This design comes from an exercise in tuning for a short achievable clock period and few clock cycles on the open sky130 flow, not from production work.
In this exercise RTL edits were held to simulation tests only and were not proved equivalent to the original.
The series may have gaps, and a smaller design here may also do less where the tests do not look.
Treat power and IR drop as tool artefacts here; the default activity estimate runs too high for this design.

==> flow/design.v <==
module Alu #(parameter N = 32)(
    input [N-1 : 0] A, B,
    input [2:0] sel,
    output reg [N-1 : 0] out,
    output reg zero
);
    always@(*) begin
    case(sel)
        3'b000: out = A & B;
        3'b001: out = A | B;
        3'b010: out = A + B;
        3'b100: out = A - B;
        3'b101: out = A * B;
        3'b110: begin 
                  if(A<B)
                        out = 32'b1;
                  else
                        out = 32'b0;
                end
        default: out = 32'b0;   
    endcase
    end
    always@(*)
    begin
        if(out == 0)
            zero = 1;
        else
            zero = 0;
    end
endmodule
module Alu_decoder(
    input [5:0] funct,
    input [1:0] Alu_op,
    output reg [2:0]  Alu_control
);
    always@(*) begin
        if(Alu_op == 0 )
            Alu_control = 3'b010;  
        else if(Alu_op == 1)
            Alu_control = 3'b100;  
        else if(Alu_op == 2)
        begin
            case(funct)
                6'b100000: Alu_control = 3'b010;  
                6'b100010: Alu_control = 3'b100;  
                6'b101010: Alu_control = 3'b110;  
                6'b011100: Alu_control = 3'b101;  
                default: Alu_control = 3'b010;
            endcase
        end
        else
            Alu_control = 3'b010;
    end
endmodule
module main_decoder(
    input [5:0] opcode,
    output reg mem_write, reg_write,
    output reg reg_dest, alu_src,
    output reg memtoreg, branch, jump,
    output reg [1:0] alu_op
);
    always@(*) begin
        alu_op = 2'b00;
        mem_write = 1'b0;
        reg_write = 1'b0;
        reg_dest = 1'b0;
        alu_src = 1'b0;
        memtoreg = 1'b0;
        branch = 1'b0;
        jump = 1'b0;
        case(opcode)
            6'b000000: begin
                         alu_op = 2'b10;
                         reg_write = 1'b1;
                         reg_dest = 1'b1;
                       end
            6'b100011: begin
                         alu_src = 1'b1;
                         reg_write = 1'b1;
                         memtoreg = 1'b1;
                       end
            6'b101011: begin
                          mem_write = 1'b1;
                          alu_src = 1'b1;
                          memtoreg = 1'b1;
                       end
            6'b000100: begin
                         alu_op = 2'b01;
                         branch = 1'b1; 
                       end
            6'b001000: begin
                         reg_write = 1'b1;
                         alu_src = 1'b1;
                       end
            6'b000010: begin
                         jump = 1'b1;
                       end
            default: begin
                         alu_op = 2'b00;
                         mem_write = 1'b0;
                         reg_write = 1'b0;
                         reg_dest = 1'b0;
                         alu_src = 1'b0;
                         memtoreg = 1'b0;
                         branch = 1'b0;
                         jump = 1'b0;
                     end
        endcase 
    end
endmodule
module controller(
    input [5:0] funct, opcode,
    output mem_write, reg_write,
    output reg_dest, alu_src,
    output memtoreg, jump,
    output pcsrc,
    input zero,
    output [2:0] Alu_control
);
    wire [1:0] Alu_op;
    wire branch;
    main_decoder mde1(
        .opcode(opcode),
        .mem_write(mem_write),
        .reg_write(reg_write),
        .reg_dest(reg_dest),
        .alu_src(alu_src),
        .memtoreg(memtoreg),
        .branch(branch),
        .jump(jump),
        .alu_op(Alu_op)
    );
    Alu_decoder alucont1(
        .funct(funct),
        .Alu_op(Alu_op),
        .Alu_control(Alu_control)
    );
    assign pcsrc = branch & zero;
endmodule
module reg_file(
    input clk, we3, reset,
    input [4:0] A1, A2, A3,
    input [31:0] WD3,
    output reg [31:0] RD1, RD2
);
    reg [31:0] memory [31:0] ;
    integer I ;
    always @(posedge clk or negedge reset)
    begin
    if(reset==0)   
        begin
          for (I = 0 ; I < 32 ; I = I +1)
            begin
              memory[I] <= 32'b0; 
            end
         end
    else if (we3) 
       memory[A3] <= WD3 ;
    end 
    always @*
    begin
       RD1 = memory[A1] ;
       RD2 = memory[A2] ;
    end
endmodule 
module PC #(parameter N = 32)(
    input clk, reset,
    input [N-1:0] Pc_in,
    output reg [N-1:0] Pc_out
);
    always@(posedge clk, negedge reset)
    begin
        if(~reset)
            Pc_out <= 32'b0;
        else
            Pc_out <= Pc_in;
    end
endmodule
module adder(
    input [31:0] a,b,
    output [31:0] c
);
    assign c = a + b;
endmodule
module mux_2N #(parameter N = 2)(
    input  [N-1:0] a0, a1,
    input sel,
    output [N-1:0] y
);
    assign y = sel ? a1 : a0;
endmodule
module left_shifter(
    input [31:0] x,
    output [31:0] y
);
    assign y = x << 2;
endmodule
module sign_ex(
    input [15:0] x,
    output [31:0] y
);
    assign y = {{16{x[15]}}, x};
endmodule
module data_path(
    input clk, reset,
    input reg_write, reg_dest,
    input alu_src, pcsrc,
    input memtoreg, jump,
    input [2:0] Alu_control,
    input [31:0] read_data, instr,
    output [31:0] PC, Alu_Result,
    output [31:0] Witre_data,
    output zero
);
    wire [4:0] Write_reg;
    wire [31:0] SrcA, SrcB;
    wire [31:0] Result, Signlmm;
    wire [31:0] shift_out1, shift_out2;
    wire [31:0] PcBranch, PcPlus4;
    wire [31:0] mux_4out, mux_Pc;
    reg_file regfile1(
        .clk(clk),
        .reset(reset),
        .we3(reg_write),
        .A1(instr[25:21]),
        .A2(instr[20:16]),
        .A3(Write_reg),
        .WD3(Result),
        .RD1(SrcA),
        .RD2(Witre_data)
    );
    left_shifter sh1(
        .x(Signlmm),
        .y(shift_out1)
    );
    left_shifter sh2(
        .x({6'd0 ,instr[25:0]}),
        .y(shift_out2)
    );
    Alu #(.N(32)) ALu1(
        .A(SrcA),
        .B(SrcB),
        .sel(Alu_control),
        .out(Alu_Result),
        .zero(zero)
    );
    sign_ex sign_ex1(
        .x(instr[15:0]),
        .y(Signlmm)
    );
    mux_2N #(.N(32)) mux1(
        .a0(Alu_Result),
        .a1(read_data),
        .sel(memtoreg),
        .y(Result)
    );
    mux_2N #(.N(32)) mux2(
        .a0(Witre_data),
        .a1(Signlmm),
        .sel(alu_src),
        .y(SrcB)
    );
    mux_2N #(.N(5)) mux3(
        .a0(instr[20:16]),
        .a1(instr[15:11]),
        .sel(reg_dest),
        .y(Write_reg)
    );
    mux_2N #(.N(32)) mux4(
        .a0(PcPlus4),
        .a1(PcBranch),
        .sel(pcsrc),
        .y(mux_4out)
    );
    mux_2N #(.N(32)) mux5(
        .a0(mux_4out),
        .a1({PcPlus4[31:28] ,shift_out2[27:0]}),
        .sel(jump),
        .y(mux_Pc)
    );
    adder add1(
        .a(shift_out1),
        .b(PcPlus4),
        .c(PcBranch)
    );
    adder add2(
        .a(PC),
        .b(32'd4),
        .c(PcPlus4)
    );
    PC #(.N(32)) Pcm(
    .clk(clk),
    .reset(reset),
    .Pc_in(mux_Pc),
    .Pc_out(PC)
    );
endmodule
module Mips_Top(
    input clk, reset,
    output [31:0] imem_addr,
    input  [31:0] imem_rdata,
    output        dmem_we,
    output [31:0] dmem_addr,
    output [31:0] dmem_wdata,
    input  [31:0] dmem_rdata
    );
    wire mem_write, reg_write;
    wire reg_dest, alu_src;
    wire memtoreg, jump;
    wire pcsrc, zero;
    wire [2:0] Alu_control;
    wire [31:0] instr;
    wire [31:0] PC;
    wire [31:0] Alu_Result;
    wire [31:0] Witre_data;
    wire [31:0] Read_data;
    data_path datapath(
        .clk(clk),
        .reset(reset),
        .reg_write(reg_write),
        .reg_dest(reg_dest),
        .alu_src(alu_src),
        .pcsrc(pcsrc),
        .memtoreg(memtoreg),
        .jump(jump),
        .Alu_control(Alu_control),
        .read_data(Read_data),
        .instr(instr),
        .PC(PC),
        .Alu_Result(Alu_Result),
        .Witre_data(Witre_data),
        .zero(zero)
    );
    controller controll(
        .funct(instr [5:0]),
        .opcode(instr [31:26]),
        .mem_write(mem_write),
        .reg_write(reg_write),
        .reg_dest(reg_dest),
        .alu_src(alu_src),
        .memtoreg(memtoreg),
        .jump(jump),
        .pcsrc(pcsrc),
        .zero(zero),
        .Alu_control(Alu_control)
    );
    assign imem_addr  = PC;
    assign instr      = imem_rdata;
    assign dmem_we    = mem_write;
    assign dmem_addr  = Alu_Result;
    assign dmem_wdata = Witre_data;
    assign Read_data  = dmem_rdata;
endmodule
==> flow/run.sh <==
#!/bin/bash
# synth_recipe.tcl (not shown) runs the flow's synth.tcl, then flattens the netlist and writes it again
# the make line also repeats each setting of config.mk as NAME=value (left out here)
make -C /OpenROAD-flow-scripts/flow DESIGN_CONFIG=/design/flow/config.mk WORK_HOME=/design/flow/orfs CLKGATE_MAP_FILE= SYNTH_SCRIPT=/design/flow/synth_recipe.tcl finish
==> flow/config.mk <==
export PLATFORM = sky130hd
export DESIGN_NAME = Mips_Top
export DESIGN_NICKNAME = Mips_Top
export VERILOG_FILES = /design/flow/design.v
export SDC_FILE = /design/flow/constraint.sdc
export NUM_CORES = 4
export LEC_CHECK = 0
export CAP_MARGIN = 20
export CORE_MARGIN = 2
export CORE_UTILIZATION = 25
export PLACE_DENSITY = 0.45
export SETUP_SLACK_MARGIN = 0.5
export SLEW_MARGIN = 20
==> flow/constraint.sdc <==
create_clock -name core_clock -period 17.0 [get_ports {clk}]
set_input_delay 3.4000 -clock core_clock [delete_from_list [all_inputs] [get_ports {clk}]]
set_output_delay 3.4000 -clock core_clock [all_outputs]
set_load 0.01 [all_outputs]
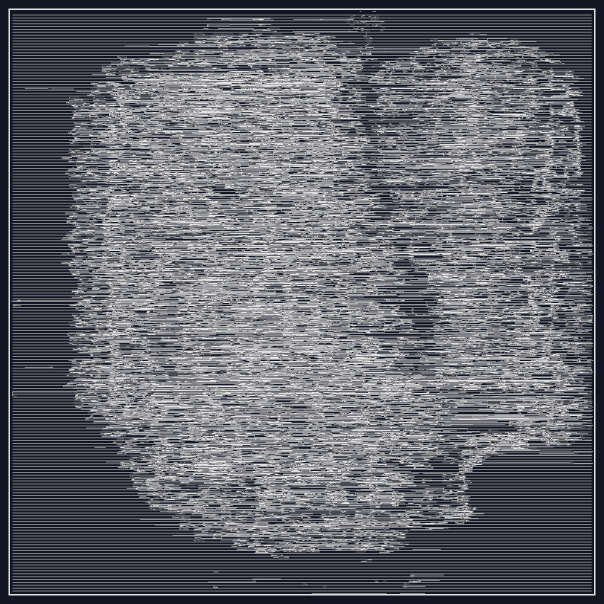
Run 1: M1 wires
Supply wires on this layer in grey.
- share of all routed wire: 40%
- wire length on this layer: 183 mm
met1 Use GR: 0.382
via count: 75144

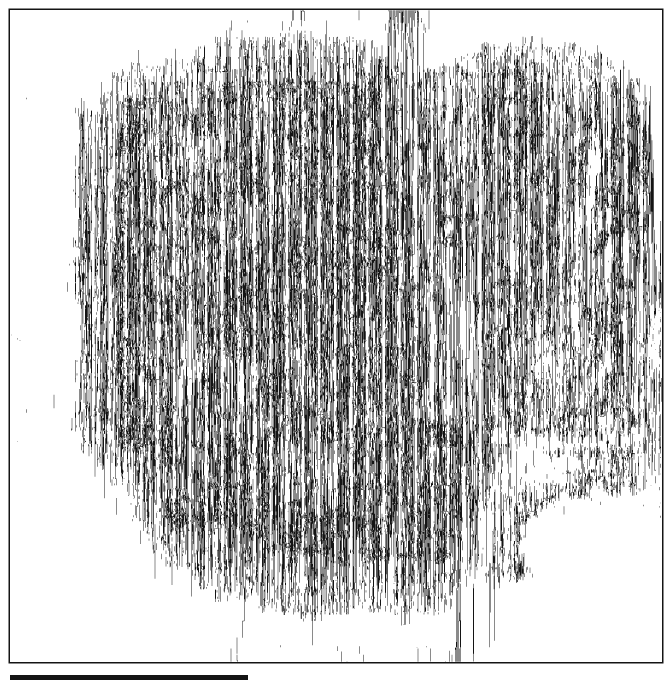
Run 1: signal wires on met2
The bar under the picture is 200 µm long.
- longest straight run: 150 µm
- share of all routed wire: 44%
met2 Usage GRT: 0.468
Detailed Route WL: 462000 µm

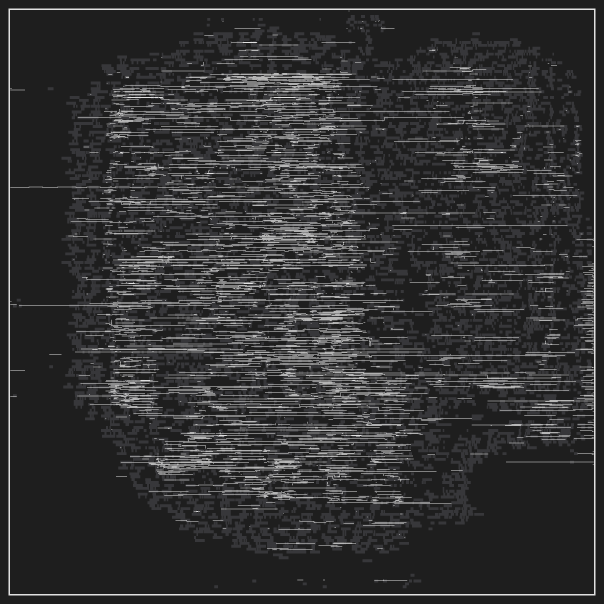
Run 1: metal 3
- nets with wire on the layer: 1315
- wire length on this layer: 42.8 mm
- main direction: horizontal
- longest straight run: 210 µm

==> results.json, run 1 <==
{
  "status": "complete, no violations",
  "drc": 0,
  "async_flop_share": 1.00,
  "largest_class": "multi-input combinational cells",
  "grt-busiest-layer": "met2",
  "drt_iter0_drc": 10165,
  "finalPower_uw": 8760,
  "use_met3": 0.0698,
  "area_growth_syn_to_layout_pct": 26.5,
  "seq_area_frac_synth": 0.356,
  "clk_share": 0.0494,
  "yosysMostFrequentCell": "nand2_1",
  "maxCapViolCount": 0,
  "finalMaxSlewViolations": 0,
  "powerSeq_uw": 3060,
  "fin_crit_ns": 16.41,
  "vias_per_cell": 5.63,
  "yosysWarnings": 6,
  "crit_path_end_kind": "primary output",
  "postPlaceCellArea_um2": 88400,
  "post-place-ws_ns": -0.369,
  "r2r_setup_slack_ns": 5.51,
  "inv_count": 656,
  "antennaDiodeCount": 15,
  "timing.slew.headroom": 0.137,
  "whs_ns": 0.497,
  "postCtsSetupRepairBufs": 19,
  "buffer_area_frac": 0.128,
  "switchingPower_uw": 3270,
  "core_um2": 295000,
  "synth_cell_type_count": 110,
  "start_util": 0.252,
  "crit_slowest_cell": "clkdlybuf4s50_1",
  "leakage_uw": 0.0426,
  "final_core_util": 0.318,
  "grt_pass1_wl_um": 629000,
  "worst_skew_pair.late_latency_ns": 0.85,
  "hold_buffers": 0,
  "p_int_uw": 5490,
  "die_x_um": 549,
  "synthTopCellsByCount": "nand2_1, dfrtp_1, o21ai_0",
  "power_frac_seq": 0.349,
  "clk-power_uw": 3080,
  "root_buffer": "clkbuf_16",
  "seq_cell_count": 1054,
  "n_all_buffers": 1248,
  "ant_nets": 0,
  "synth-xor-area-share": 0.0185,
  "required_ns": 13.60,
  "cts_inserted_buffers": 133,
  "place_congestion": 1.00,
  "max_slew.worst_pin.slew_ns": 1.28,
  "grt_max_degree": 156,
  "cts.clk_slew.worst_paths_ns": 0.06,
  "cpPeakStageDelay_ns": 0.60,
  "layout_setup_ws_ns": 0.594,
  "rsz0062_at_grt": "yes",
  "drive_gt1_frac": 0.179,
  "cts_buffer_depth": 3,
  "synth_enable_flop_cells": 0,
  "min_path_cells": 2,
  "reg2reg_to": "datapath.Pcm.Pc_out[30]",
  "dpl.cell_count": 13061,
  "hp-class": "reg -> reg",
  "dieArea_um2": 301000,
  "cp.depth": 38,
  "m1WireLength_um": 183000,
  "min_to": "datapath.regfile1.memory[10][16]",
  "n_tap_cell": 3919,
  "power_density_nw_per_um2": 93.4,
  "grt_pass1_vias": 73414,
  "synth_mux_area_frac": 0.0251,
  "largest_register": "datapath.regfile1.memory",
  "synth.avg_cell_area_um2": 8.60,
  "critPathMaxFanout": 8,
  "largest_register_ffs": 1024,
  "regArea_um2": 26400,
  "finish.net_count": 10000,
  "hpwl_um": 343000,
  "ys_seq_elements": 1054,
  "cts-htree-levels": 4,
  "seq_share": 0.281,
  "p_clk_frac": 0.351,
  "cp_top_family": "adder cells",
  "multi_input_area_share": 0.462,
  "wl_per_cell_um": 34.6,
  "worstPathArrival_ns": 13.01,
  "n_clock_buffer": 184,
  "synth_compound_area_frac": 0.191,
  "p_comb_uw": 2620,
  "ys.flop_type": "dfrtp_1",
  "swShare": 0.373,
  "overflow": 0,
  "fmax_mhz": 61.0,
  "final_common_cell": "nand2_1",
  "route.met3.wl_um": 42800,
  "synth_top_area_cell": "dfrtp_1",
  "finalCritPeriodShare": 0.965,
  "die_h_um": 549,
  "synth_area_leaders": "dfrtp_1, fa_1, nand2_1",
  "rr_worst_depth": 40,
  "setup_viol": 0,
  "first_pass_iters": 6,
  "hold_violations": 0,
  "worstReg2RegStart": "datapath.regfile1.memory[12][8]",
  "grtUsageTotal": 0.301,
  "clkSinkCount": 1054,
  "hold_start": "datapath.regfile1.memory[10][16]",
  "grt_antenna_before_repair": 32,
  "reg.largest.list": "datapath.regfile1.memory x1024, datapath.Pcm.Pc_out x30",
  "mappedNetlistArea_um2": 74200,
  "finClkSkew_ns": 0.0386
}
Testbench counts for the RTL of run 1, summed over its fixed seeds: cycles 17,389.
Run 1, the clock tree on the layout:
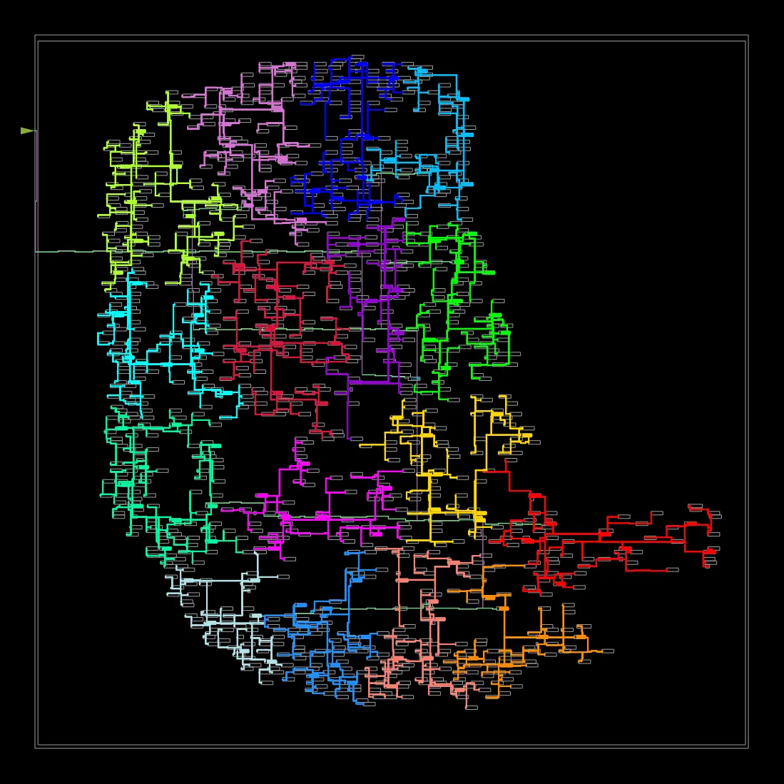

--- run 2 (changed files replaced; the others as in run 1) ---
removed: flow/run.sh
==> flow/design.v <==
module Alu(
    input  [31:0] A, B,
    input  [15:0] imm,
    input  useimm, sub, slt,
    output [31:0] out,
    output eq
);
    wire [31:0] bi   = useimm ? {{16{imm[15]}}, imm} : B;
    wire [31:0] sum  = A + bi;
    wire [31:0] diff = A - B;
    wire        ltu  = A < B;
    assign out = slt ? {31'd0, ltu} : sub ? diff : sum;
    assign eq  = A == B;
endmodule
module main_decoder(
    input  [31:0] ins,
    output wr,       
    output ld, st, mul,
    output br,       
    output jmp,      
    output useimm,   
    output sub, slt,
    output [4:0] dst
);
    wire [5:0] op = ins[31:26];
    wire [5:0] fn = ins[5:0];
    wire is_r    = op == 6'h00;
    wire is_addi = op == 6'h08;
    wire is_beq  = op == 6'h04;
    wire same    = ins[25:21] == ins[20:16];
    assign ld     = op == 6'h23;
    assign st     = op == 6'h2B;
    assign mul    = is_r & (fn == 6'h1C);
    assign sub    = is_r & (fn == 6'h22);
    assign slt    = is_r & (fn == 6'h2A);
    assign wr     = is_r | is_addi | ld;
    assign br     = is_beq & ~same;
    assign jmp    = (op == 6'h02) | (is_beq & same);
    assign useimm = ~is_r;
    assign dst    = is_r ? ins[15:11] : ins[20:16];
endmodule
module reg_file(
    input clk, reset, we,
    input [4:0] wa,
    input [31:0] wd,
    input [4:0] ra1, ra2,
    output [31:0] rd1, rd2
);
    reg [31:0] memory [31:0];
    integer I;
    always @(posedge clk or negedge reset) begin
        if (reset == 0) begin
            for (I = 0; I < 32; I = I + 1)
                memory[I] <= 32'b0;
        end else if (we)
            memory[wa] <= wd;
    end
    assign rd1 = memory[ra1];
    assign rd2 = memory[ra2];
endmodule
module mul_tree_a(
    input  [31:0] a, b,
    output [159:0] rows
);
    wire [31:0] pp0 = a & {32{b[0]}};
    wire [31:0] pp1 = {a[30:0] & {31{b[1]}}, 1'b0};
    wire [31:0] pp2 = {a[29:0] & {30{b[2]}}, 2'b0};
    wire [31:0] pp3 = {a[28:0] & {29{b[3]}}, 3'b0};
    wire [31:0] pp4 = {a[27:0] & {28{b[4]}}, 4'b0};
    wire [31:0] pp5 = {a[26:0] & {27{b[5]}}, 5'b0};
    wire [31:0] pp6 = {a[25:0] & {26{b[6]}}, 6'b0};
    wire [31:0] pp7 = {a[24:0] & {25{b[7]}}, 7'b0};
    wire [31:0] pp8 = {a[23:0] & {24{b[8]}}, 8'b0};
    wire [31:0] pp9 = {a[22:0] & {23{b[9]}}, 9'b0};
    wire [31:0] pp10 = {a[21:0] & {22{b[10]}}, 10'b0};
    wire [31:0] pp11 = {a[20:0] & {21{b[11]}}, 11'b0};
    wire [31:0] pp12 = {a[19:0] & {20{b[12]}}, 12'b0};
    wire [31:0] pp13 = {a[18:0] & {19{b[13]}}, 13'b0};
    wire [31:0] pp14 = {a[17:0] & {18{b[14]}}, 14'b0};
    wire [31:0] pp15 = {a[16:0] & {17{b[15]}}, 15'b0};
    wire [31:0] pp16 = {a[15:0] & {16{b[16]}}, 16'b0};
    wire [31:0] pp17 = {a[14:0] & {15{b[17]}}, 17'b0};
    wire [31:0] pp18 = {a[13:0] & {14{b[18]}}, 18'b0};
    wire [31:0] pp19 = {a[12:0] & {13{b[19]}}, 19'b0};
    wire [31:0] pp20 = {a[11:0] & {12{b[20]}}, 20'b0};
    wire [31:0] pp21 = {a[10:0] & {11{b[21]}}, 21'b0};
    wire [31:0] pp22 = {a[9:0] & {10{b[22]}}, 22'b0};
    wire [31:0] pp23 = {a[8:0] & {9{b[23]}}, 23'b0};
    wire [31:0] pp24 = {a[7:0] & {8{b[24]}}, 24'b0};
    wire [31:0] pp25 = {a[6:0] & {7{b[25]}}, 25'b0};
    wire [31:0] pp26 = {a[5:0] & {6{b[26]}}, 26'b0};
    wire [31:0] pp27 = {a[4:0] & {5{b[27]}}, 27'b0};
    wire [31:0] pp28 = {a[3:0] & {4{b[28]}}, 28'b0};
    wire [31:0] pp29 = {a[2:0] & {3{b[29]}}, 29'b0};
    wire [31:0] pp30 = {a[1:0] & {2{b[30]}}, 30'b0};
    wire [31:0] pp31 = {a[0:0] & {1{b[31]}}, 31'b0};
    wire [31:0] t_s0_0 = pp0 ^ pp1 ^ pp2;
    wire [31:0] t_m0_0 = (pp0 & pp1) | (pp0 & pp2) | (pp1 & pp2);
    wire [31:0] t_c0_0 = {t_m0_0[30:0], 1'b0};
    wire [31:0] t_s0_1 = pp3 ^ pp4 ^ pp5;
    wire [31:0] t_m0_1 = (pp3 & pp4) | (pp3 & pp5) | (pp4 & pp5);
    wire [31:0] t_c0_1 = {t_m0_1[30:0], 1'b0};
    wire [31:0] t_s0_2 = pp6 ^ pp7 ^ pp8;
    wire [31:0] t_m0_2 = (pp6 & pp7) | (pp6 & pp8) | (pp7 & pp8);
    wire [31:0] t_c0_2 = {t_m0_2[30:0], 1'b0};
    wire [31:0] t_s0_3 = pp9 ^ pp10 ^ pp11;
    wire [31:0] t_m0_3 = (pp9 & pp10) | (pp9 & pp11) | (pp10 & pp11);
    wire [31:0] t_c0_3 = {t_m0_3[30:0], 1'b0};
    wire [31:0] t_s0_4 = pp12 ^ pp13 ^ pp14;
    wire [31:0] t_m0_4 = (pp12 & pp13) | (pp12 & pp14) | (pp13 & pp14);
    wire [31:0] t_c0_4 = {t_m0_4[30:0], 1'b0};
    wire [31:0] t_s0_5 = pp15 ^ pp16 ^ pp17;
    wire [31:0] t_m0_5 = (pp15 & pp16) | (pp15 & pp17) | (pp16 & pp17);
    wire [31:0] t_c0_5 = {t_m0_5[30:0], 1'b0};
    wire [31:0] t_s0_6 = pp18 ^ pp19 ^ pp20;
    wire [31:0] t_m0_6 = (pp18 & pp19) | (pp18 & pp20) | (pp19 & pp20);
    wire [31:0] t_c0_6 = {t_m0_6[30:0], 1'b0};
    wire [31:0] t_s0_7 = pp21 ^ pp22 ^ pp23;
    wire [31:0] t_m0_7 = (pp21 & pp22) | (pp21 & pp23) | (pp22 & pp23);
    wire [31:0] t_c0_7 = {t_m0_7[30:0], 1'b0};
    wire [31:0] t_s0_8 = pp24 ^ pp25 ^ pp26;
    wire [31:0] t_m0_8 = (pp24 & pp25) | (pp24 & pp26) | (pp25 & pp26);
    wire [31:0] t_c0_8 = {t_m0_8[30:0], 1'b0};
    wire [31:0] t_s0_9 = pp27 ^ pp28 ^ pp29;
    wire [31:0] t_m0_9 = (pp27 & pp28) | (pp27 & pp29) | (pp28 & pp29);
    wire [31:0] t_c0_9 = {t_m0_9[30:0], 1'b0};
    wire [31:0] t_s1_0 = t_s0_0 ^ t_c0_0 ^ t_s0_1;
    wire [31:0] t_m1_0 = (t_s0_0 & t_c0_0) | (t_s0_0 & t_s0_1) | (t_c0_0 & t_s0_1);
    wire [31:0] t_c1_0 = {t_m1_0[30:0], 1'b0};
    wire [31:0] t_s1_1 = t_c0_1 ^ t_s0_2 ^ t_c0_2;
    wire [31:0] t_m1_1 = (t_c0_1 & t_s0_2) | (t_c0_1 & t_c0_2) | (t_s0_2 & t_c0_2);
    wire [31:0] t_c1_1 = {t_m1_1[30:0], 1'b0};
    wire [31:0] t_s1_2 = t_s0_3 ^ t_c0_3 ^ t_s0_4;
    wire [31:0] t_m1_2 = (t_s0_3 & t_c0_3) | (t_s0_3 & t_s0_4) | (t_c0_3 & t_s0_4);
    wire [31:0] t_c1_2 = {t_m1_2[30:0], 1'b0};
    wire [31:0] t_s1_3 = t_c0_4 ^ t_s0_5 ^ t_c0_5;
    wire [31:0] t_m1_3 = (t_c0_4 & t_s0_5) | (t_c0_4 & t_c0_5) | (t_s0_5 & t_c0_5);
    wire [31:0] t_c1_3 = {t_m1_3[30:0], 1'b0};
    wire [31:0] t_s1_4 = t_s0_6 ^ t_c0_6 ^ t_s0_7;
    wire [31:0] t_m1_4 = (t_s0_6 & t_c0_6) | (t_s0_6 & t_s0_7) | (t_c0_6 & t_s0_7);
    wire [31:0] t_c1_4 = {t_m1_4[30:0], 1'b0};
    wire [31:0] t_s1_5 = t_c0_7 ^ t_s0_8 ^ t_c0_8;
    wire [31:0] t_m1_5 = (t_c0_7 & t_s0_8) | (t_c0_7 & t_c0_8) | (t_s0_8 & t_c0_8);
    wire [31:0] t_c1_5 = {t_m1_5[30:0], 1'b0};
    wire [31:0] t_s1_6 = t_s0_9 ^ t_c0_9 ^ pp30;
    wire [31:0] t_m1_6 = (t_s0_9 & t_c0_9) | (t_s0_9 & pp30) | (t_c0_9 & pp30);
    wire [31:0] t_c1_6 = {t_m1_6[30:0], 1'b0};
    wire [31:0] t_s2_0 = t_s1_0 ^ t_c1_0 ^ t_s1_1;
    wire [31:0] t_m2_0 = (t_s1_0 & t_c1_0) | (t_s1_0 & t_s1_1) | (t_c1_0 & t_s1_1);
    wire [31:0] t_c2_0 = {t_m2_0[30:0], 1'b0};
    wire [31:0] t_s2_1 = t_c1_1 ^ t_s1_2 ^ t_c1_2;
    wire [31:0] t_m2_1 = (t_c1_1 & t_s1_2) | (t_c1_1 & t_c1_2) | (t_s1_2 & t_c1_2);
    wire [31:0] t_c2_1 = {t_m2_1[30:0], 1'b0};
    wire [31:0] t_s2_2 = t_s1_3 ^ t_c1_3 ^ t_s1_4;
    wire [31:0] t_m2_2 = (t_s1_3 & t_c1_3) | (t_s1_3 & t_s1_4) | (t_c1_3 & t_s1_4);
    wire [31:0] t_c2_2 = {t_m2_2[30:0], 1'b0};
    wire [31:0] t_s2_3 = t_c1_4 ^ t_s1_5 ^ t_c1_5;
    wire [31:0] t_m2_3 = (t_c1_4 & t_s1_5) | (t_c1_4 & t_c1_5) | (t_s1_5 & t_c1_5);
    wire [31:0] t_c2_3 = {t_m2_3[30:0], 1'b0};
    wire [31:0] t_s2_4 = t_s1_6 ^ t_c1_6 ^ pp31;
    wire [31:0] t_m2_4 = (t_s1_6 & t_c1_6) | (t_s1_6 & pp31) | (t_c1_6 & pp31);
    wire [31:0] t_c2_4 = {t_m2_4[30:0], 1'b0};
    wire [31:0] t_s3_0 = t_s2_0 ^ t_c2_0 ^ t_s2_1;
    wire [31:0] t_m3_0 = (t_s2_0 & t_c2_0) | (t_s2_0 & t_s2_1) | (t_c2_0 & t_s2_1);
    wire [31:0] t_c3_0 = {t_m3_0[30:0], 1'b0};
    wire [31:0] t_s3_1 = t_c2_1 ^ t_s2_2 ^ t_c2_2;
    wire [31:0] t_m3_1 = (t_c2_1 & t_s2_2) | (t_c2_1 & t_c2_2) | (t_s2_2 & t_c2_2);
    wire [31:0] t_c3_1 = {t_m3_1[30:0], 1'b0};
    wire [31:0] t_s3_2 = t_s2_3 ^ t_c2_3 ^ t_s2_4;
    wire [31:0] t_m3_2 = (t_s2_3 & t_c2_3) | (t_s2_3 & t_s2_4) | (t_c2_3 & t_s2_4);
    wire [31:0] t_c3_2 = {t_m3_2[30:0], 1'b0};
    wire [31:0] t_s4_0 = t_s3_0 ^ t_c3_0 ^ t_s3_1;
    wire [31:0] t_m4_0 = (t_s3_0 & t_c3_0) | (t_s3_0 & t_s3_1) | (t_c3_0 & t_s3_1);
    wire [31:0] t_c4_0 = {t_m4_0[30:0], 1'b0};
    wire [31:0] t_s4_1 = t_c3_1 ^ t_s3_2 ^ t_c3_2;
    wire [31:0] t_m4_1 = (t_c3_1 & t_s3_2) | (t_c3_1 & t_c3_2) | (t_s3_2 & t_c3_2);
    wire [31:0] t_c4_1 = {t_m4_1[30:0], 1'b0};
    assign rows = {t_c2_4, t_c4_1, t_s4_1, t_c4_0, t_s4_0};
endmodule
module mul_tree_b(
    input  [159:0] rows,
    output [31:0] p
);
    wire [31:0] r0 = rows[31:0];
    wire [31:0] r1 = rows[63:32];
    wire [31:0] r2 = rows[95:64];
    wire [31:0] r3 = rows[127:96];
    wire [31:0] r4 = rows[159:128];
    wire [31:0] u_s0_0 = r0 ^ r1 ^ r2;
    wire [31:0] u_m0_0 = (r0 & r1) | (r0 & r2) | (r1 & r2);
    wire [31:0] u_c0_0 = {u_m0_0[30:0], 1'b0};
    wire [31:0] u_s1_0 = u_s0_0 ^ u_c0_0 ^ r3;
    wire [31:0] u_m1_0 = (u_s0_0 & u_c0_0) | (u_s0_0 & r3) | (u_c0_0 & r3);
    wire [31:0] u_c1_0 = {u_m1_0[30:0], 1'b0};
    wire [31:0] u_s2_0 = u_s1_0 ^ u_c1_0 ^ r4;
    wire [31:0] u_m2_0 = (u_s1_0 & u_c1_0) | (u_s1_0 & r4) | (u_c1_0 & r4);
    wire [31:0] u_c2_0 = {u_m2_0[30:0], 1'b0};
    assign p = u_s2_0 + u_c2_0;
endmodule
module Mips_Top(
    input clk, reset,
    output [31:0] imem_addr,
    input  [31:0] imem_rdata,
    output        dmem_we,
    output [31:0] dmem_addr,
    output [31:0] dmem_wdata,
    input  [31:0] dmem_rdata
    );
    reg  [9:0] pc;
    wire [31:0] ins = imem_rdata;
    wire [4:0]  rs = ins[25:21];
    wire [4:0]  rt = ins[20:16];
    wire d_wr, d_ld, d_st, d_mul, d_br, d_jmp, d_useimm, d_sub, d_slt;
    wire [4:0] d_dst;
    main_decoder dec(
        .ins(ins),
        .wr(d_wr), .ld(d_ld), .st(d_st), .mul(d_mul), .br(d_br),
        .jmp(d_jmp), .useimm(d_useimm), .sub(d_sub), .slt(d_slt),
        .dst(d_dst)
    );
    reg        e_wr, e_ld, e_st, e_mul, e_br;
    reg  [4:0] e_rd;
    reg        e_useimm, e_sub, e_slt;
    reg        e_fam, e_faw, e_fbm, e_fbw;
    reg  [9:0] e_bt;
    reg [31:0] e_a, e_b;
    reg [15:0] e_imm;
    reg        m_wr, m_ld, m_mul, m_st;
    reg  [4:0] m_rd;
    reg [31:0] m_res, m_sd;
    reg [159:0] m_rows;
    reg [31:0] w_val;
    wire [31:0] rf_a, rf_b;
    wire [31:0] m_wd;
    reg_file regs(
        .clk(clk), .reset(reset),
        .we(m_wr), .wa(m_rd), .wd(m_wd),
        .ra1(rs), .ra2(rt),
        .rd1(rf_a), .rd2(rf_b)
    );
    wire hazard = e_wr & (e_ld | e_mul) & ((rs == e_rd) | (rt == e_rd)) & ~d_jmp;
    wire taken;
    wire [9:0] pc1 = pc + 10'd1;
    wire [9:0] tgt = pc1 + ins[9:0];
    wire [9:0] jtgt = (ins[31:26] == 6'h02) ? ins[9:0] : tgt;
    wire [9:0] pc_next = taken  ? e_bt :
                         hazard ? pc :
                         d_jmp  ? jtgt : pc1;
    wire issue = ~taken & ~hazard;
    always @(posedge clk or negedge reset) begin
        if (~reset) begin
            pc   <= 10'd0;
            e_wr <= 1'b0; e_ld <= 1'b0; e_st <= 1'b0; e_mul <= 1'b0; e_br <= 1'b0;
            m_wr <= 1'b0; m_ld <= 1'b0; m_mul <= 1'b0; m_st <= 1'b0;
        end else begin
            pc    <= pc_next;
            e_wr  <= issue & d_wr;
            e_ld  <= issue & d_ld;
            e_st  <= issue & d_st;
            e_mul <= issue & d_mul;
            e_br  <= issue & d_br;
            m_wr  <= e_wr;
            m_ld  <= e_ld;
            m_mul <= e_mul;
            m_st  <= e_st;
        end
    end
    always @(posedge clk) begin
        e_rd     <= d_dst;
        e_useimm <= d_useimm;
        e_sub    <= d_sub;
        e_slt    <= d_slt;
        e_bt     <= tgt;
        e_imm    <= ins[15:0];
        e_a      <= rf_a;
        e_b      <= rf_b;
        e_fam    <= e_wr & (rs == e_rd);
        e_faw    <= m_wr & (rs == m_rd);
        e_fbm    <= e_wr & (rt == e_rd);
        e_fbw    <= m_wr & (rt == m_rd);
    end
    wire [31:0] A = e_fam ? m_res : e_faw ? w_val : e_a;
    wire [31:0] B = e_fbm ? m_res : e_fbw ? w_val : e_b;
    wire [31:0] e_res;
    wire        e_eq;
    Alu alu(
        .A(A), .B(B), .imm(e_imm),
        .useimm(e_useimm), .sub(e_sub), .slt(e_slt),
        .out(e_res), .eq(e_eq)
    );
    assign taken = e_br & e_eq;
    wire [159:0] e_rows;
    mul_tree_a mta(.a(A), .b(B), .rows(e_rows));
    always @(posedge clk) begin
        m_rd   <= e_rd;
        m_res  <= e_res;
        m_sd   <= B;
        m_rows <= e_rows;
    end
    wire [31:0] m_prod;
    mul_tree_b mtb(.rows(m_rows), .p(m_prod));
    assign m_wd = m_ld ? dmem_rdata : m_mul ? m_prod : m_res;
    always @(posedge clk)
        w_val <= m_wd;
    assign imem_addr  = {20'd0, pc, 2'b00};
    assign dmem_we    = m_st;
    assign dmem_addr  = m_res;
    assign dmem_wdata = m_sd;
endmodule
==> flow/flow/run.sh <==
#!/bin/bash
# The standard layout, with timing repair aimed well below the clock period.
set -uo pipefail
bash standard.sh SETUP_SLACK_MARGIN=12.5 TNS_END_PERCENT=100 finish > orfs_make.log 2>&1
==> flow/standard.sh <==
#!/bin/bash
# synth_recipe.tcl (not shown) runs the flow's synth.tcl, then flattens the netlist and writes it again
# the make line also repeats each setting of config.mk as NAME=value (left out here)
make -C /OpenROAD-flow-scripts/flow DESIGN_CONFIG=/design/flow/config.mk WORK_HOME=/design/flow/orfs CLKGATE_MAP_FILE= SYNTH_SCRIPT=/design/flow/synth_recipe.tcl "${@:-finish}"
==> flow/config.mk <==
export PLATFORM = sky130hd
export DESIGN_NAME = Mips_Top
export DESIGN_NICKNAME = Mips_Top
export VERILOG_FILES = /design/flow/design.v
export SDC_FILE = /design/flow/constraint.sdc
export NUM_CORES = 4
export LEC_CHECK = 0
export ABC_CLOCK_PERIOD_IN_PS = 4000
export CAP_MARGIN = 20
export CORE_MARGIN = 2
export CORE_UTILIZATION = 40
export PLACE_DENSITY = 0.6
export SETUP_SLACK_MARGIN = 0.5
export SLEW_MARGIN = 20
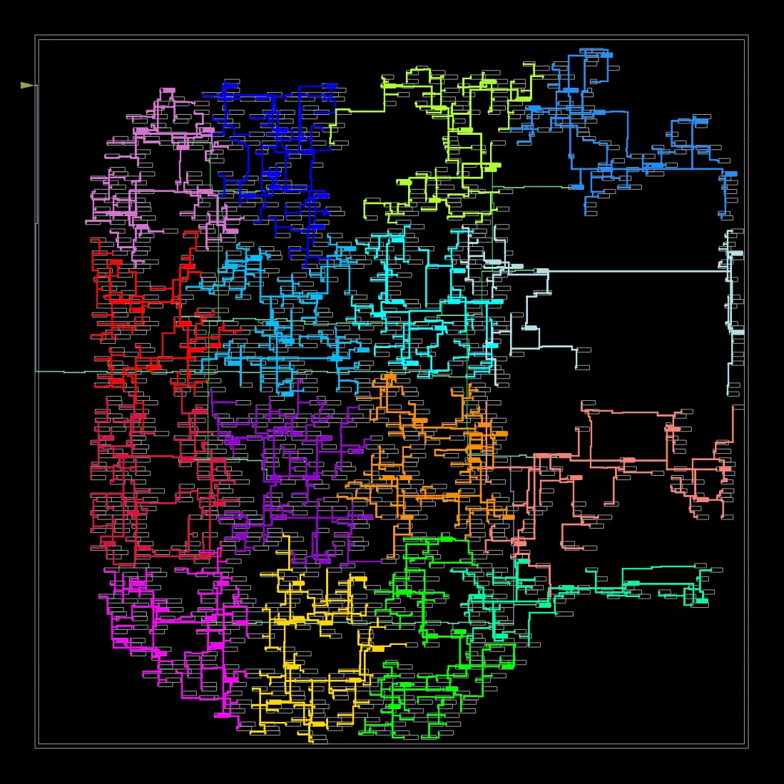
Run 2: the clock tree on the layout
num sequential: 1332
H-tree Lvls: 4

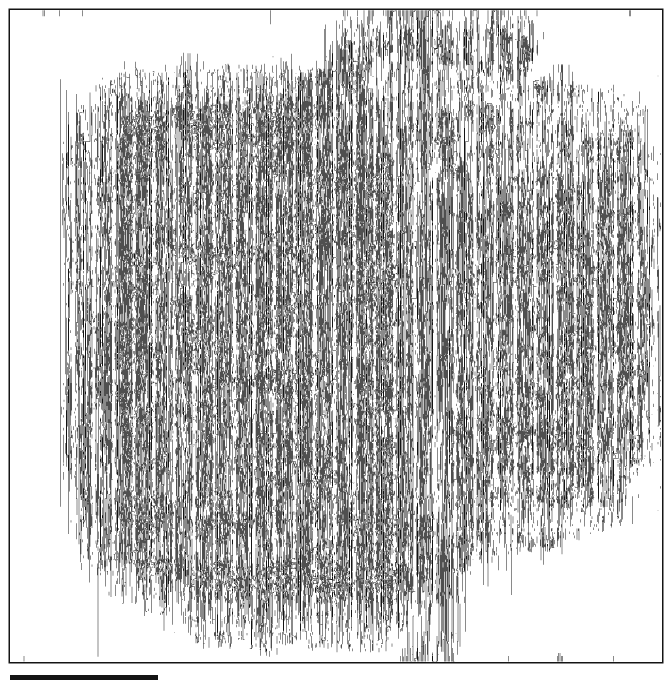
Run 2: signal wires on met2
The bar under the picture is 100 µm long.
- share of all routed wire: 40%
- main direction: vertical
- nets with wire on the layer: 7499

==> run 2 against run 1 <==
  * Total power is 120% higher
  * Sequential power up 38%
  * Clock power up 13%
==> results.json, run 2 <==
{
  "maxPowerGroup": "combinational logic",
  "hold_violations": 0,
  "ant_nets": 0,
  "area_growth_syn_to_layout_pct": 26.8,
  "p_clk_frac": 0.183,
  "drc": 0,
  "finalPower_uw": 19100,
  "drive_gt1_frac": 0.215,
  "mappedNetlistArea_um2": 76300,
  "cp_cell_sequence": "buf_12 -> buf_4 -> mux2i_2 -> o21a_4 -> buf_12 -> nor2_1 -> fa_1 -> inv_1 -> fa_1 -> inv_1 -> fa_1 -> inv_2 -> fa_2 -> xor2_2 -> xnor2_1 -> xnor2_1 -> xnor2_1 -> xnor2_1 -> xnor2_1 -> xnor2_1",
  "rr_worst_depth": 20,
  "route.met3.wl_um": 61100,
  "cts_resized": 1043,
  "antennaDiodeCount": 29,
  "worstReg2RegStart": "e_fbw",
  "first_pass_iters": 13,
  "layout_common_cells": "nand2_1, dfrtp_1, o21ai_0",
  "grt_antenna_before_repair": 33,
  "critPathKind": "reg -> reg",
  "n_clock_buffer": 213,
  "vias": 75532,
  "status": "complete, no violations",
  "fill_cells": 16919,
  "crit_path_end_kind": "flip-flop",
  "multi_input_area_um2": 44200,
  "largest_class": "multi-input combinational cells",
  "min_to": "m_st",
  "die_h_um": 441,
  "ys_seq_elements": 1332,
  "whs_ns": 0.349,
  "cts_inserted_buffers": 148,
  "min_path_cells": 0,
  "peakVddDrop_mv": 0.327,
  "dr_wl_met2_um": 164000,
  "grt_max_degree": 167,
  "clk_share": 0.0535,
  "synth_top_area_cell": "dfrtp_1",
  "synth_top_family_by_area": "compound AO/OA/AOI/OAI gates",
  "place_congestion": 0.983,
  "timing.slew.headroom": 0.121,
  "n_tap_cell": 2511,
  "grtUsageTotal": 0.391,
  "p_comb_uw": 11400,
  "path_buf_inv": 6,
  "clkSinkCount": 1332,
  "p_comb_frac": 0.596,
  "dpl.cell_count": 10432,
  "root_buffer": "clkbuf_16",
  "largest_register": "regs.memory",
  "reg.largest.list": "regs.memory x1024, m_rows x86",
  "leakage_uw": 0.0434,
  "seq_area_frac_synth": 0.418,
  "max_slew.worst_pin.slew_ns": 1.32,
  "drt_wl_total_um": 407000,
  "fmax_mhz": 202,
  "fin_cells": 11219,
  "power_density_nw_per_um2": 197,
  "worstPathArrival_ns": 5.68,
  "async_flop_share": 0.783,
  "maxCapViolCount": 0,
  "wl_per_cell_um": 36.3,
  "reg2reg_to": "m_rows[31]",
  "rsz0062_at_grt": "yes",
  "synth_compound_area_frac": 0.225,
  "multi_input_area_share": 0.457,
  "layout_setup_ws_ns": 12.04,
  "synth-simple-area-share": 0.124,
  "clk-power_uw": 3490,
  "largest_register_ffs": 1024,
  "regArea_um2": 32000,
  "powerSeq_uw": 4230,
  "portBuffers": 140,
  "hold_buffers": 0,
  "switchingPower_uw": 8510,
  "start_kind": "flip-flop",
  "cts_buffer_depth": 3,
  "core_um2": 190000,
  "final_core_util": 0.510,
  "cp_common_cell": "xnor2_1",
  "drt_iter0_drc": 13496,
  "grt_pass1_wl_um": 538000,
  "finClkSkew_ns": 0.0473,
  "post-place-ws_ns": 10.15,
  "top_layer": "met5",
  "crit_slowest_cell": "fa_1",
  "hp-class": "reg -> reg",
  "grt-busiest-layer": "met2",
  "grt_use_met1": 0.461,
  "final_common_cell": "nand2_1",
  "cts.clk_slew.worst_paths_ns": 0.06,
  "yosysMostFrequentCell": "nand2_1",
  "hold_start": "e_st",
  "dieArea_um2": 194000,
  "cpPeakStageDelay_ns": 0.55,
  "power_frac_seq": 0.221,
  "start_util": 0.402,
  "inv_count": 505,
  "swShare": 0.446,
  "synth.avg_cell_area_um2": 9.29,
  "vias_per_cell": 6.73,
  "critPathCapture": "m_rows[31]",
  "r2r_setup_slack_ns": 12.04,
  "p_int_uw": 10600,
  "synth_enable_flop_cells": 0,
  "m1WireLength_um": 135000,
  "grt_pass1_vias": 70540,
  "rows": 160,
  "cp_top_family": "adder cells",
  "required_ns": 17.72,
  "cts_tree": "built",
  "cp-startpoint": "e_fbw",
  "finalMaxSlewViolations": 0,
  "finalCritPeriodShare": 0.292,
  "setup_viol": 0,
  "postLayoutCellArea_um2": 96800,
  "synth_area_leaders": "dfrtp_1, fa_1, dfxtp_1",
  "fin_crit_ns": 4.96,
  "seq_share": 0.331,
  "overflow": 0,
  "critPathMaxFanout": 8,
  "met2_usage": 0.559,
  "synth_mux_area_frac": 0.0131,
  "postPlaceCellArea_um2": 82300,
  "buffer_area_frac": 0.104,
  "ys.flop_type": "dfrtp_1",
  "synth-xor-area-share": 0.0176,
  "synthTopCellsByCount": "nand2_1, dfrtp_1, o21ai_0",
  "nMultiInputCombCells": 5740,
  "die_x_um": 441,
  "ioPinCount": 163,
  "tns_ns": 0,
  "postCtsSetupRepairBufs": 243,
  "yosysWarnings": 3,
  "finish.net_count": 9242,
  "cp.depth": 20,
  "worst_skew_pair.late_latency_ns": 0.84,
  "synth_top_area_share": 0.342,
  "n_all_buffers": 826,
  "use_met3": 0.157,
  "syn-instance-count": 8214,
  "synth_fa_ha_area_frac": 0.143,
  "hpwl_um": 218000,
  "synth_cell_type_count": 87
}
Testbench counts for the RTL of run 2, summed over its fixed seeds: cycles 18,594.
Run 2, metal 3:
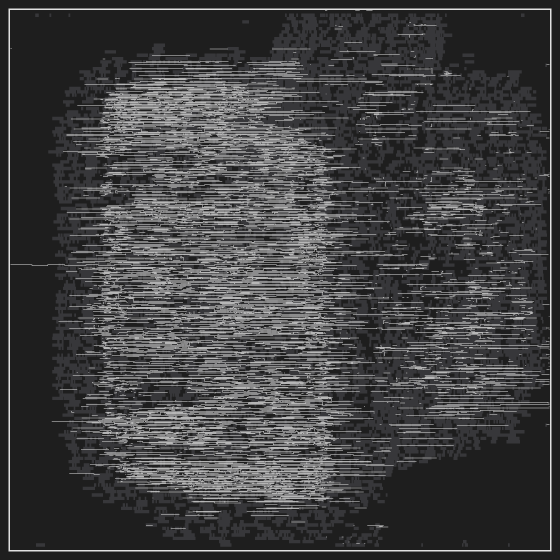

==> run 3, diff against run 2 <==
--- a/flow/design.v
+++ b/flow/design.v
@@ -30,2 +30,3 @@
     wire same    = ins[25:21] == ins[20:16];
+    wire off0    = ins[15:0] == 16'd0;
     assign ld     = op == 6'h23;
@@ -36,3 +37,3 @@
     assign wr     = is_r | is_addi | ld;
-    assign br     = is_beq & ~same;
+    assign br     = is_beq & ~same & ~off0;
     assign jmp    = (op == 6'h02) | (is_beq & same);
--- a/flow/config.mk
+++ b/flow/config.mk
@@ -10,4 +10,4 @@
 export CORE_MARGIN = 2
-export CORE_UTILIZATION = 40
-export PLACE_DENSITY = 0.6
+export CORE_UTILIZATION = 30
+export PLACE_DENSITY = 0.45
 export SETUP_SLACK_MARGIN = 0.5
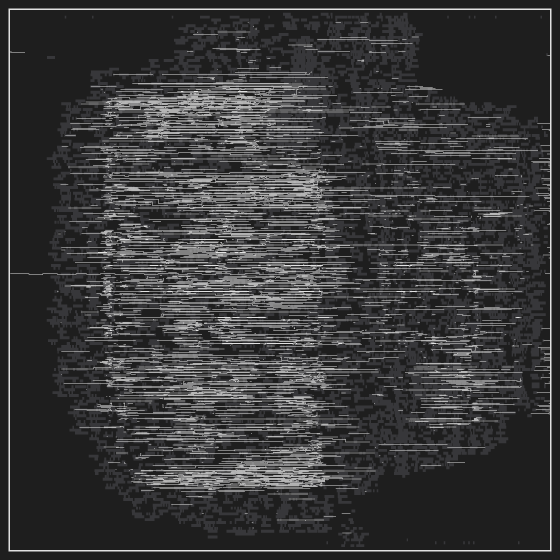
Run 3: metal 3
- share of all routed wire: 12%
- nets with wire on the layer: 1245
- main direction: horizontal
- wire length on this layer: 53.3 mm
- longest straight run: 219 µm
grt met3 use: 0.102
via count: 73339
Detailed Route WL: 449000 µm

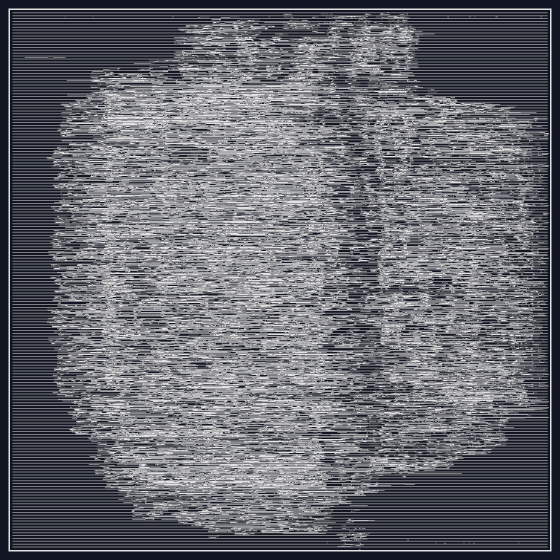
Run 3: M1 wires
Supply wires on this layer in grey.
- share of all routed wire: 36%
- nets with wire on the layer: 8748
met1 Use GR: 0.392

==> run 3 against run 2 <==
  * Critical endpoint unchanged
  * Cell area is 1.4% higher
  * Non-clock buffer count is 61 higher
  * Count of clock-buffer cells in the layout is 31 higher
  * Flip-flop and latch count stayed put
  * Clock power is 3% higher
  * Largest cell class unchanged
==> results.json, run 3 <==
{
  "finClkSkew_ns": 0.0615,
  "rr_worst_depth": 15,
  "reg2reg_to": "m_rows[31]",
  "hold_start": "e_st",
  "power_density_nw_per_um2": 195,
  "largest_register": "regs.memory",
  "grt_pass1_wl_um": 580000,
  "syn-instance-count": 8220,
  "die_x_um": 509,
  "vias_per_cell": 6.04,
  "hold_violations": 0,
  "clk_share": 0.0547,
  "synth_compound_area_frac": 0.220,
  "synth-simple-area-share": 0.125,
  "multi_input_area_share": 0.446,
  "synth_mux_area_frac": 0.0173,
  "grtUsageTotal": 0.322,
  "switchingPower_uw": 8680,
  "swShare": 0.452,
  "async_flop_share": 0.783,
  "cts_buffer_depth": 3,
  "grt_pass1_vias": 69479,
  "grt-busiest-layer": "met2",
  "critPathMaxFanout": 9,
  "synth_top_family_by_area": "compound AO/OA/AOI/OAI gates",
  "synth_fa_ha_area_frac": 0.143,
  "portBuffers": 140,
  "crit_path_end_kind": "flip-flop",
  "cts.clk_slew.worst_paths_ns": 0.06,
  "largest_class": "multi-input combinational cells",
  "core_um2": 254000,
  "worstPathArrival_ns": 5.62,
  "final_core_util": 0.387,
  "hpwl_um": 244000,
  "cts_resized": 971,
  "dr_wl_met2_um": 190000,
  "p_comb_frac": 0.589,
  "met2_usage": 0.487,
  "regArea_um2": 32000,
  "drive_gt1_frac": 0.211,
  "post-place-ws_ns": 10.07,
  "buffer_area_frac": 0.108,
  "clkSinkCount": 1332,
  "cts_tree": "built",
  "layout_setup_ws_ns": 12.12,
  "worst_skew_pair.late_latency_ns": 0.88,
  "min_to": "m_st",
  "synthTopCellsByCount": "nand2_1, dfrtp_1, o21ai_0",
  "cp-startpoint": "e_a[19]",
  "grt_antenna_before_repair": 38,
  "leakage_uw": 0.0433,
  "whs_ns": 0.369,
  "postCtsSetupRepairBufs": 246,
  "top_layer": "met5",
  "synth-xor-area-share": 0.0190,
  "first_pass_iters": 9,
  "die_h_um": 509,
  "synth_enable_flop_cells": 0,
  "p_int_uw": 10500,
  "cts-htree-levels": 4,
  "min_path_cells": 0,
  "setup_viol": 0,
  "fin_crit_ns": 4.88,
  "nMultiInputCombCells": 5749,
  "postPlaceCellArea_um2": 83500,
  "layout_common_cells": "nand2_1, dfrtp_1, o21ai_0",
  "tns_ns": 0,
  "overflow": 0,
  "n_all_buffers": 887,
  "critPathCapture": "m_rows[31]",
  "p_comb_uw": 11300,
  "grt_max_degree": 160,
  "route.met3.wl_um": 53300,
  "start_util": 0.301,
  "power_frac_seq": 0.224,
  "ys_seq_elements": 1332,
  "rows": 185,
  "multi_input_area_um2": 43800,
  "fill_cells": 24987,
  "maxCapViolCount": 0,
  "cp_top_family": "adder cells",
  "cp.depth": 15,
  "finish.net_count": 9317,
  "ys.flop_type": "dfrtp_1",
  "n_clock_buffer": 244,
  "maxPowerGroup": "combinational logic",
  "worstReg2RegStart": "e_a[19]",
  "synth_cell_type_count": 80,
  "ant_nets": 0,
  "p_clk_frac": 0.187,
  "timing.slew.headroom": 0.150,
  "postLayoutCellArea_um2": 98200,
  "drc": 0,
  "critPathKind": "reg -> reg",
  "dpl.cell_count": 11296,
  "required_ns": 17.74,
  "finalPower_uw": 19200,
  "synth_top_area_share": 0.342,
  "status": "complete, no violations",
  "mappedNetlistArea_um2": 76400,
  "antennaDiodeCount": 19,
  "root_buffer": "clkbuf_16",
  "m1WireLength_um": 162000,
  "hold_buffers": 0,
  "cp_cell_sequence": "mux2i_1 -> o21a_4 -> inv_1 -> nand2_1 -> fa_1 -> fa_1 -> fa_1 -> fa_2 -> xor2_2 -> xnor2_1 -> xnor2_1 -> xnor2_1 -> xnor2_1 -> xnor2_2 -> xnor2_2",
  "yosysWarnings": 3,
  "ioPinCount": 163,
  "seq_area_frac_synth": 0.418,
  "fmax_mhz": 205,
  "final_common_cell": "nand2_1",
  "synth_area_leaders": "dfrtp_1, fa_1, dfxtp_1",
  "hp-class": "reg -> reg",
  "fin_cells": 12146,
  "crit_slowest_cell": "dfxtp_1",
  "finalMaxSlewViolations": 0,
  "r2r_setup_slack_ns": 12.12,
  "max_slew.worst_pin.slew_ns": 1.28,
  "wl_per_cell_um": 37.0,
  "finalCritPeriodShare": 0.287,
  "n_tap_cell": 3366,
  "synth_top_area_cell": "dfrtp_1",
  "cts_inserted_buffers": 157
}
Testbench counts for the RTL of run 3, summed over its fixed seeds: cycles 18,486.
Run 3, signal wires on met2:
The bar under the picture is 200 µm long.
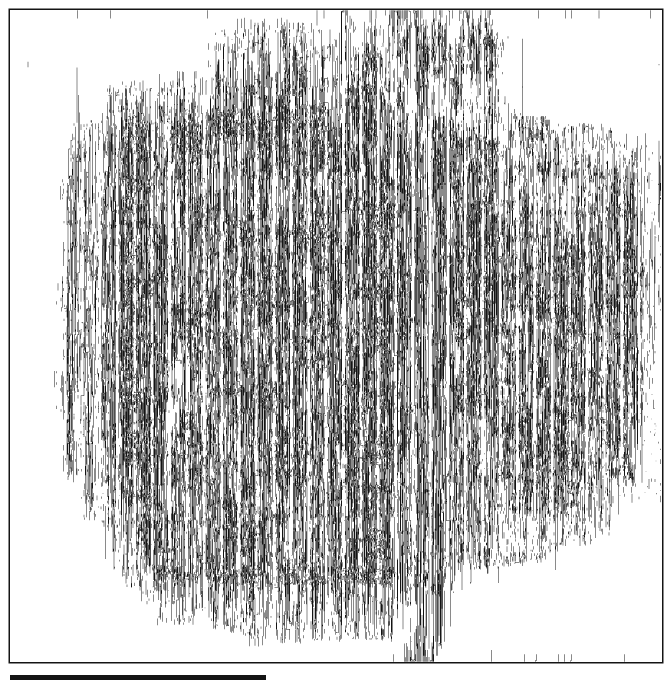

==> run 4, diff against run 3 <==
--- a/flow/design.v
+++ b/flow/design.v
@@ -63,3 +63,3 @@
     input  [31:0] a, b,
-    output [159:0] rows
+    output [223:0] rows
 );
@@ -172,12 +172,6 @@
     wire [31:0] t_c3_2 = {t_m3_2[30:0], 1'b0};
-    wire [31:0] t_s4_0 = t_s3_0 ^ t_c3_0 ^ t_s3_1;
-    wire [31:0] t_m4_0 = (t_s3_0 & t_c3_0) | (t_s3_0 & t_s3_1) | (t_c3_0 & t_s3_1);
-    wire [31:0] t_c4_0 = {t_m4_0[30:0], 1'b0};
-    wire [31:0] t_s4_1 = t_c3_1 ^ t_s3_2 ^ t_c3_2;
-    wire [31:0] t_m4_1 = (t_c3_1 & t_s3_2) | (t_c3_1 & t_c3_2) | (t_s3_2 & t_c3_2);
-    wire [31:0] t_c4_1 = {t_m4_1[30:0], 1'b0};
-    assign rows = {t_c2_4, t_c4_1, t_s4_1, t_c4_0, t_s4_0};
+    assign rows = {t_c2_4, t_c3_2, t_s3_2, t_c3_1, t_s3_1, t_c3_0, t_s3_0};
 endmodule
 module mul_tree_b(
-    input  [159:0] rows,
+    input  [223:0] rows,
     output [31:0] p
@@ -189,2 +183,4 @@
     wire [31:0] r4 = rows[159:128];
+    wire [31:0] r5 = rows[191:160];
+    wire [31:0] r6 = rows[223:192];
     wire [31:0] u_s0_0 = r0 ^ r1 ^ r2;
@@ -192,9 +188,15 @@
     wire [31:0] u_c0_0 = {u_m0_0[30:0], 1'b0};
-    wire [31:0] u_s1_0 = u_s0_0 ^ u_c0_0 ^ r3;
-    wire [31:0] u_m1_0 = (u_s0_0 & u_c0_0) | (u_s0_0 & r3) | (u_c0_0 & r3);
+    wire [31:0] u_s0_1 = r3 ^ r4 ^ r5;
+    wire [31:0] u_m0_1 = (r3 & r4) | (r3 & r5) | (r4 & r5);
+    wire [31:0] u_c0_1 = {u_m0_1[30:0], 1'b0};
+    wire [31:0] u_s1_0 = u_s0_0 ^ u_c0_0 ^ u_s0_1;
+    wire [31:0] u_m1_0 = (u_s0_0 & u_c0_0) | (u_s0_0 & u_s0_1) | (u_c0_0 & u_s0_1);
     wire [31:0] u_c1_0 = {u_m1_0[30:0], 1'b0};
-    wire [31:0] u_s2_0 = u_s1_0 ^ u_c1_0 ^ r4;
-    wire [31:0] u_m2_0 = (u_s1_0 & u_c1_0) | (u_s1_0 & r4) | (u_c1_0 & r4);
+    wire [31:0] u_s2_0 = u_s1_0 ^ u_c1_0 ^ u_c0_1;
+    wire [31:0] u_m2_0 = (u_s1_0 & u_c1_0) | (u_s1_0 & u_c0_1) | (u_c1_0 & u_c0_1);
     wire [31:0] u_c2_0 = {u_m2_0[30:0], 1'b0};
-    assign p = u_s2_0 + u_c2_0;
+    wire [31:0] u_s3_0 = u_s2_0 ^ u_c2_0 ^ r6;
+    wire [31:0] u_m3_0 = (u_s2_0 & u_c2_0) | (u_s2_0 & r6) | (u_c2_0 & r6);
+    wire [31:0] u_c3_0 = {u_m3_0[30:0], 1'b0};
+    assign p = u_s3_0 + u_c3_0;
 endmodule
@@ -231,3 +233,3 @@
     reg [31:0] m_res, m_sd;
-    reg [159:0] m_rows;
+    reg [223:0] m_rows;
     reg [31:0] w_val;
@@ -242,2 +244,7 @@
     wire hazard = e_wr & (e_ld | e_mul) & ((rs == e_rd) | (rt == e_rd)) & ~d_jmp;
+    localparam BI = 5;
+    reg  [1:0] bht [0:(1<<BI)-1];
+    wire       pred = bht[pc[BI-1:0]][1];
+    reg        e_pt;
+    reg [BI-1:0] e_bi;
     wire taken;
@@ -248,3 +255,3 @@
                          hazard ? pc :
-                         d_jmp  ? jtgt : pc1;
+                         (d_jmp | (d_br & pred)) ? jtgt : pc1;
     wire issue = ~taken & ~hazard;
@@ -273,3 +280,5 @@
         e_slt    <= d_slt;
-        e_bt     <= tgt;
+        e_bt     <= pred ? pc1 : tgt;
+        e_pt     <= pred;
+        e_bi     <= pc[BI-1:0];
         e_imm    <= ins[15:0];
@@ -291,4 +300,16 @@
     );
-    assign taken = e_br & e_eq;
-    wire [159:0] e_rows;
+    assign taken = e_br & (e_eq ^ e_pt);
+    integer k;
+    always @(posedge clk or negedge reset) begin
+        if (~reset) begin
+            for (k = 0; k < (1<<BI); k = k + 1)
+                bht[k] <= 2'b01;
+        end else if (e_br) begin
+            if (e_eq & (bht[e_bi] != 2'b11))
+                bht[e_bi] <= bht[e_bi] + 2'd1;
+            else if (~e_eq & (bht[e_bi] != 2'b00))
+                bht[e_bi] <= bht[e_bi] - 2'd1;
+        end
+    end
+    wire [223:0] e_rows;
     mul_tree_a mta(.a(A), .b(B), .rows(e_rows));
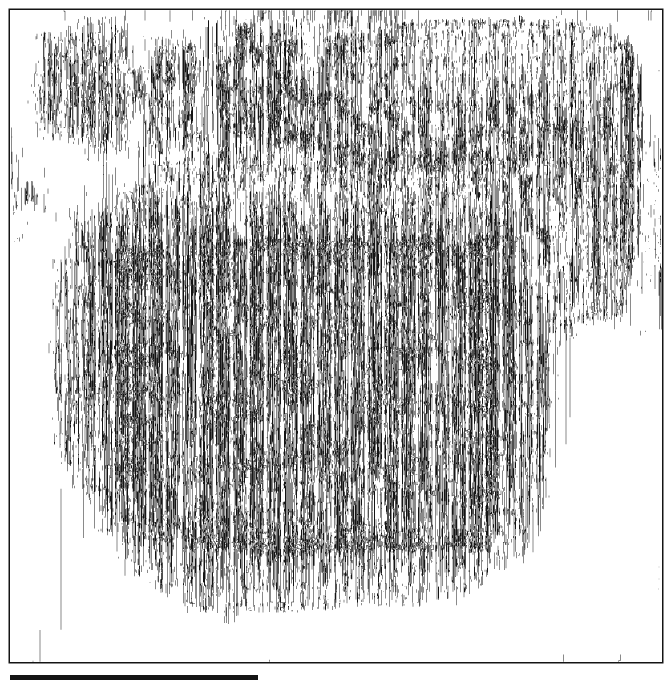
Run 4: signal wires on met2
The bar under the picture is 200 µm long.
- main direction: vertical
- longest straight run: 245 µm
- share of all routed wire: 41%
Detailed Route WL: 452000 µm
met2 Usage GRT: 0.444
via count: 76548

==> run 4 against run 3 <==
  * Die area rose by 6.8%
  * Critical endpoint is now regs.memory[21][29]
  * Critical path depth rose by 6
  * Sequential power rose by 5.8%
  * Critical path type unchanged
==> results.json, run 4 <==
{
  "power_density_nw_per_um2": 208,
  "ys.flop_type": "dfrtp_1",
  "cts_resized": 1071,
  "area_growth_syn_to_layout_pct": 27.2,
  "regArea_um2": 34400,
  "post-place-ws_ns": 10.04,
  "dieArea_um2": 276000,
  "drt_iter0_drc": 11166,
  "start_util": 0.302,
  "seq_share": 0.332,
  "hold_violations": 0,
  "n_all_buffers": 819,
  "synth_cell_type_count": 85,
  "finalPower_uw": 21500,
  "synthTopCellsByCount": "nand2_1, dfrtp_1, o21ai_0",
  "postPlaceCellArea_um2": 89300,
  "postLayoutCellArea_um2": 104000,
  "grt_pass1_vias": 73780,
  "fin_cells": 12704,
  "yosysMostFrequentCell": "nand2_1",
  "multi_input_area_share": 0.454,
  "r2r_setup_slack_ns": 12.01,
  "synth-simple-area-share": 0.122,
  "synth_top_area_cell": "dfrtp_1",
  "finClkSkew_ns": 0.0606,
  "hp-class": "reg -> reg",
  "overflow": 0,
  "largest_class": "multi-input combinational cells",
  "p_comb_frac": 0.603,
  "powerSeq_uw": 4540,
  "ioPinCount": 163,
  "use_met3": 0.0953,
  "cts-htree-levels": 4,
  "cp_cell_sequence": "inv_2 -> fa_1 -> inv_1 -> fa_1 -> inv_1 -> fa_2 -> inv_2 -> ha_4 -> ha_4 -> and3_4 -> and3_1 -> a22oi_2 -> nand4b_1 -> a31oi_2 -> xor2_2 -> o211ai_1 -> o21ai_4 -> buf_6 -> buf_6 -> buf_16 -> o21ai_2",
  "finish.net_count": 9667,
  "drc": 0,
  "status": "complete, no violations",
  "layout_common_cells": "nand2_1, dfrtp_1, o21ai_0",
  "crit_path_end_kind": "flip-flop",
  "rr_worst_depth": 21,
  "critPathMaxFanout": 8,
  "cpPeakStageDelay_ns": 0.55,
  "crit_slowest_cell": "fa_2",
  "cp-startpoint": "m_rows[23]",
  "n_tap_cell": 3570,
  "inv_count": 589,
  "mappedNetlistArea_um2": 81600,
  "synth_enable_flop_cells": 0,
  "start_kind": "flip-flop",
  "clk-power_uw": 4010,
  "synth_area_leaders": "dfrtp_1, fa_1, dfxtp_1",
  "largest_register": "regs.memory",
  "power_frac_seq": 0.211,
  "portBuffers": 140,
  "reg.largest.list": "regs.memory x1024, m_rows x117, bht x64",
  "die_x_um": 526,
  "layout_setup_ws_ns": 12.01,
  "peakVddDrop_mv": 0.553,
  "critPathKind": "reg -> reg",
  "hold_buffers": 0,
  "route.met3.wl_um": 52700,
  "worstPathArrival_ns": 5.71,
  "worst_skew_pair.late_latency_ns": 0.88,
  "setup_viol": 0,
  "synth_top_family_by_area": "compound AO/OA/AOI/OAI gates",
  "nMultiInputCombCells": 5958,
  "m1WireLength_um": 178000,
  "cp.depth": 21,
  "n_clock_buffer": 253,
  "reg2reg_to": "regs.memory[21][29]",
  "synth_top_area_share": 0.330,
  "synth_compound_area_frac": 0.209,
  "finalCritPeriodShare": 0.293,
  "drive_gt1_frac": 0.224,
  "dr_wl_met2_um": 186000,
  "cp_top_family": "adder cells",
  "cts.clk_slew.worst_paths_ns": 0.07,
  "rows": 191,
  "yosysWarnings": 4,
  "largest_register_ffs": 1024,
  "ant_nets": 0,
  "min_path_cells": 0,
  "synth_mux_area_frac": 0.0369,
  "die_h_um": 526,
  "core_um2": 271000,
  "final_core_util": 0.383,
  "grt_pass1_wl_um": 605000,
  "cts_tree": "built",
  "top_layer": "met5",
  "p_clk_frac": 0.186,
  "first_pass_iters": 9,
  "postCtsSetupRepairBufs": 258,
  "clk_share": 0.0582,
  "grt_antenna_before_repair": 27,
  "antennaDiodeCount": 13
}
Testbench counts for the RTL of run 4, summed over its fixed seeds: cycles 18,367.
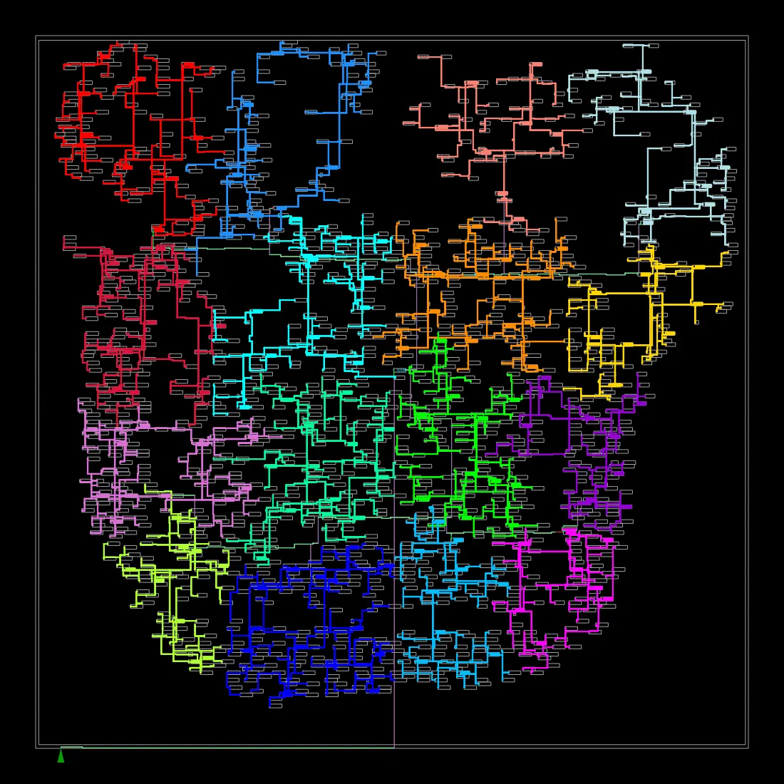
Run 4: the clock tree on the layout
clock sinks: 1433
TritonCTS buffer count: 172
num sequential: 1433
CTS Root Cell: clkbuf_16

Run 4, the metal 4 layer:
The bar under the picture is 200 µm long. Supply wires on this layer in grey.
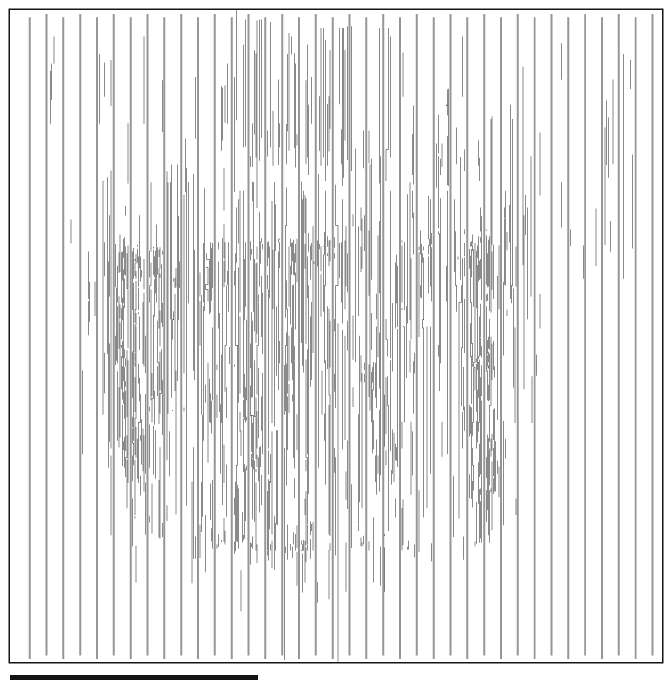

==> run 5, diff against run 4 <==
--- a/flow/design.v
+++ b/flow/design.v
@@ -22,2 +22,3 @@
     output sub, slt,
+    output usea, useb,  
     output [4:0] dst
@@ -40,2 +41,4 @@
     assign useimm = ~is_r;
+    assign usea   = is_r | is_addi | ld | st | br;
+    assign useb   = is_r | st | br;
     assign dst    = is_r ? ins[15:11] : ins[20:16];
@@ -63,3 +66,3 @@
     input  [31:0] a, b,
-    output [223:0] rows
+    output [191:0] rows
 );
@@ -172,6 +175,9 @@
     wire [31:0] t_c3_2 = {t_m3_2[30:0], 1'b0};
-    assign rows = {t_c2_4, t_c3_2, t_s3_2, t_c3_1, t_s3_1, t_c3_0, t_s3_0};
+    wire [31:0] t_s4_0 = t_s3_0 ^ t_c3_0 ^ t_s3_1;
+    wire [31:0] t_m4_0 = (t_s3_0 & t_c3_0) | (t_s3_0 & t_s3_1) | (t_c3_0 & t_s3_1);
+    wire [31:0] t_c4_0 = {t_m4_0[30:0], 1'b0};
+    assign rows = {t_c2_4, t_c3_2, t_s3_2, t_c3_1, t_c4_0, t_s4_0};
 endmodule
 module mul_tree_b(
-    input  [223:0] rows,
+    input  [191:0] rows,
     output [31:0] p
@@ -184,3 +190,2 @@
     wire [31:0] r5 = rows[191:160];
-    wire [31:0] r6 = rows[223:192];
     wire [31:0] u_s0_0 = r0 ^ r1 ^ r2;
@@ -197,6 +202,3 @@
     wire [31:0] u_c2_0 = {u_m2_0[30:0], 1'b0};
-    wire [31:0] u_s3_0 = u_s2_0 ^ u_c2_0 ^ r6;
-    wire [31:0] u_m3_0 = (u_s2_0 & u_c2_0) | (u_s2_0 & r6) | (u_c2_0 & r6);
-    wire [31:0] u_c3_0 = {u_m3_0[30:0], 1'b0};
-    assign p = u_s3_0 + u_c3_0;
+    assign p = u_s2_0 + u_c2_0;
 endmodule
@@ -212,2 +214,3 @@
     reg  [9:0] pc;
+    reg  [9:0] pc1;
     wire [31:0] ins = imem_rdata;
@@ -216,2 +219,3 @@
     wire d_wr, d_ld, d_st, d_mul, d_br, d_jmp, d_useimm, d_sub, d_slt;
+    wire d_usea, d_useb;
     wire [4:0] d_dst;
@@ -221,2 +225,3 @@
         .jmp(d_jmp), .useimm(d_useimm), .sub(d_sub), .slt(d_slt),
+        .usea(d_usea), .useb(d_useb),
         .dst(d_dst)
@@ -227,3 +232,3 @@
     reg        e_fam, e_faw, e_fbm, e_fbw;
-    reg  [9:0] e_bt;
+    reg  [9:0] e_bt, e_bt1;
     reg [31:0] e_a, e_b;
@@ -232,4 +237,4 @@
     reg  [4:0] m_rd;
-    reg [31:0] m_res, m_sd;
-    reg [223:0] m_rows;
+    reg [31:0] m_res, m_addr, m_sd;
+    reg [191:0] m_rows;
     reg [31:0] w_val;
@@ -243,6 +248,7 @@
     );
-    wire hazard = e_wr & (e_ld | e_mul) & ((rs == e_rd) | (rt == e_rd)) & ~d_jmp;
+    wire hazard = e_wr & (e_ld | e_mul) &
+                  ((d_usea & (rs == e_rd)) | (d_useb & (rt == e_rd)));
     localparam BI = 5;
     reg  [1:0] bht [0:(1<<BI)-1];
-    wire       pred = bht[pc[BI-1:0]][1];
+    wire       pred = bht[pc1[BI-1:0]][1];
     reg        e_pt;
@@ -250,8 +256,15 @@
     wire taken;
-    wire [9:0] pc1 = pc + 10'd1;
-    wire [9:0] tgt = pc1 + ins[9:0];
-    wire [9:0] jtgt = (ins[31:26] == 6'h02) ? ins[9:0] : tgt;
-    wire [9:0] pc_next = taken  ? e_bt :
-                         hazard ? pc :
-                         (d_jmp | (d_br & pred)) ? jtgt : pc1;
+    wire [9:0] pc2   = pc1 + 10'd1;
+    wire [9:0] tgt   = pc1 + ins[9:0];
+    wire [9:0] tgt1  = pc2 + ins[9:0];
+    wire       is_j  = ins[31:26] == 6'h02;
+    wire [9:0] jtgt  = is_j ? ins[9:0] : tgt;
+    wire [9:0] jtgt1 = is_j ? ins[9:0] + 10'd1 : tgt1;
+    wire       redir = d_jmp | (d_br & pred);
+    wire [9:0] pc_next  = taken  ? e_bt  :
+                          hazard ? pc    :
+                          redir  ? jtgt  : pc1;
+    wire [9:0] pc1_next = taken  ? e_bt1 :
+                          hazard ? pc1   :
+                          redir  ? jtgt1 : pc2;
     wire issue = ~taken & ~hazard;
@@ -260,2 +273,3 @@
             pc   <= 10'd0;
+            pc1  <= 10'd1;
             e_wr <= 1'b0; e_ld <= 1'b0; e_st <= 1'b0; e_mul <= 1'b0; e_br <= 1'b0;
@@ -264,2 +278,3 @@
             pc    <= pc_next;
+            pc1   <= pc1_next;
             e_wr  <= issue & d_wr;
@@ -281,4 +296,5 @@
         e_bt     <= pred ? pc1 : tgt;
+        e_bt1    <= pred ? pc2 : tgt1;
         e_pt     <= pred;
-        e_bi     <= pc[BI-1:0];
+        e_bi     <= pc1[BI-1:0];
         e_imm    <= ins[15:0];
@@ -313,3 +329,3 @@
     end
-    wire [223:0] e_rows;
+    wire [191:0] e_rows;
     mul_tree_a mta(.a(A), .b(B), .rows(e_rows));
@@ -321,2 +337,5 @@
     end
+    always @(posedge clk)
+        if (e_ld | e_st)
+            m_addr <= e_res;
     wire [31:0] m_prod;
@@ -328,3 +347,3 @@
     assign dmem_we    = m_st;
-    assign dmem_addr  = m_res;
+    assign dmem_addr  = m_addr;
     assign dmem_wdata = m_sd;
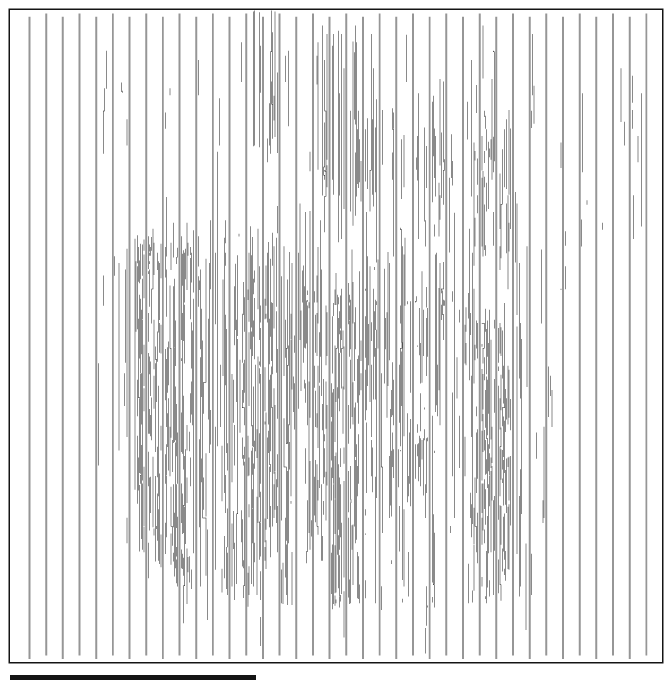
Run 5: the metal 4 layer
The bar under the picture is 200 µm long. Supply wires on this layer in grey.
- longest straight run: 271 µm
- nets with wire on the layer: 405
Detailed Route WL: 464000 µm
via count: 78155

==> run 5 against run 4 <==
  * Global-route usage down 0.15 points
  * Total power down 7.2%
  * Sequential share of layout area down 0.48 points
  * Clock skew up 0.017 ns
  * Worst hold slack better by 0.0089 ns
  * Non-clock buffer count up 125
  * Sequential power up 4%
  * Die area up 1.9%
  * Wire length up 2.8%
  * Combinational power down 14%
  * First-iteration DRC count down 8.9%
  * Synthesized cell count up 0.70%
  * Largest cell class unchanged
==> results.json, run 5 <==
{
  "dieArea_um2": 282000,
  "cts.clk_slew.worst_paths_ns": 0.06,
  "route.met3.wl_um": 55700,
  "start_kind": "flip-flop",
  "critPathCapture": "dmem_addr[21]",
  "n_clock_buffer": 245,
  "crit_slowest_cell": "edfxtp_1",
  "clkSinkCount": 1462,
  "vias_per_cell": 6.00,
  "synth_top_area_share": 0.326,
  "cp-startpoint": "m_addr[21]",
  "status": "complete, no violations",
  "synth-simple-area-share": 0.118,
  "reg.largest.list": "regs.memory x1024, m_rows x94, bht x64",
  "overflow": 0,
  "grt_antenna_before_repair": 25,
  "final_core_util": 0.390,
  "fill_cells": 27072,
  "inv_count": 555,
  "drive_gt1_frac": 0.254,
  "synth_cell_type_count": 90,
  "p_clk_frac": 0.204,
  "met2_usage": 0.452,
  "hpwl_um": 258000,
  "synth_top_area_cell": "dfrtp_1",
  "maxCapViolCount": 0,
  "switchingPower_uw": 8850,
  "die_x_um": 531,
  "first_pass_iters": 7,
  "grt-busiest-layer": "met2",
  "power_frac_seq": 0.236,
  "max_slew.worst_pin.slew_ns": 1.24,
  "mappedNetlistArea_um2": 83200,
  "clk-power_uw": 4080,
  "multi_input_area_um2": 48300,
  "swShare": 0.442,
  "required_ns": 13.60,
  "rr_worst_depth": 20,
  "grt_pass1_wl_um": 612000,
  "rsz0062_at_grt": "yes",
  "cp.depth": 1,
  "min_path_cells": 0,
  "cts_inserted_buffers": 178,
  "hold_violations": 0,
  "postCtsSetupRepairBufs": 307,
  "synth_mux_area_frac": 0.0422,
  "rows": 193,
  "reg2reg_to": "m_rows[31]",
  "cts_buffer_depth": 4,
  "synth_top_family_by_area": "compound AO/OA/AOI/OAI gates",
  "largest_register": "regs.memory",
  "yosysWarnings": 4,
  "grt_pass1_vias": 74385,
  "synth.avg_cell_area_um2": 9.53,
  "antennaDiodeCount": 17,
  "worstPathArrival_ns": 1.63,
  "root_buffer": "clkbuf_16",
  "maxPowerGroup": "combinational logic",
  "cpPeakStageDelay_ns": 0.56,
  "syn-instance-count": 8728,
  "cp_top_family": "flip-flops",
  "yosysMostFrequentCell": "nand2_1",
  "seq_cell_count": 1462,
  "grt_max_degree": 92,
  "die_h_um": 531,
  "buffer_area_frac": 0.105,
  "drc": 0,
  "largest_class": "multi-input combinational cells",
  "seq_area_frac_synth": 0.423,
  "synthTopCellsByCount": "nand2_1, dfrtp_1, o21ai_0",
  "layout_setup_ws_ns": 11.97,
  "n_all_buffers": 944,
  "critPathMaxFanout": 1,
  "area_growth_syn_to_layout_pct": 29.6,
  "dpl.cell_count": 12097,
  "n_tap_cell": 3705,
  "tns_ns": 0,
  "regArea_um2": 35200,
  "r2r_setup_slack_ns": 12.17,
  "hp-class": "reg -> reg",
  "fmax_mhz": 199,
  "async_flop_share": 0.764,
  "setup_viol": 0,
  "synth_enable_flop_cells": 32,
  "wl_per_cell_um": 35.7,
  "clk_share": 0.0566,
  "cts_resized": 1232,
  "finClkSkew_ns": 0.0778,
  "p_comb_frac": 0.560,
  "dr_wl_met2_um": 192000,
  "multi_input_area_share": 0.447,
  "fin_cells": 13021,
  "power_density_nw_per_um2": 185,
  "crit_path_end_kind": "primary output",
  "largest_register_ffs": 1024,
  "portBuffers": 140,
  "nMultiInputCombCells": 6019,
  "whs_ns": 0.365,
  "hold_buffers": 0,
  "m1WireLength_um": 177000,
  "path_buf_inv": 1,
  "place_congestion": 0.921,
  "synth_compound_area_frac": 0.205,
  "cp_cell_sequence": "buf_6",
  "p_int_uw": 11200,
  "fin_crit_ns": 5.03,
  "leakage_uw": 0.0469,
  "grt_use_met1": 0.395,
  "hold_start": "e_st",
  "worst_skew_pair.late_latency_ns": 0.92,
  "post-place-ws_ns": 10.06,
  "p_comb_uw": 11200,
  "ys_seq_elements": 1462,
  "powerSeq_uw": 4710,
  "use_met3": 0.0933,
  "finalPower_uw": 20000,
  "grtUsageTotal": 0.310,
  "worstReg2RegStart": "e_faw",
  "postLayoutCellArea_um2": 108000,
  "drt_iter0_drc": 10168,
  "ioPinCount": 163,
  "synth-xor-area-share": 0.0187,
  "synth_area_leaders": "dfrtp_1, fa_1, dfxtp_1",
  "timing.slew.headroom": 0.174,
  "critPathKind": "reg -> out",
  "synth_fa_ha_area_frac": 0.133,
  "min_to": "m_st",
  "ant_nets": 0,
  "final_common_cell": "nand2_1",
  "postPlaceCellArea_um2": 90900,
  "ys.flop_type": "dfrtp_1",
  "cts-htree-levels": 4,
  "peakVddDrop_mv": 0.242,
  "layout_common_cells": "nand2_1, dfrtp_1, o21ai_0",
  "finalCritPeriodShare": 0.296,
  "finalMaxSlewViolations": 0,
  "finish.net_count": 9863,
  "top_layer": "met5",
  "start_util": 0.301,
  "cts_tree": "built"
}
Testbench counts for the RTL of run 5, summed over its fixed seeds: cycles 18,360.
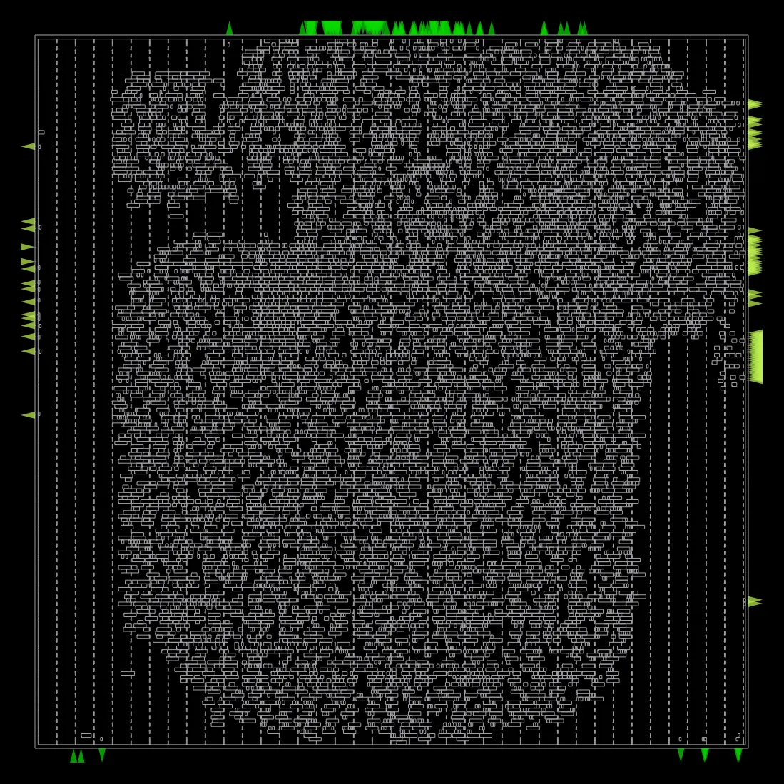
Run 5: placed standard cells
Core Box Area: 276000 µm²
Seq area share: 0.327

Run 5, signal wires on met2:
The bar under the picture is 200 µm long.
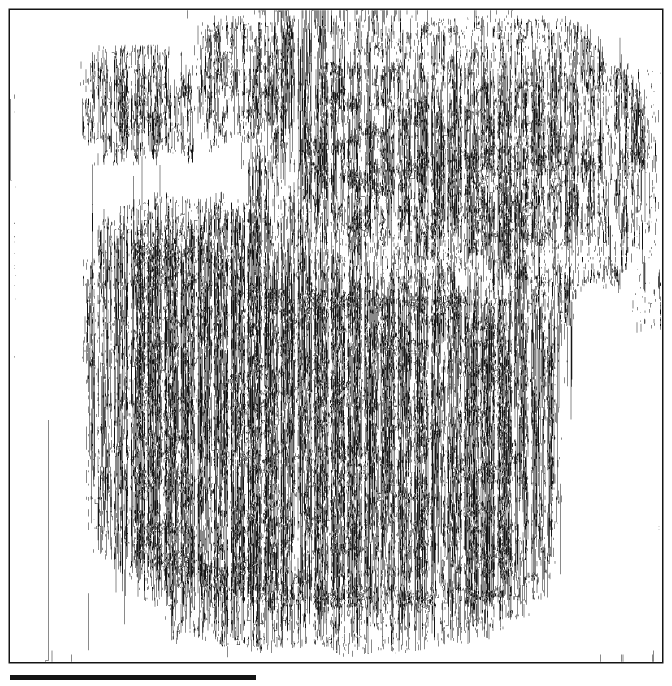

==> run 6, diff against run 5 <==
--- a/flow/design.v
+++ b/flow/design.v
@@ -5,3 +5,4 @@
     output [31:0] out,
-    output eq
+    output eq,
+    output ltu
 );
@@ -10,3 +11,3 @@
     wire [31:0] diff = A - B;
-    wire        ltu  = A < B;
+    assign      ltu  = A < B;
     assign out = slt ? {31'd0, ltu} : sub ? diff : sum;
@@ -23,2 +24,4 @@
     output usea, useb,  
+    output addi,
+    output bq,       
     output [4:0] dst
@@ -41,4 +44,6 @@
     assign useimm = ~is_r;
-    assign usea   = is_r | is_addi | ld | st | br;
-    assign useb   = is_r | st | br;
+    assign addi   = is_addi;
+    assign bq     = is_beq & ~same;
+    assign usea   = is_r | is_addi | ld | st | is_beq;
+    assign useb   = is_r | st | is_beq;
     assign dst    = is_r ? ins[15:11] : ins[20:16];
@@ -219,3 +224,3 @@
     wire d_wr, d_ld, d_st, d_mul, d_br, d_jmp, d_useimm, d_sub, d_slt;
-    wire d_usea, d_useb;
+    wire d_usea, d_useb, d_addi, d_bq;
     wire [4:0] d_dst;
@@ -225,3 +230,3 @@
         .jmp(d_jmp), .useimm(d_useimm), .sub(d_sub), .slt(d_slt),
-        .usea(d_usea), .useb(d_useb),
+        .usea(d_usea), .useb(d_useb), .addi(d_addi), .bq(d_bq),
         .dst(d_dst)
@@ -230,3 +235,4 @@
     reg  [4:0] e_rd;
-    reg        e_useimm, e_sub, e_slt;
+    reg        e_useimm, e_sub, e_slt, e_addi;
+    reg [31:0] e_nimm;
     reg        e_fam, e_faw, e_fbm, e_fbw;
@@ -255,2 +261,46 @@
     reg [BI-1:0] e_bi;
+    reg  [31:0] zf;
+    wire        e_ltu, e_za;
+    wire        m_z  = m_ld ? (dmem_rdata == 32'd0) : (m_res == 32'd0);
+    wire        mr_z = m_res == 32'd0;
+    wire        m_k  = ~m_mul & ~m_ld;
+    wire        e_zk = e_slt | e_sub | e_addi;
+    wire        e_z  = e_slt ? ~e_ltu : e_sub ? e_eq : e_za;
+    reg  [31:0] kz, knz;
+    integer i;
+    always @* begin
+        for (i = 0; i < 32; i = i + 1) begin
+            if (m_wr & (m_rd == i)) begin
+                kz[i]  = m_k & mr_z;
+                knz[i] = m_k & ~mr_z;
+            end else begin
+                kz[i]  = zf[i];
+                knz[i] = ~zf[i];
+            end
+        end
+    end
+    reg  [10:0] bt [0:(1<<BI)-1];
+    reg  [10:0] bte;
+    reg         bseq;
+    wire        bv  = bte[10] & bseq;
+    wire [4:0]  brs = bte[9:5];
+    wire [4:0]  brt = bte[4:0];
+    reg  [4:0]  e_rs, e_rt;
+    wire xe = e_wr & (brs == e_rd);
+    wire ye = e_wr & (brt == e_rd);
+    wire kz_e  = e_zk & e_z;
+    wire knz_e = e_zk & ~e_z;
+    wire kzx  = xe ? kz_e  : kz[brs];
+    wire knzx = xe ? knz_e : knz[brs];
+    wire kzy  = ye ? kz_e  : kz[brt];
+    wire knzy = ye ? knz_e : knz[brt];
+    wire eqk = kzx & kzy;
+    wire nek = (kzx & knzy) | (knzx & kzy);
+    wire guess = bv ? (eqk | (~nek & pred)) : pred;
+    always @(posedge clk or negedge reset) begin
+        if (~reset)
+            zf <= 32'hffffffff;
+        else if (m_wr)
+            zf[m_rd] <= ~m_mul & m_z;
+    end
     wire taken;
@@ -262,9 +312,17 @@
     wire [9:0] jtgt1 = is_j ? ins[9:0] + 10'd1 : tgt1;
-    wire       redir = d_jmp | (d_br & pred);
-    wire [9:0] pc_next  = taken  ? e_bt  :
-                          hazard ? pc    :
-                          redir  ? jtgt  : pc1;
-    wire [9:0] pc1_next = taken  ? e_bt1 :
-                          hazard ? pc1   :
-                          redir  ? jtgt1 : pc2;
+    wire       redir = d_jmp | (d_bq & guess);
+    wire [9:0] base     = taken  ? e_bt  : hazard ? pc  : pc1;
+    wire [9:0] base1    = taken  ? e_bt1 : hazard ? pc1 : pc2;
+    wire       go       = redir & ~taken & ~hazard;
+    always @(posedge clk or negedge reset) begin
+        if (~reset) begin
+            bte  <= 11'd0;
+            bseq <= 1'b0;
+        end else begin
+            bte  <= bt[pc2[BI-1:0]];
+            bseq <= ~taken & ~hazard & ~go;
+        end
+    end
+    wire [9:0] pc_next  = go ? jtgt  : base;
+    wire [9:0] pc1_next = go ? jtgt1 : base1;
     wire issue = ~taken & ~hazard;
@@ -293,8 +351,12 @@
         e_useimm <= d_useimm;
+        e_addi   <= d_addi;
+        e_nimm   <= -{{16{ins[15]}}, ins[15:0]};
         e_sub    <= d_sub;
         e_slt    <= d_slt;
-        e_bt     <= pred ? pc1 : tgt;
-        e_bt1    <= pred ? pc2 : tgt1;
-        e_pt     <= pred;
+        e_bt     <= guess ? pc1 : tgt;
+        e_bt1    <= guess ? pc2 : tgt1;
+        e_pt     <= guess;
         e_bi     <= pc1[BI-1:0];
+        e_rs     <= rs;
+        e_rt     <= rt;
         e_imm    <= ins[15:0];
@@ -314,5 +376,6 @@
         .useimm(e_useimm), .sub(e_sub), .slt(e_slt),
-        .out(e_res), .eq(e_eq)
+        .out(e_res), .eq(e_eq), .ltu(e_ltu)
     );
     assign taken = e_br & (e_eq ^ e_pt);
+    assign e_za = A == e_nimm;
     integer k;
@@ -320,5 +383,8 @@
         if (~reset) begin
-            for (k = 0; k < (1<<BI); k = k + 1)
+            for (k = 0; k < (1<<BI); k = k + 1) begin
                 bht[k] <= 2'b01;
+                bt[k]  <= 11'd0;
+            end
         end else if (e_br) begin
+            bt[e_bi] <= {1'b1, e_rs, e_rt};
             if (e_eq & (bht[e_bi] != 2'b11))
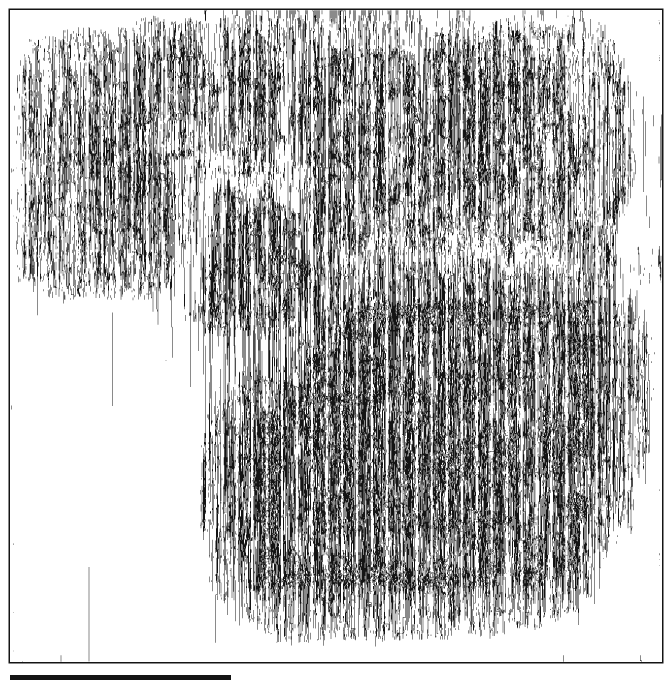
Run 6: signal wires on met2
The bar under the picture is 200 µm long.
- share of all routed wire: 41%
- longest straight run: 139 µm
- wire length on this layer: 242 mm
- nets with wire on the layer: 9937

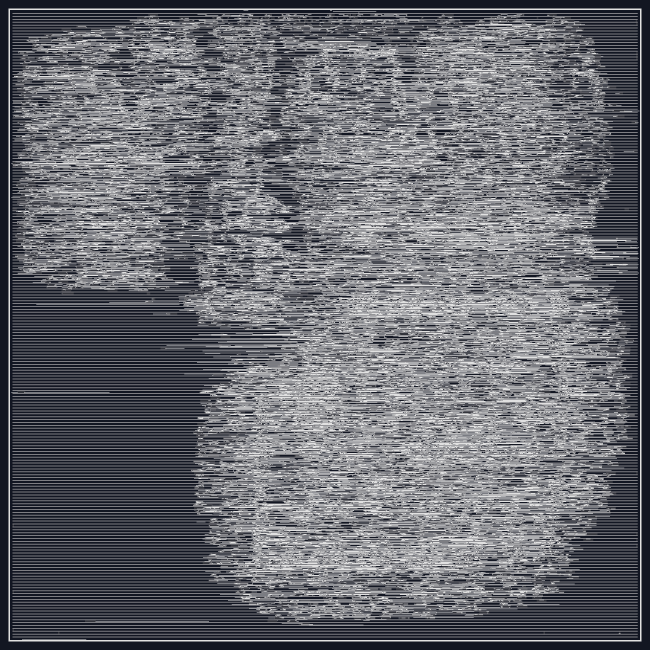
Run 6: M1 wires
Supply wires on this layer in grey.
- share of all routed wire: 38%
- wire length on this layer: 223 mm
via count: 98310
Detailed Route WL: 588000 µm
met1 Use GR: 0.404

==> run 6 against run 5 <==
  * Non-clock buffer count is 329 higher
  * Clock skew is 0.062 ns higher
  * Clock power is 29% higher
  * Core utilization is 0.68 points higher
  * Flip-flop and latch count is 438 higher
  * Sequential share of layout area is 1.1 points higher
  * First-iteration DRC count is 46% higher
  * Cell area is 26% higher
  * Setup slack worse by 0.093 ns
  * Critical path depth is 8 higher
  * Die area is 24% higher
  * Global-route usage is 0.82 points higher
  * Largest power group unchanged
==> results.json, run 6 <==
{
  "cp_common_cell": "buf_6",
  "n_tap_cell": 4557,
  "die_x_um": 591,
  "core_um2": 343000,
  "overflow": 0,
  "fin_cells": 16026,
  "antennaDiodeCount": 46,
  "buffer_area_frac": 0.118,
  "postLayoutCellArea_um2": 136000,
  "synth_top_area_cell": "dfrtp_1",
  "leakage_uw": 0.0600,
  "drt_iter0_drc": 14813,
  "cpPeakStageDelay_ns": 0.64,
  "min_to": "m_mul",
  "worstPathArrival_ns": 5.96,
  "grtUsageTotal": 0.318,
  "drive_gt1_frac": 0.284,
  "reg.largest.list": "regs.memory x1024, bt x352, m_rows x94",
  "first_pass_iters": 14,
  "synth_fa_ha_area_frac": 0.108,
  "top_layer": "met5",
  "cp_top_family": "simple AND/OR/NAND/NOR gates",
  "multi_input_area_um2": 58100,
  "area_growth_syn_to_layout_pct": 31.9,
  "crit_path_end_kind": "flip-flop",
  "p_int_uw": 13900,
  "status": "complete, no violations",
  "worst_skew_pair.late_latency_ns": 1.01,
  "postCtsSetupRepairBufs": 435,
  "dieArea_um2": 349000,
  "synth_mux_area_frac": 0.0618,
  "yosysMostFrequentCell": "dfrtp_1",
  "clk-power_uw": 5250,
  "r2r_setup_slack_ns": 12.20,
  "fmax_mhz": 195,
  "worstReg2RegStart": "m_res[14]",
  "portBuffers": 140,
  "synth-xor-area-share": 0.0211,
  "maxCapViolCount": 0,
  "synth_enable_flop_cells": 32,
  "async_flop_share": 0.796,
  "fill_cells": 33099,
  "cts-htree-levels": 4,
  "met2_usage": 0.463,
  "cp.depth": 9,
  "mappedNetlistArea_um2": 103000,
  "postPlaceCellArea_um2": 112000,
  "ant_nets": 0,
  "p_comb_frac": 0.547,
  "synth.avg_cell_area_um2": 9.77,
  "p_clk_frac": 0.211,
  "rr_worst_depth": 15,
  "cts_buffer_depth": 4,
  "swShare": 0.441,
  "hpwl_um": 327000,
  "syn-instance-count": 10582,
  "synth_top_area_share": 0.351,
  "cts_inserted_buffers": 223,
  "layout_common_cells": "dfrtp_1, nand2_1, o21ai_0",
  "dpl.cell_count": 14735,
  "switchingPower_uw": 11000,
  "clk_share": 0.0578,
  "place_congestion": 0.951,
  "cts.clk_slew.worst_paths_ns": 0.06,
  "multi_input_area_share": 0.426,
  "synthTopCellsByCount": "dfrtp_1, nand2_1, o21ai_0",
  "start_kind": "primary input",
  "power_frac_seq": 0.241,
  "largest_register": "regs.memory",
  "synth_cell_type_count": 93,
  "synth-simple-area-share": 0.114,
  "grt-busiest-layer": "met2",
  "seq_cell_count": 1900,
  "finish.net_count": 11942,
  "synth_compound_area_frac": 0.196,
  "whs_ns": 0.406,
  "grt_pass1_wl_um": 776000,
  "final_common_cell": "dfrtp_1",
  "root_buffer": "clkbuf_16",
  "seq_area_frac_synth": 0.445,
  "seq_share": 0.338,
  "powerSeq_uw": 5990,
  "hold_violations": 0,
  "grt_max_degree": 158,
  "yosysWarnings": 5,
  "hp-class": "reg -> reg",
  "layout_setup_ws_ns": 11.87,
  "cp_cell_sequence": "buf_12 -> nor4_4 -> buf_6 -> nand4_1 -> o41ai_4 -> buf_6 -> buf_6 -> and3_4 -> a22o_1",
  "use_met3": 0.108,
  "finClkSkew_ns": 0.139,
  "finalCritPeriodShare": 0.302,
  "dr_wl_met2_um": 242000,
  "vias_per_cell": 6.13,
  "m1WireLength_um": 223000,
  "p_comb_uw": 13600,
  "largest_register_ffs": 1024,
  "crit_slowest_cell": "nand4_1",
  "maxPowerGroup": "combinational logic",
  "rsz0062_at_grt": "yes",
  "max_slew.worst_pin.slew_ns": 1.23,
  "drc": 0,
  "final_core_util": 0.397,
  "required_ns": 17.84,
  "largest_class": "multi-input combinational cells",
  "die_h_um": 591,
  "cts_resized": 1450,
  "grt_pass1_vias": 92762,
  "clkSinkCount": 1900,
  "timing.slew.headroom": 0.177,
  "ioPinCount": 163,
  "critPathCapture": "zf[25]",
  "nMultiInputCombCells": 7266,
  "finalMaxSlewViolations": 0,
  "ys_seq_elements": 1900,
  "route.met3.wl_um": 75100,
  "critPathKind": "in -> reg",
  "min_path_cells": 0,
  "hold_buffers": 0,
  "post-place-ws_ns": 9.33,
  "synth_area_leaders": "dfrtp_1, fa_1, dfxtp_1",
  "ys.flop_type": "dfrtp_1",
  "n_clock_buffer": 309,
  "rows": 215,
  "wl_per_cell_um": 36.7,
  "critPathMaxFanout": 8,
  "start_util": 0.301,
  "n_all_buffers": 1273,
  "synth_top_family_by_area": "compound AO/OA/AOI/OAI gates",
  "path_buf_inv": 4,
  "fin_crit_ns": 5.13,
  "regArea_um2": 46100,
  "reg2reg_to": "pc1[5]",
  "cp-startpoint": "dmem_rdata[0]",
  "finalPower_uw": 24800,
  "cts_tree": "built",
  "hold_start": "e_mul",
  "tns_ns": 0,
  "setup_viol": 0,
  "inv_count": 567,
  "power_density_nw_per_um2": 182,
  "peakVddDrop_mv": 0.266,
  "grt_antenna_before_repair": 55
}
Testbench counts for the RTL of run 6, summed over its fixed seeds: cycles 17,906.
Run 6, the metal 4 layer:
The bar under the picture is 200 µm long. Supply wires on this layer in grey.
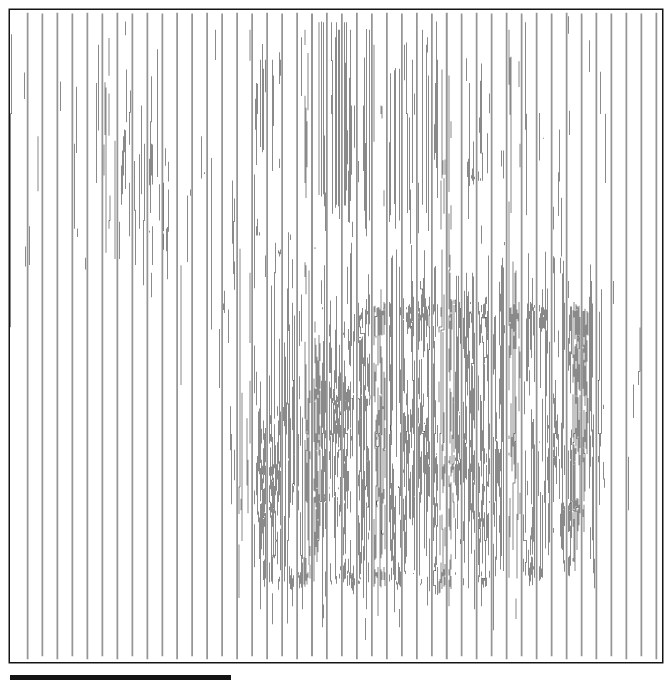

==> run 7, diff against run 6 <==
--- a/flow/config.mk
+++ b/flow/config.mk
@@ -10,4 +10,4 @@
 export CORE_MARGIN = 2
-export CORE_UTILIZATION = 30
-export PLACE_DENSITY = 0.45
+export CORE_UTILIZATION = 35
+export PLACE_DENSITY = 0.5
 export SETUP_SLACK_MARGIN = 0.5
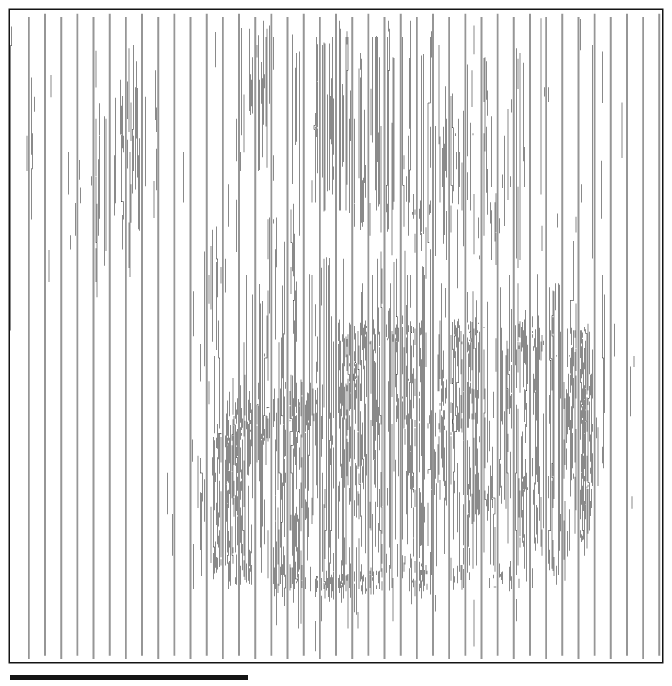
Run 7: the metal 4 layer
The bar under the picture is 200 µm long. Supply wires on this layer in grey.
- longest straight run: 285 µm
- nets with wire on the layer: 595
- main direction: vertical
- share of all routed wire: 8.5%
- wire length on this layer: 46.1 mm
via count: 95821
Detailed Route WL: 541000 µm

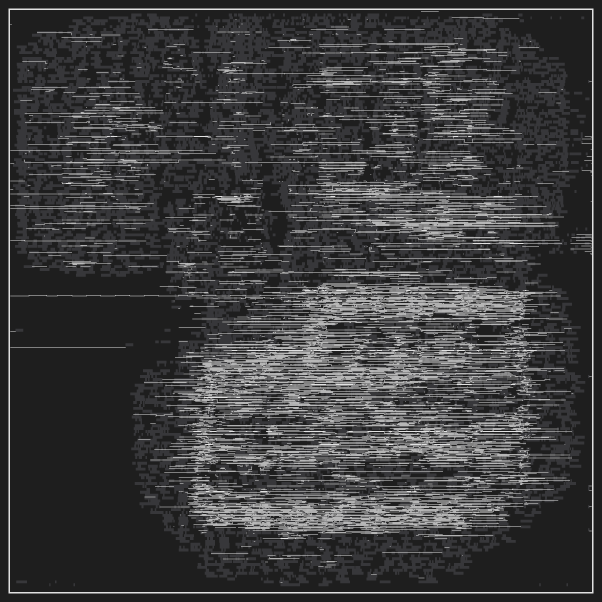
Run 7: metal 3
- main direction: horizontal
- longest straight run: 239 µm
grt met3 use: 0.115

==> run 7 against run 6 <==
  * Global-route usage grew 2.5 points
  * Clock skew is 0.033 ns lower
  * Cell area is 2.9% lower
  * Non-clock buffer count shrank 162
  * Die area is 14% lower
  * Largest power group unchanged
  * Core utilization rose by 5.3 points
==> results.json, run 7 <==
{
  "synth-simple-area-share": 0.114,
  "power_density_nw_per_um2": 182,
  "p_comb_frac": 0.543,
  "die_x_um": 547,
  "portBuffers": 140,
  "peakVddDrop_mv": 0.241,
  "syn-instance-count": 10582,
  "area_growth_syn_to_layout_pct": 28.1,
  "critPathMaxFanout": 8,
  "grt_pass1_wl_um": 729000,
  "setup_viol": 0,
  "hold_buffers": 0,
  "synth_area_leaders": "dfrtp_1, fa_1, dfxtp_1",
  "path_buf_inv": 3,
  "grtUsageTotal": 0.343,
  "ys_seq_elements": 1900,
  "cp-startpoint": "dmem_rdata[31]",
  "grt_antenna_before_repair": 29,
  "top_layer": "met5",
  "rows": 199,
  "finalMaxSlewViolations": 0,
  "m1WireLength_um": 203000,
  "hpwl_um": 310000,
  "synth_cell_type_count": 93,
  "root_buffer": "clkbuf_16",
  "cp.depth": 9,
  "fill_cells": 27507,
  "seq_share": 0.348,
  "route.met3.wl_um": 69600,
  "worst_skew_pair.late_latency_ns": 0.97,
  "min_path_cells": 0,
  "drc": 0,
  "dpl.cell_count": 14084,
  "seq_cell_count": 1900,
  "mappedNetlistArea_um2": 103000,
  "n_clock_buffer": 299,
  "final_common_cell": "dfrtp_1",
  "crit_slowest_cell": "nand4_1",
  "clkSinkCount": 1900,
  "maxCapViolCount": 0,
  "grt_pass1_vias": 91079,
  "whs_ns": 0.386,
  "synth_fa_ha_area_frac": 0.108,
  "grt-busiest-layer": "met2",
  "reg2reg_to": "m_addr[31]",
  "rsz0062_at_grt": "yes",
  "synthTopCellsByCount": "dfrtp_1, nand2_1, o21ai_0",
  "hold_violations": 0,
  "regArea_um2": 46100,
  "met2_usage": 0.492,
  "place_congestion": 0.969,
  "status": "complete, no violations",
  "cts-htree-levels": 4,
  "power_frac_seq": 0.248,
  "synth.avg_cell_area_um2": 9.77,
  "drive_gt1_frac": 0.264,
  "grt_max_degree": 120,
  "hold_start": "e_mul",
  "finish.net_count": 11774,
  "finalPower_uw": 24100,
  "multi_input_area_share": 0.437,
  "core_um2": 294000,
  "r2r_setup_slack_ns": 12.29,
  "start_kind": "primary input",
  "postPlaceCellArea_um2": 112000,
  "cts_resized": 1229,
  "fin_cells": 15198,
  "synth_enable_flop_cells": 32,
  "postLayoutCellArea_um2": 132000,
  "timing.slew.headroom": 0.193,
  "worstPathArrival_ns": 5.81,
  "n_all_buffers": 1111,
  "cts_buffer_depth": 4,
  "final_core_util": 0.451,
  "rr_worst_depth": 22,
  "die_h_um": 547,
  "leakage_uw": 0.0586,
  "min_to": "m_mul",
  "switchingPower_uw": 10600,
  "synth_top_area_cell": "dfrtp_1",
  "layout_setup_ws_ns": 12.00,
  "largest_register": "regs.memory",
  "ioPinCount": 163,
  "finalCritPeriodShare": 0.294,
  "maxPowerGroup": "combinational logic",
  "ys.flop_type": "dfrtp_1",
  "async_flop_share": 0.796,
  "swShare": 0.438,
  "largest_register_ffs": 1024,
  "start_util": 0.352,
  "cp_cell_sequence": "buf_12 -> nor4_4 -> buf_6 -> nand4_1 -> o41ai_4 -> buf_6 -> nand2_4 -> nor2_4 -> a22o_1",
  "cts_tree": "built",
  "n_tap_cell": 3919,
  "buffer_area_frac": 0.103,
  "multi_input_area_um2": 57800,
  "powerSeq_uw": 5980,
  "seq_area_frac_synth": 0.445,
  "clk-power_uw": 5060,
  "postCtsSetupRepairBufs": 284,
  "inv_count": 567,
  "grt_use_met1": 0.439,
  "first_pass_iters": 22,
  "crit_path_end_kind": "flip-flop",
  "tns_ns": 0,
  "p_comb_uw": 13100,
  "vias_per_cell": 6.30,
  "synth_compound_area_frac": 0.196
}
Run 7, signal wires on met2:
The bar under the picture is 200 µm long.
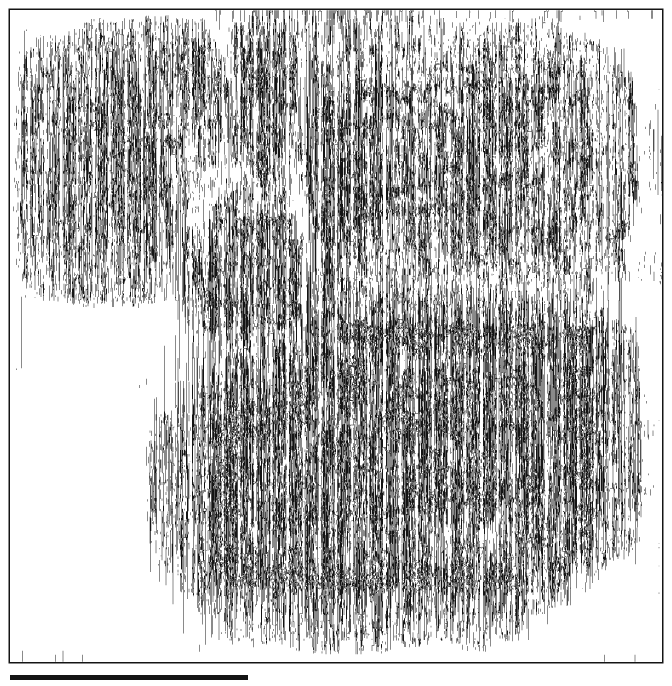

==> run 8, diff against run 7 <==
--- a/flow/config.mk
+++ b/flow/config.mk
@@ -10,4 +10,4 @@
 export CORE_MARGIN = 2
-export CORE_UTILIZATION = 35
-export PLACE_DENSITY = 0.5
+export CORE_UTILIZATION = 25
+export PLACE_DENSITY = 0.4
 export SETUP_SLACK_MARGIN = 0.5
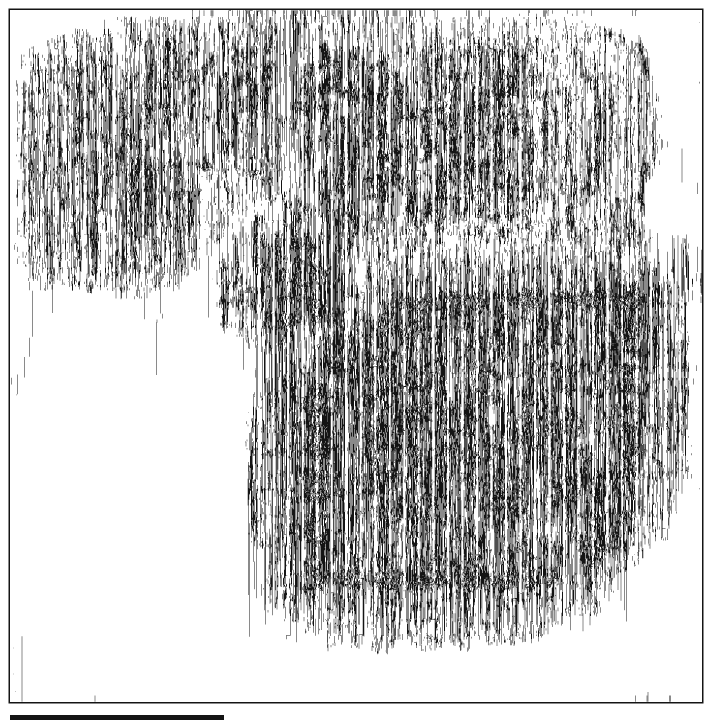
Run 8: signal wires on met2
The bar under the picture is 200 µm long.
- wire length on this layer: 250 mm
- nets with wire on the layer: 9828
- longest straight run: 171 µm
- main direction: vertical
Detailed Route WL: 591000 µm
met2 Usage GRT: 0.402
via count: 95271

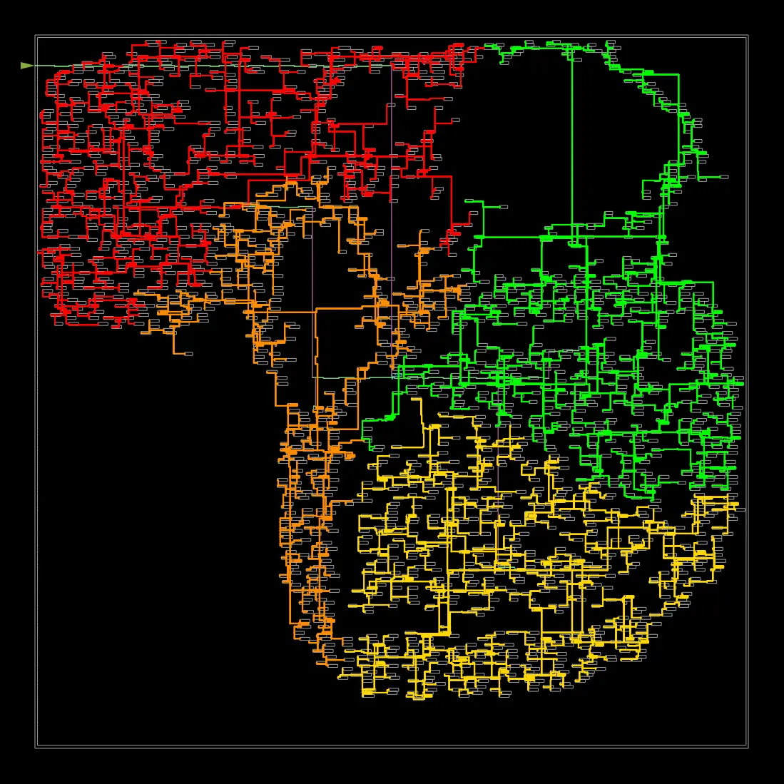
Run 8: the clock tree on the layout
num sequential: 1900
clock sinks: 1900
TritonCTS buffer count: 226

==> run 8 against run 7 <==
  * Core utilization shrank 12 points
  * Area after synthesis is the same
  * Synthesized cell count did not move
  * Critical path depth unchanged
  * Cell area increased by 3.3%
==> results.json, run 8 <==
{
  "status": "complete, no violations",
  "synth_mux_area_frac": 0.0618,
  "peakVddDrop_mv": 0.366,
  "grt_pass1_vias": 92981,
  "ant_nets": 0,
  "mappedNetlistArea_um2": 103000,
  "p_comb_frac": 0.554,
  "p_comb_uw": 13900,
  "root_buffer": "clkbuf_16",
  "swShare": 0.445,
  "finalCritPeriodShare": 0.295,
  "clk_share": 0.0565,
  "syn-instance-count": 10582,
  "synth_enable_flop_cells": 32,
  "synth-simple-area-share": 0.114,
  "n_clock_buffer": 336,
  "synth_compound_area_frac": 0.196,
  "fin_crit_ns": 5.01,
  "tns_ns": 0,
  "cts_resized": 1328,
  "layout_setup_ws_ns": 11.99,
  "min_path_cells": 0,
  "portBuffers": 140,
  "grt_antenna_before_repair": 48,
  "hpwl_um": 340000,
  "final_core_util": 0.332,
  "area_growth_syn_to_layout_pct": 32.3,
  "rr_worst_depth": 23,
  "n_all_buffers": 1251,
  "top_layer": "met5",
  "start_kind": "primary input",
  "cp_top_family": "simple AND/OR/NAND/NOR gates",
  "dieArea_um2": 419000,
  "path_buf_inv": 4,
  "maxCapViolCount": 0,
  "leakage_uw": 0.0596,
  "overflow": 0,
  "crit_path_end_kind": "flip-flop",
  "hp-class": "reg -> reg",
  "synth_fa_ha_area_frac": 0.108,
  "final_common_cell": "dfrtp_1",
  "buffer_area_frac": 0.113,
  "rows": 236,
  "critPathMaxFanout": 8,
  "yosysWarnings": 5,
  "finish.net_count": 11921,
  "synth.avg_cell_area_um2": 9.77,
  "r2r_setup_slack_ns": 12.17,
  "p_int_uw": 13900,
  "grt_pass1_wl_um": 785000,
  "p_clk_frac": 0.206,
  "worstReg2RegStart": "e_faw",
  "worstPathArrival_ns": 5.83,
  "crit_slowest_cell": "nand4_1",
  "rsz0062_at_grt": "yes",
  "powerSeq_uw": 5990,
  "synth_cell_type_count": 93,
  "cp-startpoint": "dmem_rdata[31]",
  "seq_share": 0.337,
  "largest_register": "regs.memory",
  "start_util": 0.251,
  "async_flop_share": 0.796,
  "cts_buffer_depth": 4,
  "synth_top_area_share": 0.351,
  "worst_skew_pair.late_latency_ns": 1.02,
  "cts.clk_slew.worst_paths_ns": 0.06
}

==> notes/layouts.md <==
Pictures saved along the way, in no particular order.

M1 wires.
Supply wires on this layer in grey.
panel A
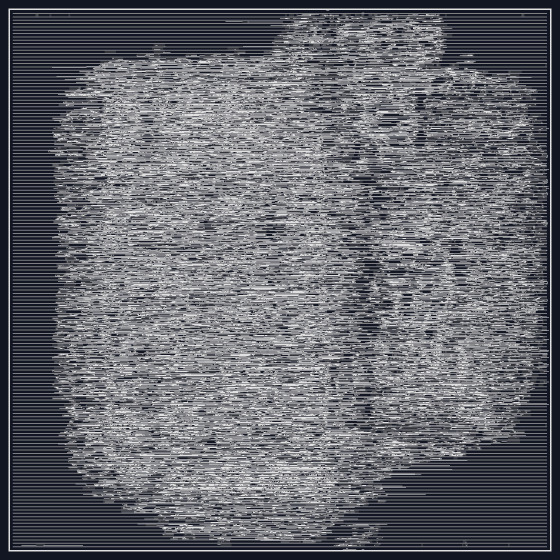
panel B
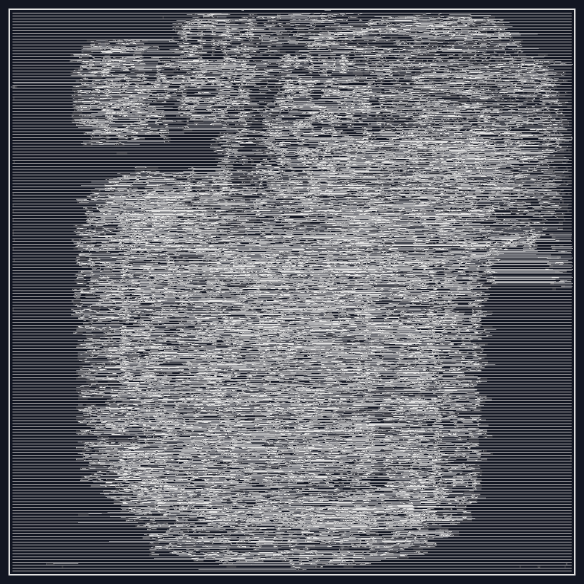
panel C
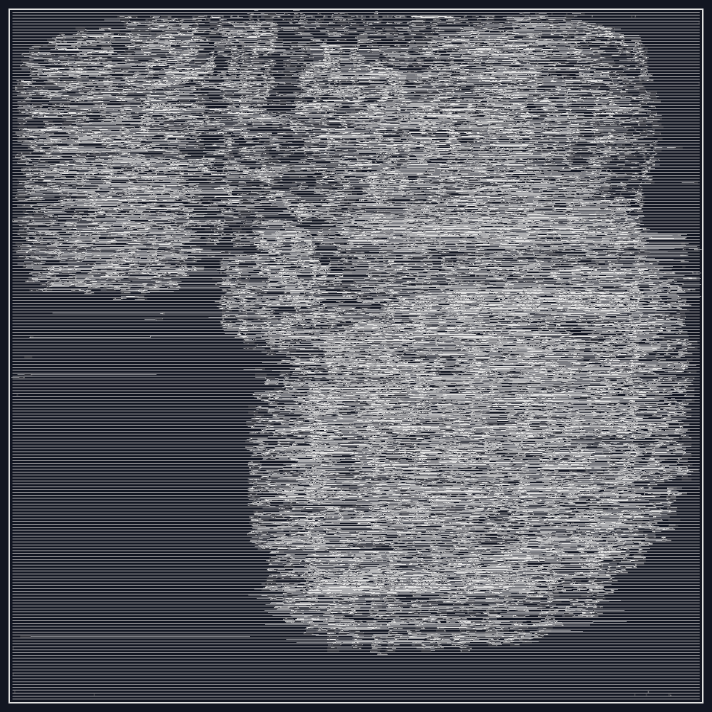
- panel A = run 2
- panel B = run 5
- panel C = run 8


## Gallery

The clock tree on the layout.
picture 1
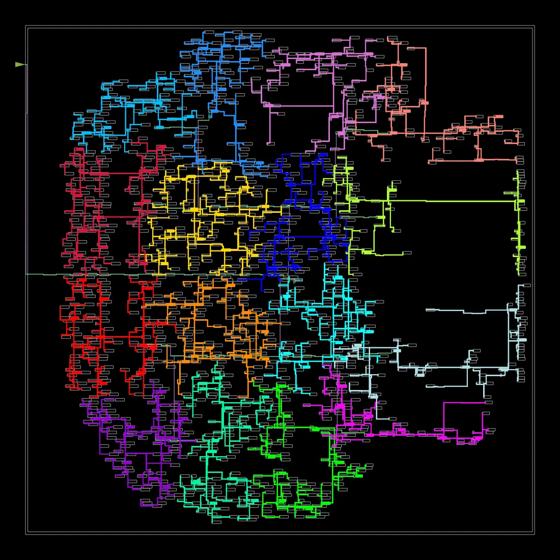
picture 2
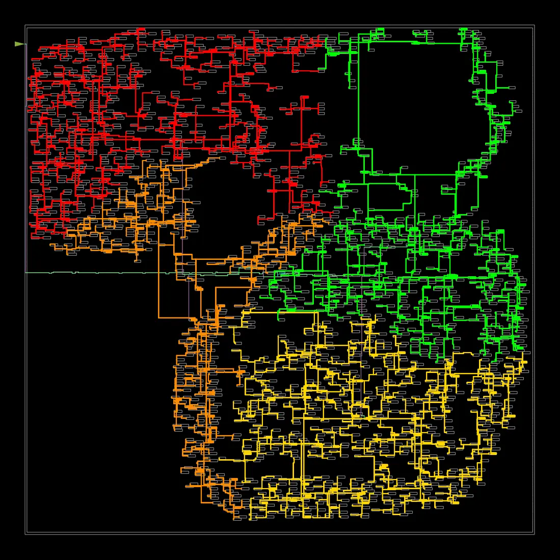
picture 3
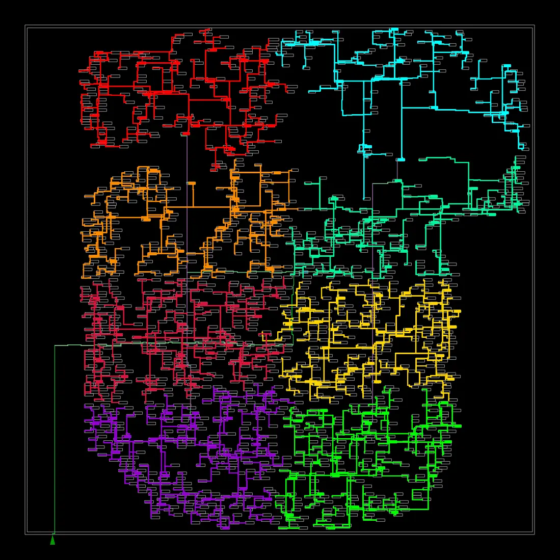
- run 5 = picture 3
- run 3 = picture 1
- run 6 = picture 2
The one with the most sequential cells is picture 2.

-- re-timing with driven ports --
No port has a modelled driver above. Below, the same layouts with a new extraction and two added sets of constraints. Step 1 sets driving cells, clkbuf_16 on the clock port and buf_2 on the other inputs (assumed; they add their load-dependent delay and slew). Step 2 times the ports against the registers' clock, not the clock port: input delays grow and output delays shrink by t, the midpoint of the rising clock arrivals with the driver on. a / b / c = ideal / step 1 / step 2; a / b = the first two.
| run | t (ns) | setup WS [ns] | worst slew at a driven data input, ns | cell pins on the clock port's net |
|---|---|---|---|---|
| run 1 | 0.930 | 0.594 / 0.468 / 0.468 | 0.23 | 1 |
| run 2 | 0.911 | 12.044 / 12.044 / 11.337 | 0.14 | 1 |
| run 3 | 0.942 | 12.121 / 12.044 / 11.423 | 0.15 | 1 |
| run 4 | 0.951 | 12.012 / 11.957 / 11.266 | 0.40 | 1 |
| run 5 | 0.974 | 11.967 / 11.871 / 11.278 | 0.17 | 1 |
| run 6 | 1.038 | 11.874 / 11.811 / 10.881 | 0.32 | 1 |
| run 7 | 1.002 | 11.997 / 11.988 / 11.035 | 0.18 | 1 |
| run 8 | 1.057 | 11.991 / 11.923 / 11.006 | 0.19 | 1 |
After both steps every run listed still meets setup and hold. For run 6, which loses most, drivers alone change the setup slack by -0.063 ns; drivers and shift together by -0.993 ns.
